What follows belongs to an exercise in optimizing a design on an open flow for small area and a short achievable clock period; a production flow would make more cautious choices.
Not every run is shown, and edits may drop behaviour that the tests do not exercise.
No run shown here included a check of the RTL's function; only the layout flow was run.

==> design.v <==
module alu(res, carry, zero, T, N, c, inst);
   parameter l=16;
   input [l-1:0] T, N;
   input c;
   input [2:0] inst;
   output [l-1:0] res;
   output carry, zero;
   wire prop, andor, selr;
   assign { prop, selr, andor } = inst;
   wire        [l-1:0] r1, r2;
   wire [l:0]  carries;
   assign r1 = T ^ N ^ carries;
   assign r2 = (T & N) | 
               (T & carries[l-1:0]) | 
               (N & carries[l-1:0]);
   assign carries = 
        prop ? { r2[l-1:0], (c | selr) & andor } 
             : { c, {(l){andor}}};
   assign res = (selr & ~prop) ? r2 : r1;
   assign carry = carries[l];
   assign zero = ~|T;
endmodule  
module stack(clk, sp, spdec, push, gwrite, in, out);
   parameter dep=2, l=16;
   input clk, push, gwrite;
   input [dep-1:0] sp, spdec;
   input [l-1:0] in;
   output [l-1:0] out;
   reg [l-1:0] stackmem[0:(1<<dep)-1];
   always @(posedge clk)
      if(push)
         stackmem[spdec] <= in;
  assign out = stackmem[sp];
endmodule  
module cpu(clk, latclk, run, nreset, addr, rd, wr, data, 
           dataout, gwrite
 ,
           dr, dw, daddr, din, dout, bp);
   parameter rstaddr=16'h3FFE, show=0,
             l=16, sdep=4, rdep=4;
   input clk, latclk, run, nreset, gwrite;
   output [l-1:0] addr;
   output rd;
   output [1:0] wr;
   input  [l-1:0] data;
   output [l-1:0] dataout;
      input [2:0] daddr;
      input dr, dw;
      input [l-1:0] din, bp;
      output [l-1:0] dout;
   reg [sdep-1:0] sp;
   reg [rdep-1:0] rp;
   reg [l-1:0] T, I, P, R;
   reg [1:0] state;
   reg c;
   wire [4:0] inst, rwinst;
   reg [l-1:0] jmp;
   assign inst = { 4'b0000, data[15], I[14:0] }
                 >> (5*(3-state[1:0]));
   assign rwinst = { 5'b00000, I[14:0] }
                   >> (5*(3-state[1:0]));
   always @(state or I or P or T or data)
      case(state[1:0])
        2'b00: jmp = { data[14:0], 1'b0 };
        2'b01: jmp = { P[15:11], I[9:0], 1'b0 };
        2'b10: jmp = { P[15:6], I[4:0], 1'b0 };
        2'b11: jmp = { T[15:1], 1'b0 };
      endcase  
   wire [l-1:0] res, toN, toR, N;
   wire carry, zero;
   alu #(l) alu16(.res(res), .carry(carry),
                  .zero(zero),
                  .T(T), .N(N), .c(c),
                  .inst(inst[2:0]));
   wire [l-1:0] incaddr, dataw, datas;
   wire tos2n;
   wire incby, bswap, addrsel, access, rd;
   wire [1:0] wr;
   assign incby = (rwinst[4:2] != 3'b101);
   assign access = (rwinst[4:3]==2'b10);
   assign addrsel = rd ? 
         (access & (rwinst[1:0] != 2'b11)) : |wr;
   assign rd = (state==2'b00) || 
               (access && (rwinst[1:0]!=2'b00));
   assign wr = (access && (rwinst[1:0]==2'b00)) ?
               { ~rwinst[2] | ~T[0], 
                 ~rwinst[2] | T[0] } : 2'b00;
   assign addr = addrsel ? T : P;
   assign incaddr = addr + incby + 1;
   assign tos2n = (!rd | (rwinst[1:0] == 2'b11));
   assign toN = tos2n ? T : dataw;
   assign bswap = ~incby ^ addr[0];
   assign datas = bswap ? { data[7:0], data[l-1:8] }
                        : data;
   assign dataw = incby ? datas
                        : { 8'h00, datas[7:0] }; 
   assign dataout = bswap ? { N[7:0], N[l-1:8] }
                          : N; 
   reg dpush, rpush;
   always @(state or inst or rd or run  
                                       or run or dw or daddr
                                       )
     begin
        rpush = 1'b0;
        dpush = (|state[1:0] & rd) |
                (inst[4] && inst[3] && inst[1]);
        case(inst)
           5'b00001: rpush = |state[1:0] | run;
           5'b11100: rpush = 1'b1;
           default ;
        endcase  
        if(!run && dw) case(daddr)
           3'h0: dpush = 1;
           3'h1: rpush = 1;
           default ;
        endcase
     end
   wire [sdep-1:0] spdec, spinc;
   wire [rdep-1:0] rpdec, rpinc;
   stack #(sdep,l) dstack(.clk(latclk),
                          .sp(sp),
                          .spdec(spdec),
                          .push(dpush),
                          .in(toN),
                          .out(N),
                          .gwrite(gwrite));
   stack #(rdep,l) rstack(.clk(latclk),
                          .sp(rp),
                          .spdec(rpdec),
                          .push(rpush),
                          .in(R),
                          .out(toR),
                          .gwrite(gwrite));
   assign spdec = sp-{{(sdep-1){1'b0}}, 1'b1};
   assign spinc = sp+{{(sdep-1){1'b0}}, 1'b1};
   assign rpdec = rp-{{(rdep-1){1'b0}}, 1'b1};
   assign rpinc = rp+{{(rdep-1){1'b0}}, 1'b1};
   wire [1:0] nextstate;
   assign nextstate = ((~|inst) || (|inst[4:3])) ?
                      state[1:0] + 2'b01 : 2'b00;
   reg [l-1:0] dout;
   always @(daddr or dr or run or P or T or R or I or
            state or sp or rp or c or N or toR or bp)
   if(!dr || run) dout = 'h0;
   else case(daddr)
      3'h0: dout = N;
      3'h1: dout = toR;
      3'h2: dout = bp;
      3'h3: dout = { run, 4'h0, c, state,
                     {4-sdep{1'b0}}, sp,
                     {4-rdep{1'b0}}, rp };
      3'h4: dout = P;
      3'h5: dout = T;
      3'h6: dout = R;
      3'h7: dout = I;
   endcase
   always @(posedge clk or negedge nreset)
      if(!nreset) begin
         state <= 2'b11;
         P <= rstaddr;
         T <= 16'h0000;
         I <= 16'h0000;
         R <= 16'h0000;
         c <= 1'b0;
         sp <= 0;
         rp <= 0;
      end else if(run) begin
         if(~|state || 
            ({ inst[4:3], inst[1:0] } == 4'b1011))
            P <= incaddr;
         if(|state[1:0]) begin 
            if(rd && { inst[4:3], inst[1:0] } != 4'b1010)
               sp <= spdec;
            if(|wr) sp <= spinc;
         end else begin 
            I <= data; 
            if(!data[15]) state[1:0] <= 2'b01;
         end
         state <= nextstate;
         case(inst)
            5'b00001: begin  
               rp <= rpdec;
               R <= { ~|state ? incaddr[15:1] : P[15:1], c };
               P <= jmp;
               c <= 1'b0;
               if(state == 2'b11) { sp, T } <= { spinc, N };
            end  
            5'b00010: begin  
               P <= jmp;
               if(state == 2'b11) { sp, T } <= { spinc, N };
            end
            5'b00011:  
                      { rp, c, P, R } <= 
                      { rpinc, R[0], R[l-1:1], 1'b0, toR };
            5'b00100, 5'b00101, 5'b00110, 5'b00111:
            begin  
               if((inst[1] ? c : zero) ^ inst[0]) 
                  P <= jmp;
               { sp, T } <= { spinc, N };
            end
            5'b01001:  
               { c, T } <= { 1'b1, ~T };
            5'b01110:  
               { T, R, c } <=
               { c ? { carry, res } : { 1'b0, T }, R };
            5'b01111:  
               { c, T, R } <=
               { (c | carry) ? res : T, R, (c | carry) };
            5'b01000, 5'b01010, 5'b01011, 5'b01100, 5'b01101:
               { sp, c, T } <= { spinc, carry, res };
            5'b10000, 5'b10001, 5'b10100, 5'b10101:
            begin         
               if(nextstate != 2'b10) T <= incaddr;
               sp <= rd ? spdec : spinc;
            end
            5'b10010, 5'b10011, 5'b10110, 5'b10111:
               T <= dataw;   
            5'b11000: sp <= spinc;                
            5'b11001: { sp, T } <= { spinc, N };                      
            5'b11010: { sp, T } <= { spdec, N };  
            5'b11011: sp <= spdec;                
            5'b11100: begin                       
               R <= T; rp <= rpdec; { sp, T } <= { spinc, N };
            end  
            5'b11110: begin                       
               { sp, T, R } <= { spdec, R, toR };
               rp <= rpinc;
            end  
            default ;                             
         endcase  
      end else begin  
         if(dw) case(daddr)
            3'h0: { sp, T } <= { spdec, din };
            3'h1: { rp, R } <= { rpdec, din };
            3'h3: { c, state, sp, rp } <= 
                    { din[10:8],
                      din[sdep+3:4], din[rdep-1:0] };
            3'h4: P <= din;
            3'h5: T <= din;
            3'h6: R <= din;
            3'h7: I <= din;
            default ;
         endcase
         if(dr) case(daddr)
            3'h0: sp <= spinc;
            3'h1: rp <= rpinc;
            default ;
         endcase
      end  
endmodule  
module b16_core(clk, nreset, run, addr, rd, wr, data, dataout,
                dr, dw, daddr, din, bp, dout);
   input         clk, nreset, run;
   output [15:0] addr;
   output        rd;
   output [1:0]  wr;
   input  [15:0] data;
   output [15:0] dataout;
   input         dr, dw;
   input  [2:0]  daddr;
   input  [15:0] din, bp;
   output [15:0] dout;
   cpu b16(.clk(clk), .latclk(clk), .run(run), .nreset(nreset),
           .addr(addr), .rd(rd), .wr(wr), .data(data),
           .dataout(dataout), .gwrite(1'b0),
           .dr(dr), .dw(dw), .daddr(daddr), .din(din), .dout(dout),
           .bp(bp));
endmodule
==> run.sh <==
#!/bin/bash
# synth_recipe.tcl (not shown) runs the flow's synth.tcl, then flattens the netlist and writes it again
# the make line also repeats each setting of config.mk as NAME=value (left out here)
make -C /OpenROAD-flow-scripts/flow DESIGN_CONFIG=/design/flow/config.mk WORK_HOME=/design/flow/orfs CLKGATE_MAP_FILE= SYNTH_SCRIPT=/design/flow/synth_recipe.tcl finish
==> config.mk <==
export PLATFORM = sky130hd
export DESIGN_NAME = b16_core
export DESIGN_NICKNAME = b16_core
export VERILOG_FILES = /design/flow/design.v
export SDC_FILE = /design/flow/constraint.sdc
export NUM_CORES = 4
export LEC_CHECK = 0
export CAP_MARGIN = 20
export CORE_MARGIN = 2
export CORE_UTILIZATION = 40
export SLEW_MARGIN = 20
==> constraint.sdc <==
create_clock -name core_clock -period 14.0 [get_ports {clk}]
set_input_delay 2.8000 -clock core_clock [delete_from_list [all_inputs] [get_ports {clk}]]
set_output_delay 2.8000 -clock core_clock [all_outputs]
set_load 0.01 [all_outputs]
Fig. 1: run 1, signal metal coverage by tile
28 x 28 tiles, from dark purple (low) to yellow (high), scaled to the fullest tile. Values are wire area over tile area, all layers added.
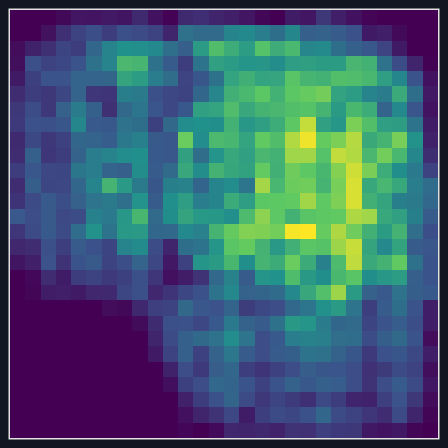
emptiest ninth of the die: south-west
fullest tile: 0.81
nearly empty tiles: 14%
tiles over half the peak: 26%
densest ninth of the die: east
mean over tiles: 0.27
total wire length: 122000 µm
DR vias: 23600

Fig. 2: run 1, sequential cells coloured by netlist name
Other sequential cells in the stronger grey, the rest of the logic in the fainter grey.
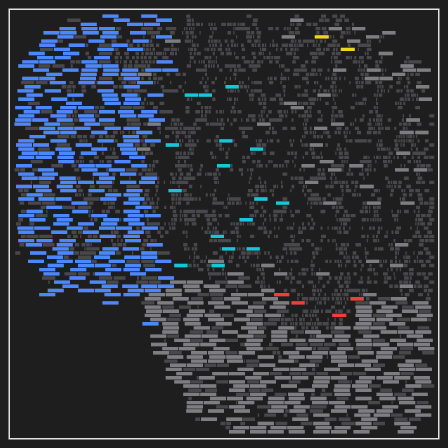
| signal | colour | flops |
|---|---|---|
| b16.dstack.stackmem | blue | 256 |
| b16.rp | red | 4 |
| b16.T | cyan | 16 |
| b16.state | yellow | 2 |
not coloured: 309
fin util: 46.8%
Seq/total area: 48.8%
Register Area: 17300 µm²

Fig. 3: run 1, nets reached from selected ports
Scale bar: 100 µm.
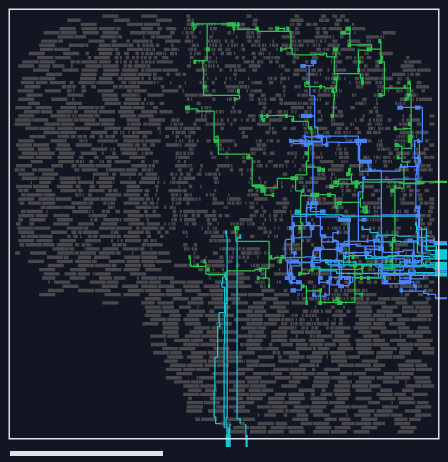
| port | colour | bits | direction | edge | end cells | wire |
|---|---|---|---|---|---|---|
| dout | cyan | 16 | output | 12 east, 4 south | 16 | 1180 µm |
| daddr | blue | 3 | input | east | 96 | 1740 µm |
| run | green | 1 | input | east | 114 | 1580 µm |
# IOs: 107
Port Buffers: 106

==> flow_metrics.env, run 1 <==
export IMPL_status="timing/DRC/antenna clean"
export IMPL_syn_nets=2523
export IMPL_synthTopCellsByArea="edfxtp_1, mux4_2, mux2i_1"
export IMPL_hold_path_class="reg -> reg"
export IMPL_max_cap_violations=0
export IMPL_finalNonFillerCells=3580
export IMPL_skew_ps=43.5
export IMPL_postSynthCellCount=2434
export IMPL_synth_cell_types=88
export IMPL_core_area_um2=75700
export IMPL_drc=0
export IMPL_cts_buffer_depth=3
export IMPL_initial_utilization_pct=40.3
export IMPL_first_pass_iters=8
export IMPL_dpl_hpwl_um=81800
export IMPL_grt_max_degree=78
export IMPL_syn_avg_cell_area_um2=12.5
export IMPL_die_x_um=280
export IMPL_synth_area_leader_cell="edfxtp_1"
export IMPL_synth_warnings=2
export IMPL_critPathMaxStageDelay_ps=560
export IMPL_clock_latency_ps=630
export IMPL_syn_area_um2=30500
export IMPL_ys_top_cells_by_count="edfxtp_1, nand2_1, o21ai_0"
export IMPL_place_area_um2=33200
export IMPL_cts_buffers=68
export IMPL_synth_top_area_share_pct=50.4
export IMPL_worst_pin_slew_ps=1190
export IMPL_worst_setup_path_type="in -> reg"
export IMPL_fp_dieH_um=280
export IMPL_nNetsFinal=2640
export IMPL_clock_sinks=587
export IMPL_grt_usage_pct=30.8
export IMPL_antenna_found_initial=2
export IMPL_path_common_cell="fa_2"
export IMPL_finalCritPeriodShare_pct=95.5
export IMPL_cts_hold_repair_buffers=0
export IMPL_maxSlewHeadroom_pct=20.4
export IMPL_final_max_slew_viol_count=0
export IMPL_final_setup_viol_count=0
export IMPL_rsz0062_at_grt="false"
export IMPL_grt_pass1_vias=22700
export IMPL_area_delta_synth_final_pct=16.1
export IMPL_async_reset_ff_share_pct=12.8
export IMPL_maxClockFrequency_mhz=74.8
export IMPL_end_kind="register"
export IMPL_drt_iter0_drc=3257
export IMPL_worst_path_max_fanout=16
export IMPL_min_period_ps=13370
export IMPL_place_congestion=1.03
export IMPL_clockRootBuffer="clkbuf_16"
export IMPL_final_area_um2=35400
export IMPL_grt_overflow=0
export IMPL_ys_dominant_reg_cell="edfxtp_1"
export IMPL_worstSetupStartpointType="input pin"
export IMPL_synth_edf_count=512
export IMPL_nFillCells=6694
export IMPL_timing_final_hold_violations=0
export IMPL_tns_ps=0
export IMPL_htree_levels=3
export IMPL_die_area_um2=78500
export IMPL_synth_most_common_cell="edfxtp_1"
export IMPL_critPathArrivalTime_ps=13850
export IMPL_required_ps=14480
export IMPL_drtAntennaViolNets=0
export IMPL_place_inst=3458
export IMPL_drive_gt1_share_pct=18.2
export IMPL_yosysSeqAreaShare_pct=56.6
export IMPL_ys_ff_latch=587
export IMPL_grt_pass1_wl_um=172000
export IMPL_crit_slowest_cell="or4bb_4"
export IMPL_clk_pin_slew_ps=70
export IMPL_rows=101
-- run 1: sequential cells by signal, indices dropped and copies added (netlist names), 4 cells and up --
name,count
b16.sp,4
b16.T,16
b16.I,16
b16.rp,4
b16.dstack.stackmem,256
b16.rstack.stackmem,256
b16.R,16
b16.P,16
-- run 1: per-stage QoR --
step | utilization, % | hold slack [ps] | setup slack [ps]
4_1_cts | 46.7 | 552 | 15.2
6_report | 46.8 | 559 | 628
2_1_floorplan | - | 445 | 1.42
5_1_grt | 46.8 | 569 | 210
3_3_place_gp | 43.8 | 527 | -618
3_5_place_dp | 43.8 | 537 | -664
-- run 1: worst max-delay path, delay by kind of cell --
family | cells | cell delay [ps]
muxes | 2 | 500
and+or+nand+nor | 2 | 880
buffers and inverters | 2 | 390
AOI/OAI and AO/OA | 19 | 3460
adders and majority gates | 16 | 5810
-- run 1: layer usage --
metal  wire [µm]  track usage, %  vias to the layer above
met1       49500            43.0                    11900
met2       52200            45.2                     1615
met5          13               0                        -
met4        7180            15.6                        2
met3       12700            6.79                      342
li1            -               -                     9715
-- run 1: path summary, 6_finish.rpt --
check | to | startpoint | slack (ps) | cells past startpoint
max in group asynchronous | b16.sp[0] | nreset | 10510 | 2
max reg2reg | b16.T[3] | b16.sp[1] | 1340 | 43
max | b16.T[3] | data[15] | 630 | 41
min in group asynchronous | b16.R[2] | nreset | 2210 | 1
min | b16.I[14] | b16.I[14] | 560 | 2
min reg2reg | b16.I[14] | b16.I[14] | 560 | 2
-- run 1: layout by cell type (no fill, tap or decap), types with 68 or more instances in the layout --
| cell type | instances |
|---|---|
| a21oi_1 | 107 |
| buf_4 | 140 |
| clkbuf_16 | 68 |
| clkdlybuf4s50_1 | 102 |
| edfxtp_1 | 512 |
| mux2i_1 | 157 |
| mux4_2 | 116 |
| nand2_1 | 240 |
| nor2_1 | 134 |
| o21ai_0 | 174 |
-- run 1: area by class of cell --
class                      count  area [µm²]  area share, %
sequential                   587       17300           48.8
multi-input combinational   1582       12300           34.9
timing repair buffer         248        2140           6.05
clock buffer                  82        1750           4.95
tap                          978        1220           3.46
clock inverter                38         414           1.17
inverter                      64         240          0.679
antenna                        1        2.50        0.00707
-- run 1: timing repair --
action,CTS,global route
pin swaps,0,2
setup endpoints to repair,2,17
buffers inserted,0,1
resized for setup,1,10
-- run 1: kinds of logic after synthesis --
logic type / Yosys count / share of synthesized area, %
AOI/OAI and AO/OA: 654 / 14.4
xor gates and xnor gates: 34 / 0.977
adders and majority gates: 33 / 1.75
buffers and inverters: 265 / 3.69
DFF: 587 / 56.6
muxes: 287 / 14.3
and+or+nand+nor: 574 / 8.32
--- run 2 (diff from run 1) ---
--- a/design.v
+++ b/design.v
@@ -8,28 +8,33 @@
    wire prop, andor, selr;
    assign { prop, selr, andor } = inst;
-   wire        [l-1:0] r1, r2;
-   wire [l:0]  carries;
-   assign r1 = T ^ N ^ carries;
-   assign r2 = (T & N) | 
-               (T & carries[l-1:0]) | 
-               (N & carries[l-1:0]);
-   assign carries = 
-        prop ? { r2[l-1:0], (c | selr) & andor } 
-             : { c, {(l){andor}}};
-   assign res = (selr & ~prop) ? r2 : r1;
-   assign carry = carries[l];
+   wire cin = andor & (c | selr);
+   wire [l+1:0] s = { 1'b0, T, 1'b1 } + { 1'b0, N, cin };
+   wire [l-1:0] lg = selr ? (andor ? (T | N) : (T & N))
+                     : (andor ? ~(T ^ N) : (T ^ N));
+   assign res = prop ? s[l:1] : lg;
+   assign carry = prop ? s[l+1] : c;
    assign zero = ~|T;
 endmodule  
-module stack(clk, sp, spdec, push, gwrite, in, out);
-   parameter dep=2, l=16;
-   input clk, push, gwrite;
-   input [dep-1:0] sp, spdec;
+module stack(clk, sp, push, in, out);
+   parameter dep=4, l=16;
+   input clk, push;
+   input [dep-1:0] sp;
    input [l-1:0] in;
    output [l-1:0] out;
-   reg [l-1:0] stackmem[0:(1<<dep)-1];
-   always @(posedge clk)
-      if(push)
-         stackmem[spdec] <= in;
-  assign out = stackmem[sp];
+   localparam n = 1 << dep;
+   wire [n-1:0] sel;
+   wire [n-1:0] we;
+   wire [l-1:0] rd [0:n];
+   assign rd[0] = {l{1'b0}};
+   genvar k;
+   generate for(k=0; k<n; k=k+1) begin : e
+      reg [l-1:0] m;
+      assign sel[k] = (sp == k);
+      assign we[k] = push & sel[(k+1) % n];
+      always @(posedge clk)
+         m <= (in & {l{we[k]}}) | (m & {l{~we[k]}});
+      assign rd[k+1] = rd[k] | (m & {l{sel[k]}});
+   end endgenerate
+   assign out = rd[n];
 endmodule  
 module cpu(clk, latclk, run, nreset, addr, rd, wr, data, 
@@ -120,16 +125,12 @@
    stack #(sdep,l) dstack(.clk(latclk),
                           .sp(sp),
-                          .spdec(spdec),
                           .push(dpush),
                           .in(toN),
-                          .out(N),
-                          .gwrite(gwrite));
+                          .out(N));
    stack #(rdep,l) rstack(.clk(latclk),
                           .sp(rp),
-                          .spdec(rpdec),
                           .push(rpush),
                           .in(R),
-                          .out(toR),
-                          .gwrite(gwrite));
+                          .out(toR));
    assign spdec = sp-{{(sdep-1){1'b0}}, 1'b1};
    assign spinc = sp+{{(sdep-1){1'b0}}, 1'b1};
--- a/config.mk
+++ b/config.mk
@@ -6,4 +6,5 @@
 export NUM_CORES = 4
 export LEC_CHECK = 0
+export ABC_AREA = 1
 export CAP_MARGIN = 20
 export CORE_MARGIN = 2
==> run 2 against run 1 <==
Effect of this change: die area is 0.84% lower; via count grew 11%; critical path depth is 33 lower; non-clock buffer count shrank 34; count of clock-buffer cells in the layout rose by 1; cell count increased by 20%; utilization up 0.28 points; critical endpoint is now dout[2]; clock skew is 26 ps higher; critical path type is now in -> out.
==> flow_metrics.env, run 2 <==
export IMPL_drtAntennaViolNets=0
export IMPL_muxShareOfSynthArea_pct=0.0372
export IMPL_ys_dominant_reg_cell="edfxtp_1"
export IMPL_grt_pass1_vias=24100
export IMPL_antenna_found_initial=6
export IMPL_initial_utilization_pct=40.5
export IMPL_drt_iter0_drc=3974
export IMPL_end_kind="output port"
export IMPL_required_ps=11200
export IMPL_cts_resized=0
export IMPL_ys_top_cells_by_count="nand2_1, edfxtp_1, inv_1"
export IMPL_synthTopCellsByArea="edfxtp_1, nand2_1, dfrtp_1"
export IMPL_worstSetupStartpointType="input pin"
export IMPL_tns_ps=0
export IMPL_async_reset_ff_share_pct=12.8
export IMPL_synth_simple_area_share_pct=18.2
export IMPL_htree_levels=3
export IMPL_drive_gt1_share_pct=10.6
export IMPL_timing_final_hold_violations=0
export IMPL_synth_top_family_by_area="simple AND/OR/NAND/NOR gates"
export IMPL_layout_common_cells="nand2_1, edfxtp_1, inv_1"
export IMPL_area_delta_synth_final_pct=16.1
export IMPL_rsz0062_at_grt="false"
export IMPL_critPathArrivalTime_ps=5850
export IMPL_hold_path_class="reg -> reg"
export IMPL_synth_most_common_cell="nand2_1"
export IMPL_syn_nets=3228
export IMPL_postSynthCellCount=3122
export IMPL_preCtsSetupSlack_ps=5380
export IMPL_synth_xor_area_share_pct=0.406
export IMPL_synth_warnings=2
export IMPL_worst_slack_ps=5350
export IMPL_synth_adder_area_share_pct=2.09
export IMPL_finalCritPeriodShare_pct=61.8
export IMPL_fp_dieH_um=279
export IMPL_ios=107
export IMPL_cts_setup_buffers=0
export IMPL_final_setup_viol_count=0
export IMPL_rows=100
export IMPL_cts_buffer_depth=3
export IMPL_clock_sinks=587
export IMPL_worst_path_max_fanout=9
export IMPL_numPortBuffers=106
export IMPL_nNetsFinal=3385
export IMPL_drc=0
export IMPL_min_period_ps=8650
export IMPL_cts_hold_repair_buffers=0
export IMPL_max_cap_violations=0
export IMPL_cts_buffers=68
export IMPL_final_common_cell="nand2_1"
export IMPL_maxSlewHeadroom_pct=17.5
export IMPL_clockRootBuffer="clkbuf_16"
export IMPL_status="timing/DRC/antenna clean"
export IMPL_synth_cell_types=72
export IMPL_clk_pin_slew_ps=60
export IMPL_synth_edf_count=512
export IMPL_syn_area_um2=30200
export IMPL_grt_overflow=0
export IMPL_maxClockFrequency_mhz=116
export IMPL_worst_pin_slew_ps=1230
export IMPL_place_congestion=1.06
export IMPL_grt_max_degree=58
export IMPL_final_max_slew_viol_count=0
export IMPL_synth_compound_area_share_pct=16.3
export IMPL_syn_avg_cell_area_um2=9.68
export IMPL_die_x_um=279
run 2: through the flow:
step           hold slack [ps]  utilization (%)  instances  cell area, µm²
6_report                   492             47.1       4303           35100
2_1_floorplan              463                -       3122           30200
4_1_cts                    491             47.0       4301           35100
3_3_place_gp               478             44.0       4178           32800
3_5_place_dp               482             44.0       4178           32800
5_1_grt                    510             47.0       4301           35100
run 2: kinds of logic (layout without fill, tap and decap cells):
family                   count (synthesis)  in the layout
other                                    0              2
AND/OR/NAND/NOR                       1267           1267
XOR/XNOR                                14             14
multiplexers                             1              1
AO/OA/AOI/OAI                          771            771
adder cells (fa/ha/maj)                 50             50
buffers and inverters                  432            642
flip-flops                             587            587
run 2: final timing paths:
kind,start,end,slack [ps],depth (start not counted)
setup / recovery,daddr[2],dout[2],5350,8
hold / removal,b16.P[3],b16.P[3],490,2
setup reg to reg,b16.sp[0],b16.T[10],7990,27
hold reg to reg,b16.P[3],b16.P[3],490,2
max in group asynchronous,nreset,b16.T[2],10700,2
min in group asynchronous,nreset,b16.P[15],2020,1
run 2: per-layer routing:
layer,global-route usage [%],share of wire [%],up-vias
met5,0,0.015,-
met4,15.7,5.9,2
met3,8.12,12,369
met2,45.6,42,1680
met1,42.8,40,12600
li1,-,-,11500
run 2: layout make-up:
type | instances | area [µm²] | share of cell area (%)
clock inverter | 40 | 458 | 1.31
timing repair buffer | 214 | 1860 | 5.31
inverter | 305 | 1160 | 3.31
clock buffer | 83 | 1780 | 5.07
sequential | 587 | 17300 | 49.2
antenna | 2 | 5.00 | 0.0143
multi-input combinational | 2103 | 11300 | 32.3
tap | 969 | 1210 | 3.46
run 2: critical path, stage by stage:
cell             delay, ps
clkdlybuf4s50_1        560
inv_1                  120
nor2_1                 540
clkinv_1               450
o221ai_1               300
a211oi_1                70
a221oi_1               390
clkdlybuf4s50_1        610
Fig. 4: run 2, M1 wires
Scale bar: 100 µm. Supply wires on this layer in grey.
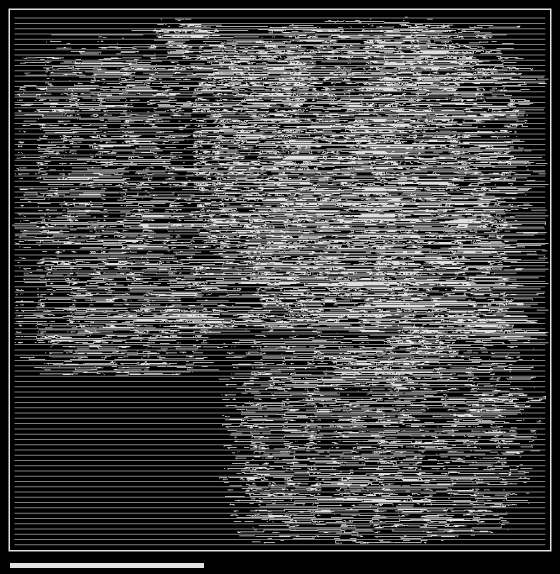
longest straight run: 118 µm
share of all routed wire: 40%
DR vias: 26200
met1 capacity usage during global routing: 42.8%
total wire length: 123000 µm

Fig. 5: run 2, clock network drawn from the DEF
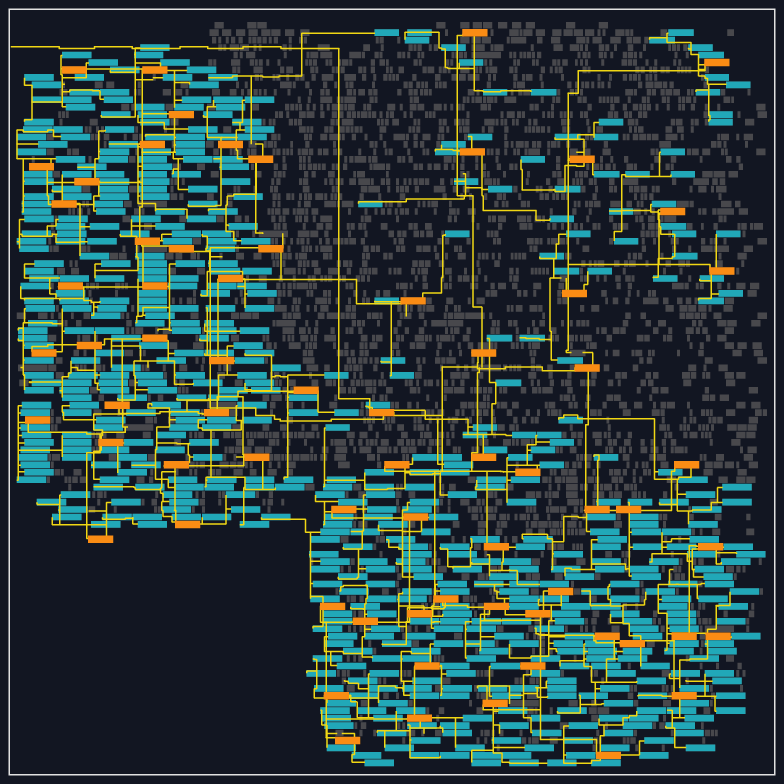
[flip-flops] cyan | count: 587
[clock-net drivers] orange | count: 68
[clock wires] yellow | length: 7640 µm
flops lie: spread over the die
Layout Skew: 69.7 ps
Clk Latency, worst-skew pair: 650 ps

Fig. 6: run 2, signal metal coverage by tile
28 x 28 tiles, from dark purple (low) to yellow (high), scaled to the fullest tile. Values are wire area over tile area, all layers added.
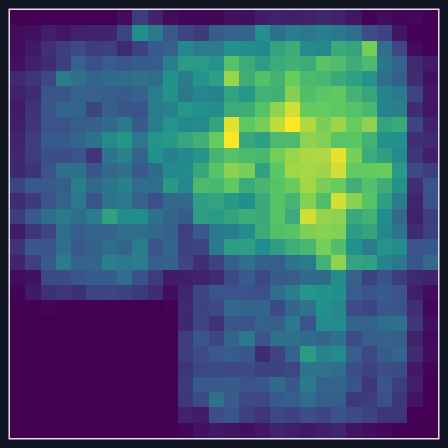
tiles over half the peak: 22%
fullest tile: 0.88
nearly empty tiles: 16%
emptiest ninth of the die: south-west
DR WL/cell: 28.6 µm
gr usage total: 31.2%

Fig. 7: run 2, congestion heat map
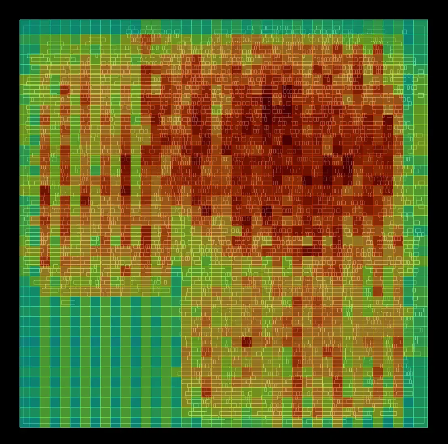
met3 GRT Util: 8.12%
routing usage on met2: 45.6%

--- run 3 (diff from run 2) ---
--- a/config.mk
+++ b/config.mk
@@ -6,5 +6,4 @@
 export NUM_CORES = 4
 export LEC_CHECK = 0
-export ABC_AREA = 1
 export CAP_MARGIN = 20
 export CORE_MARGIN = 2
==> run 3 against run 2 <==
Effect of this change: synthesized cell count decreased by 14%; sequential share of layout area down 0.23 points; critical endpoint is now dataout[13]; count of clock-buffer cells in the layout rose by 1; first-iteration DRC count shrank 3.4%; area after synthesis rose by 1.2%; die area rose by 1.2%; worst setup slack worse by 780 ps; via count shrank 1.7%; utilization is 0.56 points lower; maximum frequency fell by 8.3%.
==> flow_metrics.env, run 3 <==
export IMPL_worst_path_max_fanout=47
export IMPL_final_setup_viol_count=0
export IMPL_clk_pin_slew_ps=70
export IMPL_antenna_found_initial=9
export IMPL_status="timing/DRC/antenna clean"
export IMPL_synth_compound_area_share_pct=20.5
export IMPL_cp_top_family="buffers and inverters"
export IMPL_cts_hold_repair_buffers=0
export IMPL_path_common_cell="buf_4"
export IMPL_routed_via_count=25700
export IMPL_final_common_cell="edfxtp_1"
export IMPL_timing_critical_path_buf_inv=5
export IMPL_min_period_ps=9430
export IMPL_numPortBuffers=106
export IMPL_min_from="b16.I[15]"
export IMPL_worstSetupStartpointType="input pin"
export IMPL_timing_rr_end="b16.T[15]"
export IMPL_place_inst=3656
export IMPL_synth_simple_area_share_pct=10.6
export IMPL_htree_levels=3
export IMPL_final_area_um2=35300
export IMPL_grt_max_degree=61
export IMPL_worst_slack_ps=4570
export IMPL_wl_um=138000
export IMPL_synth_xor_area_share_pct=1.09
export IMPL_crit_slowest_cell="buf_4"
export IMPL_drive_gt1_share_pct=13.0
export IMPL_synth_top_family_by_area="compound AO/OA/AOI/OAI gates"
export IMPL_muxShareOfSynthArea_pct=5.37
export IMPL_min_to="b16.I[15]"
export IMPL_cts_buffer_depth=3
export IMPL_async_reset_ff_share_pct=12.8
export IMPL_cts_resized=0
export IMPL_max_cap_violations=0
export IMPL_rsz0062_at_grt="false"
export IMPL_ys_top_cells_by_count="edfxtp_1, nand2_1, o21ai_0"
export IMPL_critPathArrivalTime_ps=6630
export IMPL_postSynthCellCount=2673
export IMPL_drtAntennaViolNets=0
export IMPL_synth_cell_types=101
export IMPL_syn_avg_cell_area_um2=11.4
export IMPL_synth_adder_area_share_pct=2.07
export IMPL_initial_utilization_pct=40.4
export IMPL_worst_pin_slew_ps=1230
export IMPL_finalNonFillerCells=3778
export IMPL_layout_common_cells="edfxtp_1, nand2_1, o21ai_0"
export IMPL_syn_area_um2=30600
export IMPL_hold_path_class="reg -> reg"
export IMPL_finalCritPeriodShare_pct=67.4
export IMPL_syn_nets=2779
export IMPL_area_delta_synth_final_pct=15.2
export IMPL_end_kind="output port"
export IMPL_fp_dieH_um=281
export IMPL_ios=107
export IMPL_clockRootBuffer="clkbuf_16"
export IMPL_path_depth=11
export IMPL_critPathMaxStageDelay_ps=580
export IMPL_place_congestion=1.02
export IMPL_grt_overflow=0
export IMPL_grt_pass1_vias=24300
export IMPL_finalHoldWorstSlack_ps=595
export IMPL_worstRegToRegCells=17
export IMPL_hold_depth=2
export IMPL_timing_final_hold_violations=0
export IMPL_clock_latency_ps=650
export IMPL_required_ps=11200
export IMPL_place_area_um2=33100
export IMPL_tns_ps=0
export IMPL_rows=101
-- run 3: cell count changes after synthesis, moves of 53 or more --
cell / before / now
clkbuf_1: 85 / 172
nor2b_1: 0 / 53
mux2i_1: 0 / 108
a22oi_1: 51 / 150
nor2_1: 252 / 124
inv_1: 267 / 63
nand2_1: 704 / 255
-- run 3: worst register-to-register path, cell delays in order, from the launching register on --
cell and delay, ps:
dfrtp_1 500, inv_1 440, ha_1 540, and2_1 910, a222oi_1 260, and3_1 200, nand4_1 460, inv_1 500
ha_1 560, and4_1 280, nand3_1 120, nor3_2 220, nor3_4 120, o311ai_4 550, buf_4 350, mux2_2 380
a211oi_1 280, o221ai_1 170
-- run 3: layout make-up --
cell class | instances | area, µm² | area share [%]
flip-flops and latches | 587 | 17300 | 49.0
repair buffers | 232 | 2000 | 5.67
diodes | 6 | 15.0 | 0.0426
clock buffers | 84 | 1770 | 5.03
inverters | 64 | 240 | 0.681
multi-input cells | 1795 | 12400 | 35.1
clock inverters | 32 | 363 | 1.03
well taps | 978 | 1220 | 3.47
-- run 3: cell families (layout without fill, tap and decap cells) --
| logic type | count (synthesis) | after routing |
|---|---|---|
| xor+xnor | 38 | 38 |
| fa+ha+maj | 50 | 50 |
| simple gates | 671 | 671 |
| compound gates | 889 | 889 |
| flops | 587 | 587 |
| mux | 147 | 147 |
| buf+inv | 291 | 412 |
| other cells | 0 | 6 |
-- run 3: layer usage --
layer  routed length [µm]  track usage (%)  vias to the layer above
li1                     -                -                    10600
met1                55100             46.9                    13000
met2                59700             51.2                     1760
met3                15600             9.09                      396
met4                 7420             16.4                        4
met5                   27                0                        -
-- run 3: worst max path at each step --
stage / slack (ps) / startpoint / endpoint
floorplan: 5610 / data[15] / dataout[0]
global placement: 4660 / data[15] / dataout[11]
detailed placement: 4620 / data[15] / dataout[13]
CTS: 4600 / data[15] / dataout[13]
global route: 4400 / data[15] / dataout[5]
finish: 4570 / data[15] / dataout[13]
Fig. 8: run 3, congestion heat map
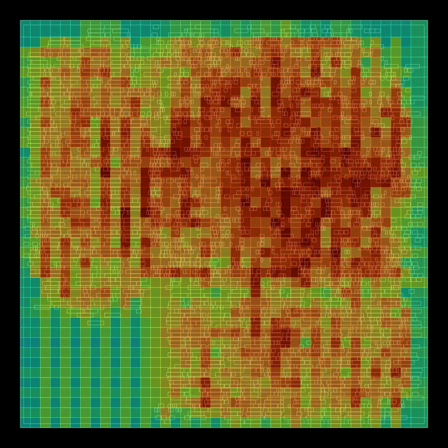
gr usage total: 34.5%
GRT Max-Usage Layer: met2
DR WL/cell: 36.5 µm
fin util: 46.5%
met3 GRT Util: 9.09%

Fig. 9: run 3, nets reached from selected ports
Scale bar: 100 µm.
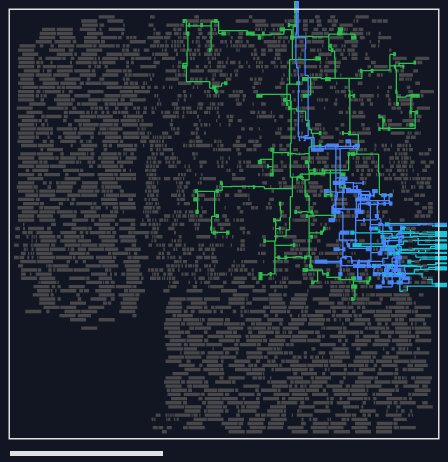
| port | colour | bits | direction | edge | end cells | wire |
|---|---|---|---|---|---|---|
| dout | cyan | 16 | output | east | 16 | 581 µm |
| run | green | 1 | input | north | 116 | 1550 µm |
| daddr | blue | 3 | input | 2 north, 1 east | 85 | 1210 µm |

Fig. 10: run 3, clock wiring as the flow saved it
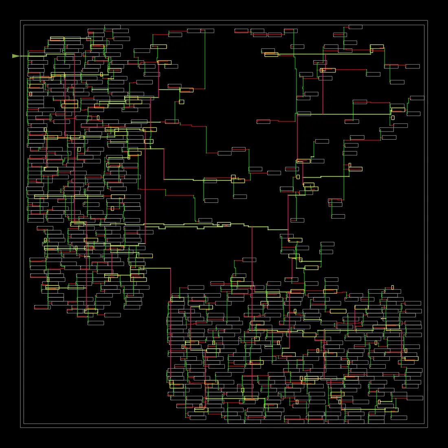
Seq cells: 587
clock buffer count from CTS: 67
clk_buf instances: 84

Fig. 11: run 3, clock network drawn from the DEF
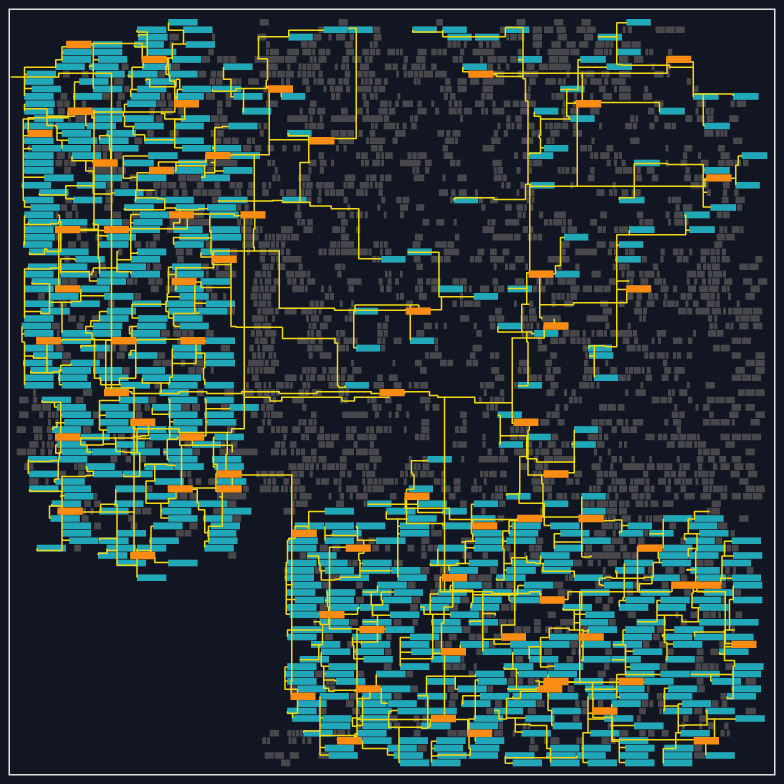
[flip-flops] cyan | count: 587
[clock wires] yellow | length: 7680 µm
[clock-net drivers] orange | count: 67
flops lie: spread over the die
routed clock nets: 68
Layout Skew: 47.7 ps

--- run 4 (diff from run 3) ---
--- a/config.mk
+++ b/config.mk
@@ -9,3 +9,5 @@
 export CORE_MARGIN = 2
 export CORE_UTILIZATION = 40
+export SETUP_SLACK_MARGIN = 5
 export SLEW_MARGIN = 20
+export TNS_END_PERCENT = 100
==> run 4 against run 3 <==
Effect of this change: clock skew grew 4.7 ps; critical path type unchanged; highest routed layer unchanged; area after synthesis did not move; maximum frequency grew 6.8%; register-to-register slack better by 20 ps; critical path depth did not move; first-iteration DRC count is 1.9% higher; wire length is 0.39% higher; worst setup slack gained 600 ps; still clean on timing, DRC and antenna.
==> flow_metrics.env, run 4 <==
export IMPL_final_common_cell="edfxtp_1"
export IMPL_status="timing/DRC/antenna clean"
export IMPL_timing_rr_end="b16.T[15]"
export IMPL_initial_utilization_pct=40.4
export IMPL_critPathArrivalTime_ps=6030
export IMPL_timing_critical_path_buf_inv=5
export IMPL_async_reset_ff_share_pct=12.8
export IMPL_max_cap_violations=0
export IMPL_hold_path_class="reg -> reg"
export IMPL_drive_gt1_share_pct=13.0
export IMPL_worst_pin_slew_ps=1210
export IMPL_fp_dieH_um=281
export IMPL_wire_per_inst_um=36.6
export IMPL_critPathMaxStageDelay_ps=570
export IMPL_min_period_ps=8830
export IMPL_grt_max_degree=61
export IMPL_cp_top_family="buffers and inverters"
export IMPL_muxShareOfSynthArea_pct=5.37
export IMPL_hold_depth=2
export IMPL_regArea_um2=17300
export IMPL_tns_ps=0
export IMPL_worstRegToRegCells=17
export IMPL_syn_area_um2=30600
export IMPL_cts_buffers=67
export IMPL_grt_overflow=0
export IMPL_place_congestion=1.02
export IMPL_cts_buffer_depth=3
export IMPL_synth_cell_types=101
export IMPL_syn_avg_cell_area_um2=11.4
export IMPL_clk_pin_slew_ps=70
export IMPL_synth_xor_area_share_pct=1.09
export IMPL_antenna_found_initial=7
export IMPL_synth_top_family_by_area="compound AO/OA/AOI/OAI gates"
export IMPL_required_ps=11200
export IMPL_rows=101
export IMPL_clockRootBuffer="clkbuf_16"
export IMPL_synth_simple_area_share_pct=10.6
export IMPL_crit_slowest_cell="clkdlybuf4s50_1"
export IMPL_finalCritPeriodShare_pct=63.1
export IMPL_syn_nets=2779
export IMPL_cts_hold_repair_buffers=0
export IMPL_clock_latency_ps=650
export IMPL_end_kind="output port"
export IMPL_grt_usage_pct=34.5
export IMPL_ys_top_cells_by_count="edfxtp_1, nand2_1, o21ai_0"
export IMPL_multi_input_area_um2=12400
export IMPL_htree_levels=3
export IMPL_min_from="b16.I[15]"
export IMPL_postSynthCellCount=2673
export IMPL_rsz0062_at_grt="false"
export IMPL_final_setup_viol_count=0
export IMPL_synth_compound_area_share_pct=20.5
export IMPL_ios=107
export IMPL_min_to="b16.I[15]"
-- run 4: changes by cell type in the layout (fill, tap and decap cells not counted) --
cell	previous run	this run
buf_4	127	124
diode_2	6	3
buf_8	1	2
clkbuf_16	68	69
buf_12	0	2
-- run 4: repair_timing --
| item | in CTS | in global routing |
|---|---|---|
| gates resized for setup | 5 | 4 |
| cloned | 0 | 1 |
| buffers inserted | 0 | 0 |
| endpoints found under the setup margin | 16 | 16 |
-- run 4: layout make-up --
| class | count | area share [%] |
|---|---|---|
| Clock inverter | 32 | 1.03 |
| Multi-Input combinational cell | 1795 | 35.0 |
| Inverter | 64 | 0.681 |
| Tap cell | 978 | 3.47 |
| Sequential cell | 587 | 48.9 |
| Timing Repair Buffer | 233 | 5.83 |
| Antenna cell | 3 | 0.0213 |
| Clock buffer | 84 | 5.02 |
-- run 4: through the flow --
stage                     instances  hold slack, ps  worst slack, ps  area, µm²
after floorplan                2673             445             5610      30600
after global placement         3655             575             4660      33000
after detailed placement       3656             579             4620      33100
after CTS                      3772             594             5020      35200
after global routing           3774             608             5030      35300
final                          3776             599             5170      35300
-- run 4: layer usage --
metal  up-vias  track usage (%)  part of all wire [%]
li1      10600                -                     -
met3       382             9.18                    12
met1     13000             46.9                    40
met5         -                0                 0.040
met4         8             15.9                   5.1
met2      1819             51.4                    43
-- run 4: how the worst max path moves through the flow --
stage             start           to  slack, ps  depth (start not counted)
2_1_floorplan  data[15]   dataout[0]       5610                         11
3_3_place_gp   data[15]  dataout[11]       4660                         12
3_5_place_dp   data[15]  dataout[13]       4620                         11
4_1_cts        data[15]  dataout[13]       5020                         11
5_1_grt        data[15]   dataout[5]       5030                         12
6_report       data[15]  dataout[13]       5170                         11
-- run 4: logic make-up (layout without fill, tap and decap cells) --
logic type	count (synthesis)	in the layout
compound gates	889	889
simple gates	671	671
mux	147	147
xor+xnor	38	38
buf+inv	291	413
fa+ha+maj	50	50
other cells	0	3
flops	587	587
-- run 4: worst register-to-register path, stage by stage, from the launching register on --
cell and delay (ps):
dfrtp_1 490, inv_1 410, ha_1 530, and2_1 910, a222oi_1 270, and3_1 210
nand4_1 480, inv_1 520, ha_1 570, and4_1 280, nand3_1 120, nor3_2 220
nor3_4 120, o311ai_4 550, buf_4 350, mux2_2 380, a211oi_1 270, o221ai_1 170
Fig. 12: run 4, clock wiring as the flow saved it
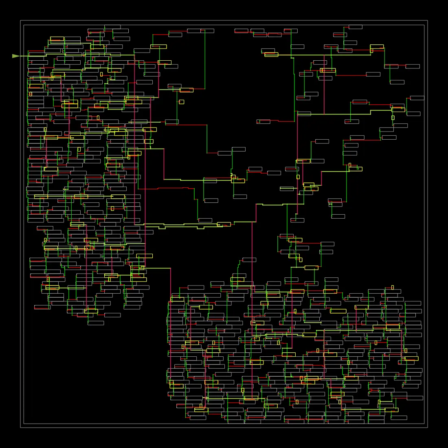
CTS sink cnt: 587
Layout Skew: 52.4 ps

Fig. 13: run 4, M1 wires
Scale bar: 100 µm. Supply wires on this layer in grey.
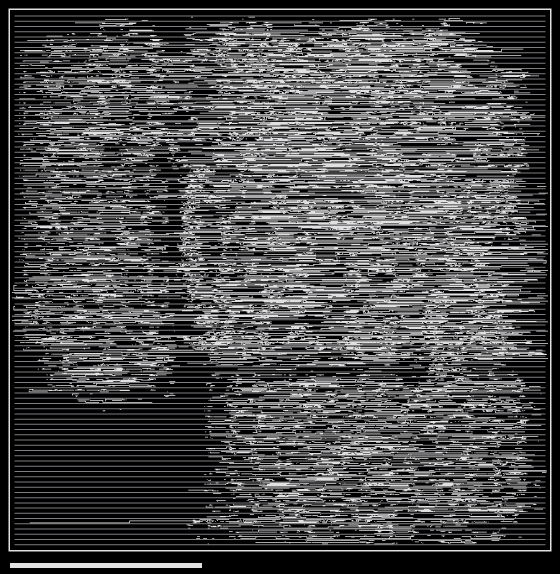
wire length on this layer: 54.7 mm
nets with wire on the layer: 2670
longest straight run: 109 µm
total wire length: 138000 µm
DR vias: 25800
met1 capacity usage during global routing: 46.9%

Fig. 14: run 4, clock network drawn from the DEF
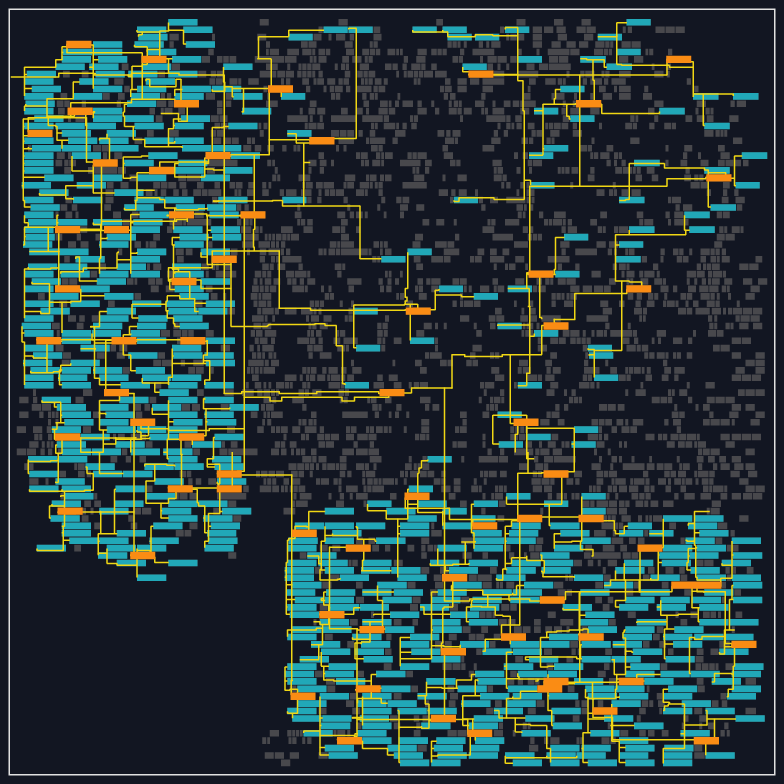
[clock wires] yellow | length: 7700 µm
[flip-flops] cyan | count: 587
[clock-net drivers] orange | count: 67
flops lie: spread over the die
routed clock nets: 68

Fig. 15: run 4, nets reached from selected ports
Scale bar: 100 µm.
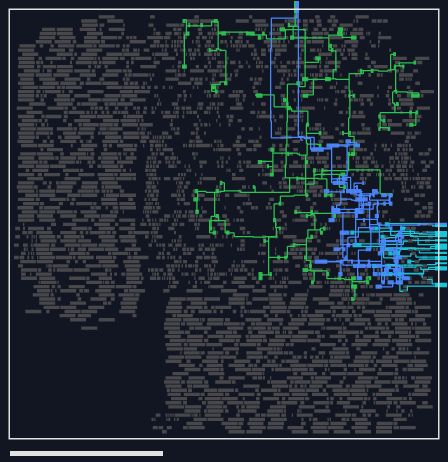
| port | colour | bits | direction | edge | end cells | wire |
|---|---|---|---|---|---|---|
| daddr | blue | 3 | input | 2 north, 1 east | 85 | 1240 µm |
| dout | cyan | 16 | output | east | 16 | 581 µm |
| run | green | 1 | input | north | 116 | 1580 µm |

## Run 5: files that changed since run 4, shown whole
==> design.v <==
module alu(sum, cout, T, N, cin);
   parameter l=16;
   input [l-1:0] T, N;
   input cin;
   output [l-1:0] sum;
   output cout;
   wire [l+1:0] s = { 1'b0, T, 1'b1 } + { 1'b0, N, cin };
   assign sum = s[l:1];
   assign cout = s[l+1];
endmodule  
module stack(clk, sp, push, in, out);
   parameter dep=4, l=16;
   input clk, push;
   input [dep-1:0] sp;
   input [l-1:0] in;
   output [l-1:0] out;
   localparam n = 1 << dep;
   wire [n*l-1:0] all;
   wire [dep-1:0] spdec = sp - 1'b1;
   genvar k;
   generate for(k=0; k<n; k=k+1) begin : e
      reg [l-1:0] m;
      always @(posedge clk)
         if(push && spdec == k) m <= in;
      assign all[k*l +: l] = m;
   end endgenerate
   assign out = all[sp*l +: l];
endmodule  
module cpu(clk, run, nreset, addr, rd, wr, data, dataout,
           dr, dw, daddr, din, dout, bp);
   parameter rstaddr=16'h3FFE, l=16, sdep=4, rdep=4;
   input clk, run, nreset;
   output [l-1:0] addr;
   output rd;
   output [1:0] wr;
   input  [l-1:0] data;
   output [l-1:0] dataout;
   input [2:0] daddr;
   input dr, dw;
   input [l-1:0] din, bp;
   output [l-1:0] dout;
   reg [sdep-1:0] sp;
   reg [rdep-1:0] rp;
   reg [l-1:0] T, I, P, R;
   reg [1:0] state;
   reg c;
   wire s0 = (state == 2'b00);
   wire s1 = (state == 2'b01);
   wire s3 = (state == 2'b11);
   reg [4:0] slot;                       
   always @(state or I)
      case(state)
        2'b00: slot = 5'b00000;
        2'b01: slot = I[14:10];
        2'b10: slot = I[9:5];
        2'b11: slot = I[4:0];
      endcase
   wire fcall = s0 & data[15];           
   wire op_exec = (slot == 5'b00001);
   wire op_call = fcall | op_exec;
   wire op_jmp  = (slot == 5'b00010);
   wire op_ret  = (slot == 5'b00011);
   wire op_cond = (slot[4:2] == 3'b001);
   wire op_com  = (slot == 5'b01001);
   wire op_mul  = (slot == 5'b01110);
   wire op_div  = (slot == 5'b01111);
   wire op_alu  = (slot[4:3] == 2'b01) & ~slot[0] & ~(slot[2] & slot[1])
                | (slot == 5'b01011) | (slot == 5'b01101);
   wire access  = (slot[4:3] == 2'b10);
   wire op_minc = access & ~slot[1];     
   wire op_ld   = access & slot[1];      
   wire op_lit  = access & slot[1] & slot[0];
   wire op_st   = access & ~slot[1] & ~slot[0];
   wire op_nip  = (slot == 5'b11000);
   wire op_drop = (slot == 5'b11001);
   wire op_over = (slot == 5'b11010);
   wire op_dup  = (slot == 5'b11011);
   wire op_tor  = (slot == 5'b11100);
   wire op_rfrom= (slot == 5'b11110);
   wire bop = (slot[4:2] == 3'b101);    
   assign rd = s0 | (access & (slot[1:0] != 2'b00));
   assign wr = op_st ? { ~slot[2] | ~T[0], ~slot[2] | T[0] } : 2'b00;
   wire addrsel = access & (slot[1:0] != 2'b11);
   assign addr = addrsel ? T : P;
   wire bswap = bop ^ addr[0];
   wire [l-1:0] incaddr = addr + { bop ? 2'b01 : 2'b10 };
   wire [l-1:0] dataw = { bop ? 8'h00 : (bswap ? data[7:0] : data[15:8]),
                     bswap ? data[15:8] : data[7:0] };
   wire [l-1:0] N, toR;
   assign dataout = bswap ? { N[7:0], N[l-1:8] } : N;
   wire dbg = ~run;
   wire dw0 = dbg & dw & (daddr == 3'h0);
   wire dw1 = dbg & dw & (daddr == 3'h1);
   wire tos2n = ~rd | (slot[1:0] == 2'b11);
   wire [l-1:0] toN = tos2n ? T : dataw;
   wire dpush = (access & (slot[1:0] != 2'b00)) |
                (slot[4] & slot[3] & slot[1]) | dw0;
   wire rpush = (fcall & run) | op_exec | op_tor | dw1;
   stack #(sdep,l) dstack(.clk(clk), .sp(sp), .push(dpush),
                          .in(toN), .out(N));
   stack #(rdep,l) rstack(.clk(clk), .sp(rp), .push(rpush),
                          .in(R), .out(toR));
   wire [sdep-1:0] spdec = sp - 1'b1;
   wire [sdep-1:0] spinc = sp + 1'b1;
   wire [rdep-1:0] rpdec = rp - 1'b1;
   wire [rdep-1:0] rpinc = rp + 1'b1;
   wire cin = slot[0] & (c | slot[1]);
   wire [l-1:0] sum;
   wire cout;
   alu #(l) alu16(.sum(sum), .cout(cout), .T(T), .N(N), .cin(cin));
   wire [l-1:0] lres = slot[1] ? (slot[0] ? (T | N) : (T & N)) : (T ^ N);
   wire [l-1:0] res = slot[2] ? sum : lres;        
   wire acarry = slot[2] ? cout : c;
   wire zero = ~|T;
   wire cond = (slot[1] ? c : zero) ^ slot[0];
   wire [l:0] msel = c ? { cout, sum } : { 1'b0, T };
   wire dc = c | cout;
   wire [l-1:0] dsel = dc ? sum : T;
   reg [l-1:0] jmp;
   always @(state or I or P or T or data)
      case(state)
        2'b00: jmp = { data[14:0], 1'b0 };
        2'b01: jmp = { P[15:11], I[9:0], 1'b0 };
        2'b10: jmp = { P[15:6], I[4:0], 1'b0 };
        2'b11: jmp = { T[15:1], 1'b0 };
      endcase
   wire [1:0] nextstate = (op_call | op_jmp | op_ret | op_cond) ?
                          2'b00 : state + 2'b01;
   wire drop3 = (op_call | op_jmp) & s3;
   wire dwa = dbg & dw;
   wire dra = dbg & dr;
   wire p_inc = run & ((s0 & ~fcall) | op_lit);
   wire p_jmp = run & (op_call | op_jmp | (op_cond & cond));
   wire p_ret = run & op_ret;
   wire p_din = dwa & (daddr == 3'h4);
   wire p_hold = ~(p_inc | p_jmp | p_ret | p_din);
   wire [l-1:0] P_n = ({l{p_inc}} & incaddr) | ({l{p_jmp}} & jmp) |
                 ({l{p_ret}} & { R[l-1:1], 1'b0 }) |
                 ({l{p_din}} & din) | ({l{p_hold}} & P);
   wire i_data = run & s0;
   wire i_din = dwa & (daddr == 3'h7);
   wire [l-1:0] I_n = i_data ? data : i_din ? din : I;
   wire t_n    = run & (drop3 | op_cond | op_drop | op_over | op_tor);
   wire t_com  = run & op_com;
   wire t_mul  = run & op_mul;
   wire t_div  = run & op_div;
   wire t_res  = run & op_alu;
   wire t_inc  = run & op_minc & ~s1;
   wire t_ld   = run & op_ld;
   wire t_r    = run & op_rfrom;
   wire t_din  = dwa & ((daddr == 3'h0) | (daddr == 3'h5));
   wire t_hold = ~(t_n | t_com | t_mul | t_div | t_res | t_inc | t_ld |
                   t_r | t_din);
   wire [l-1:0] T_n = ({l{t_n}} & N) | ({l{t_com}} & ~T) |
                 ({l{t_mul}} & msel[l:1]) |
                 ({l{t_div}} & { dsel[l-2:0], R[l-1] }) |
                 ({l{t_res}} & res) | ({l{t_inc}} & incaddr) |
                 ({l{t_ld}} & dataw) | ({l{t_r}} & R) |
                 ({l{t_din}} & din) | ({l{t_hold}} & T);
   wire r_call = run & op_call;
   wire r_pop  = run & (op_ret | op_rfrom);
   wire r_mul  = run & op_mul;
   wire r_div  = run & op_div;
   wire r_t    = run & op_tor;
   wire r_din  = dwa & ((daddr == 3'h1) | (daddr == 3'h6));
   wire r_hold = ~(r_call | r_pop | r_mul | r_div | r_t | r_din);
   wire [l-1:0] R_n = ({l{r_call}} & { s0 ? incaddr[l-1:1] : P[l-1:1], c }) |
                 ({l{r_pop}} & toR) |
                 ({l{r_mul}} & { msel[0], R[l-1:1] }) |
                 ({l{r_div}} & { R[l-2:0], dc }) |
                 ({l{r_t}} & T) | ({l{r_din}} & din) |
                 ({l{r_hold}} & R);
   reg c_n;
   always @(*) begin
      c_n = c;
      if(run) begin
         if(op_call) c_n = 1'b0;
         if(op_ret | op_mul) c_n = R[0];
         if(op_com) c_n = 1'b1;
         if(op_div) c_n = dsel[l-1];
         if(op_alu) c_n = acarry;
      end else if(dw && daddr == 3'h3)
         c_n = din[10];
   end
   wire sp_dec = run ? ((access & slot[0]) | op_over | op_dup | op_rfrom)
                     : (dw & (daddr == 3'h0) & ~(dr & (daddr == 3'h0)));
   wire sp_inc = run ? (op_st | drop3 | op_cond | op_alu | op_nip |
                        op_drop | op_tor)
                     : (dr & (daddr == 3'h0));
   wire sp_din = dwa & (daddr == 3'h3);
   reg [sdep-1:0] sp_n;
   always @(*)
      if(sp_din) sp_n = din[sdep+3:4];
      else if(sp_dec) sp_n = spdec;
      else if(sp_inc) sp_n = spinc;
      else sp_n = sp;
   wire rp_dec = run ? (op_call | op_tor)
                     : (dw & (daddr == 3'h1) & ~(dr & (daddr == 3'h1)));
   wire rp_inc = run ? (op_ret | op_rfrom) : (dr & (daddr == 3'h1));
   reg [rdep-1:0] rp_n;
   always @(*)
      if(sp_din) rp_n = din[rdep-1:0];
      else if(rp_dec) rp_n = rpdec;
      else if(rp_inc) rp_n = rpinc;
      else rp_n = rp;
   wire [1:0] state_n = run ? nextstate :
                        (dwa & (daddr == 3'h3)) ? din[9:8] : state;
   wire dsel_en = dr & ~run;
   wire [7:0] da = { 7'b0, dsel_en } << daddr;
   assign dout = ({l{da[0]}} & N) | ({l{da[1]}} & toR) |
                 ({l{da[2]}} & bp) |
                 ({l{da[3]}} & { run, 4'h0, c, state,
                                 {4-sdep{1'b0}}, sp,
                                 {4-rdep{1'b0}}, rp }) |
                 ({l{da[4]}} & P) | ({l{da[5]}} & T) |
                 ({l{da[6]}} & R) | ({l{da[7]}} & I);
   always @(posedge clk or negedge nreset)
      if(!nreset) begin
         state <= 2'b11;
         P <= rstaddr;
         T <= 16'h0000;
         I <= 16'h0000;
         R <= 16'h0000;
         c <= 1'b0;
         sp <= 0;
         rp <= 0;
      end else begin
         state <= state_n;
         P <= P_n;
         T <= T_n;
         I <= I_n;
         R <= R_n;
         c <= c_n;
         sp <= sp_n;
         rp <= rp_n;
      end
endmodule  
module b16_core(clk, nreset, run, addr, rd, wr, data, dataout,
                dr, dw, daddr, din, bp, dout);
   input         clk, nreset, run;
   output [15:0] addr;
   output        rd;
   output [1:0]  wr;
   input  [15:0] data;
   output [15:0] dataout;
   input         dr, dw;
   input  [2:0]  daddr;
   input  [15:0] din, bp;
   output [15:0] dout;
   cpu b16(.clk(clk), .run(run), .nreset(nreset),
           .addr(addr), .rd(rd), .wr(wr), .data(data),
           .dataout(dataout),
           .dr(dr), .dw(dw), .daddr(daddr), .din(din), .dout(dout),
           .bp(bp));
endmodule
==> config.mk <==
export PLATFORM = sky130hd
export DESIGN_NAME = b16_core
export DESIGN_NICKNAME = b16_core
export VERILOG_FILES = /design/flow/design.v
export SDC_FILE = /design/flow/constraint.sdc
export NUM_CORES = 4
export LEC_CHECK = 0
export CAP_MARGIN = 20
export CORE_MARGIN = 2
export CORE_UTILIZATION = 40
export SLEW_MARGIN = 20
==> run 5 against run 4 <==
Effect of this change: global-route usage shrank 5.0 points; utilization grew 0.39 points; first-iteration DRC count shrank 9.7%; via count shrank 14%; count of clock-buffer cells in the layout shrank 12; still clean; cell count shrank 10%.
==> flow_metrics.env, run 5 <==
export IMPL_status="timing/DRC/antenna clean"
export IMPL_drc=0
export IMPL_ys_dominant_reg_cell="edfxtp_1"
export IMPL_rows=99
export IMPL_place_congestion=1.02
export IMPL_clk_pin_slew_ps=60
export IMPL_finalCritPeriodShare_pct=64.3
export IMPL_nFillCells=6489
export IMPL_critPathMaxStageDelay_ps=980
export IMPL_r2r_setup_slack_ps=7200
export IMPL_synth_most_common_cell="edfxtp_1"
export IMPL_postSynthCellCount=2266
export IMPL_numPortBuffers=106
export IMPL_synth_warnings=2
export IMPL_timing_final_hold_violations=0
export IMPL_die_area_um2=76400
export IMPL_hold_path_class="reg -> reg"
export IMPL_grt_pass1_wl_um=161000
export IMPL_clockRootBuffer="clkbuf_16"
export IMPL_cts_hold_repair_buffers=0
export IMPL_critPathArrivalTime_ps=6200
export IMPL_synth_edf_count=512
export IMPL_antenna_found_initial=4
export IMPL_maxClockFrequency_mhz=111
export IMPL_critPathCapture="dataout[4]"
export IMPL_async_reset_ff_share_pct=12.8
export IMPL_dpl_hpwl_um=80000
export IMPL_max_cap_violations=0
export IMPL_reg_top3="b16.dstack.e.m x256, b16.rstack.e.m x256"
export IMPL_final_max_slew_viol_count=0
export IMPL_finalNonFillerCells=3392
export IMPL_drive_gt1_share_pct=17.2
export IMPL_place_inst=3277
export IMPL_synthTopCellsByArea="edfxtp_1, mux4_2, mux2i_1"
export IMPL_layout_common_cells="edfxtp_1, nand2_1, mux2i_1"
export IMPL_cts_resized=0
export IMPL_syn_area_um2=29700
export IMPL_regArea_um2=17300
export IMPL_ios=107
export IMPL_drt_iter0_drc=3533
export IMPL_drtAntennaViolNets=0
export IMPL_grt_max_degree=52
export IMPL_crit_path_start="b16.state[1]"
export IMPL_end_kind="output port"
export IMPL_wire_per_inst_um=33.8
export IMPL_fp_dieH_um=276
export IMPL_initial_utilization_pct=40.5
export IMPL_first_pass_iters=7
export IMPL_final_common_cell="edfxtp_1"
export IMPL_synth_top_area_share_pct=51.8
export IMPL_routed_via_count=22200
export IMPL_final_setup_viol_count=0
export IMPL_cts_buffer_depth=3
export IMPL_worst_path_max_fanout=51
export IMPL_multi_input_area_um2=11600
export IMPL_syn_avg_cell_area_um2=13.1
export IMPL_vias_per_cell=6.54
export IMPL_timing_critical_path_cells="inv_1, ha_1, a222oi_1, buf_4, nor3b_2, nand2_1, o21ai_0, ha_2, nand2_1, o21ai_0, clkdlybuf4s50_1"
export IMPL_synth_cell_types=83
export IMPL_grt_overflow=0
export IMPL_worst_setup_path_type="reg -> out"
export IMPL_rr_startpoint="b16.state[1]"
export IMPL_die_x_um=276
export IMPL_htree_levels=3
export IMPL_wl_um=115000
export IMPL_cts_setup_buffers=0
export IMPL_core_area_um2=73200
export IMPL_timing_rr_end="b16.T[12]"
export IMPL_required_ps=11200
export IMPL_rsz0062_at_grt="false"
export IMPL_tns_ps=0
export IMPL_synth_area_leader_cell="edfxtp_1"
export IMPL_area_delta_synth_final_pct=15.8
export IMPL_grt_pass1_vias=21300
export IMPL_yosysSeqAreaShare_pct=58.2
export IMPL_worstSetupStartpointType="register"
export IMPL_clock_sinks=587
export IMPL_clock_latency_ps=650
export IMPL_worst_pin_slew_ps=1260
export IMPL_min_period_ps=9000
export IMPL_worstRegToRegCells=14
export IMPL_maxSlewHeadroom_pct=15.6
export IMPL_ys_ff_latch=587
export IMPL_cts_tree="yes"
export IMPL_nNetsFinal=2495
export IMPL_final_util_pct=46.9
export IMPL_syn_nets=2375
export IMPL_crit_slowest_cell="ha_2"
export IMPL_ys_top_cells_by_count="edfxtp_1, nand2_1, o21ai_0"
## run 5: cell count changes in the layout (fill, tap and decap cells not counted), sizes merged, moves of 24 or more
cell | previous run | this run
a22o | 60 | 6
mux4 | 7 | 113
and2 | 31 | 6
mux2i | 111 | 153
o21ai | 201 | 157
a211oi | 38 | 14
a22oi | 151 | 58
nand3 | 61 | 27
nand2 | 256 | 199
nor2b | 53 | 10
a21oi | 142 | 80
## run 5: cell type report
| class | count | share of cell area, % |
|---|---|---|
| well taps | 959 | 3.49 |
| repair buffers | 224 | 5.64 |
| diodes | 1 | 0.00728 |
| inverters | 74 | 0.808 |
| clock buffers | 72 | 4.93 |
| clock inverters | 42 | 1.06 |
| multi-input cells | 1433 | 33.8 |
| flip-flops and latches | 587 | 50.3 |
## run 5: kinds of logic after synthesis
logic type      after synthesis  synth area share, %
xor+xnor                     35                 1.03
fa+ha+maj                    53                 2.28
mux                         274                 14.0
compound gates              562                 13.3
buf+inv                     246                 3.21
flops                       587                 58.2
simple gates                509                 7.93
## run 5: worst max-delay path: cells and delay by family, from the launching register on
kind | cells | cell delay, ps
flops | 1 | 580
fa+ha+maj | 2 | 1410
compound gates | 3 | 1080
simple gates | 3 | 1460
buf+inv | 3 | 990
## run 5: stage by stage
| stage | hold slack (ps) | cell area (µm²) | worst slack, ps |
|---|---|---|---|
| after CTS | 522 | 34400 | 4990 |
| after detailed placement | 513 | 32300 | 4990 |
| after global placement | 506 | 32300 | 5030 |
| final | 530 | 34400 | 5000 |
| after floorplan | 484 | 29700 | 6480 |
| after global routing | 569 | 34400 | 4460 |
## run 5: worst min path at each step
stage                            start           end  cells past startpoint
after floorplan           b16.state[1]  b16.state[1]                      2
after CTS                 b16.state[1]  b16.state[1]                      2
after global placement    b16.state[1]  b16.state[1]                      2
final                     b16.state[1]  b16.state[1]                      2
after detailed placement  b16.state[1]  b16.state[1]                      2
after global routing      b16.state[1]  b16.state[1]                      2
## run 5: metal layers
metal	track usage, %	vias up	part of all wire, %
li1	-	9201	-
met2	43.7	1393	43
met3	8.31	265	11
met4	11.6	4	4.2
met1	41.2	11300	41
met5	0	-	0.027
Fig. 16: run 5, nets reached from selected ports
Scale bar: 100 µm.
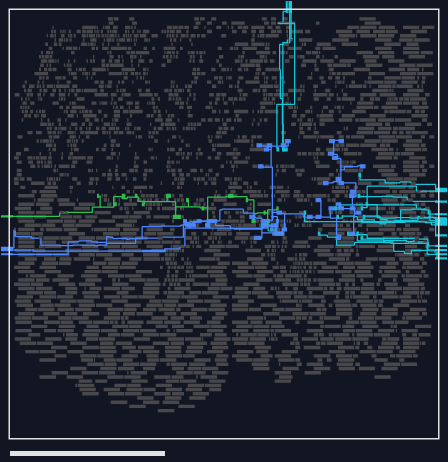
| port | colour | bits | direction | edge | end cells | wire |
|---|---|---|---|---|---|---|
| daddr | blue | 3 | input | west | 49 | 976 µm |
| run | green | 1 | input | west | 20 | 283 µm |
| dout | cyan | 16 | output | 13 east, 3 north | 16 | 1160 µm |

Fig. 17: run 5, clock wiring as the flow saved it
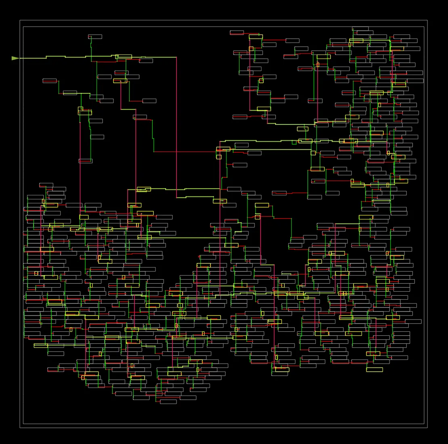
Layout Skew: 44.0 ps
clk_buf instances: 72
clock buffer count from CTS: 66

Fig. 18: run 5, clock network drawn from the DEF
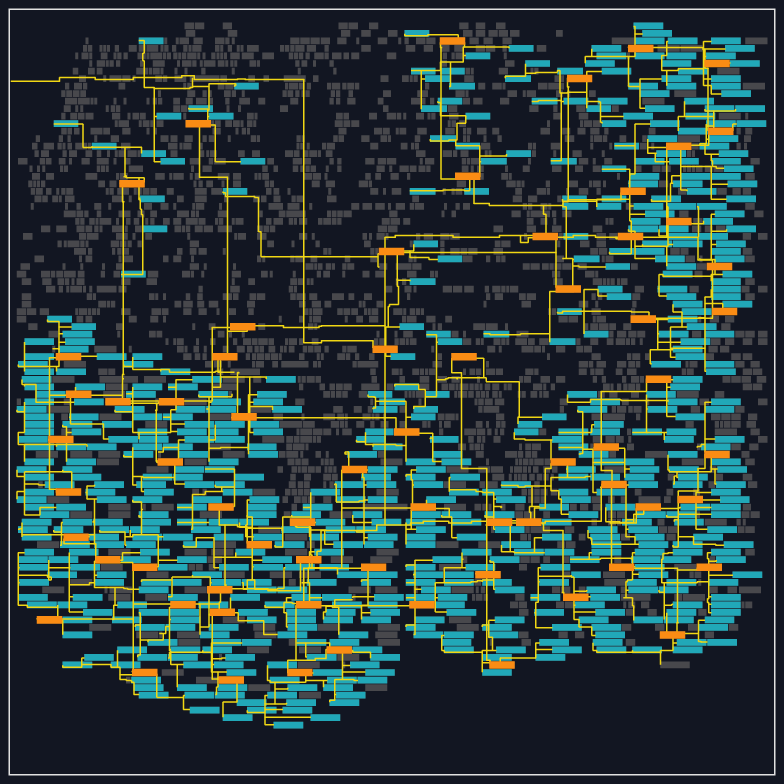
[clock-net drivers] orange | count: 66
[flip-flops] cyan | count: 587
[clock wires] yellow | length: 7580 µm
flops lie: spread over the die

Fig. 19: run 5, congestion heat map
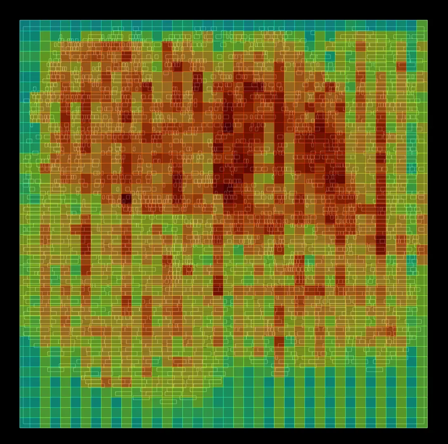
met1 capacity usage during global routing: 41.2%
gr usage total: 29.5%

## port drivers added, routing unchanged
Ports are ideal in the flow. The routed layouts listed here were re-timed in OpenROAD. Step 1 sets driving cells, clkbuf_16 on the clock port and buf_2 on the other inputs (assumed; they add their load-dependent delay and slew). Step 2 moves the port delays by t, midway between the first and last clock arrival at a register: inputs arrive t later, outputs are due t later. That takes back most of the time a late clock gives input paths. Three values: ideal, step 1, step 2; two values: the first two.
| run | t, ns | setup slack, ns | worst data-port slew with drivers (ns) | cell pins on the clock port's net |
|---|---|---|---|---|
| run 1 | 0.683 | 0.628 / 0.676 / -0.008 | 0.07 | 1 |
| run 2 | 0.681 | 5.351 / 5.311 / 5.311 | 0.12 | 1 |
| run 3 | 0.695 | 4.569 / 4.547 / 4.547 | 0.10 | 1 |
| run 4 | 0.695 | 5.168 / 5.145 / 5.145 | 0.10 | 1 |
| run 5 | 0.696 | 5.003 / 4.937 / 5.148 | 0.12 | 1 |
Met with ideal ports but missed after step 2: setup timing in run 1. For run 1, which loses most, drivers alone change the setup slack by +0.048 ns; drivers and shift together by -0.636 ns.
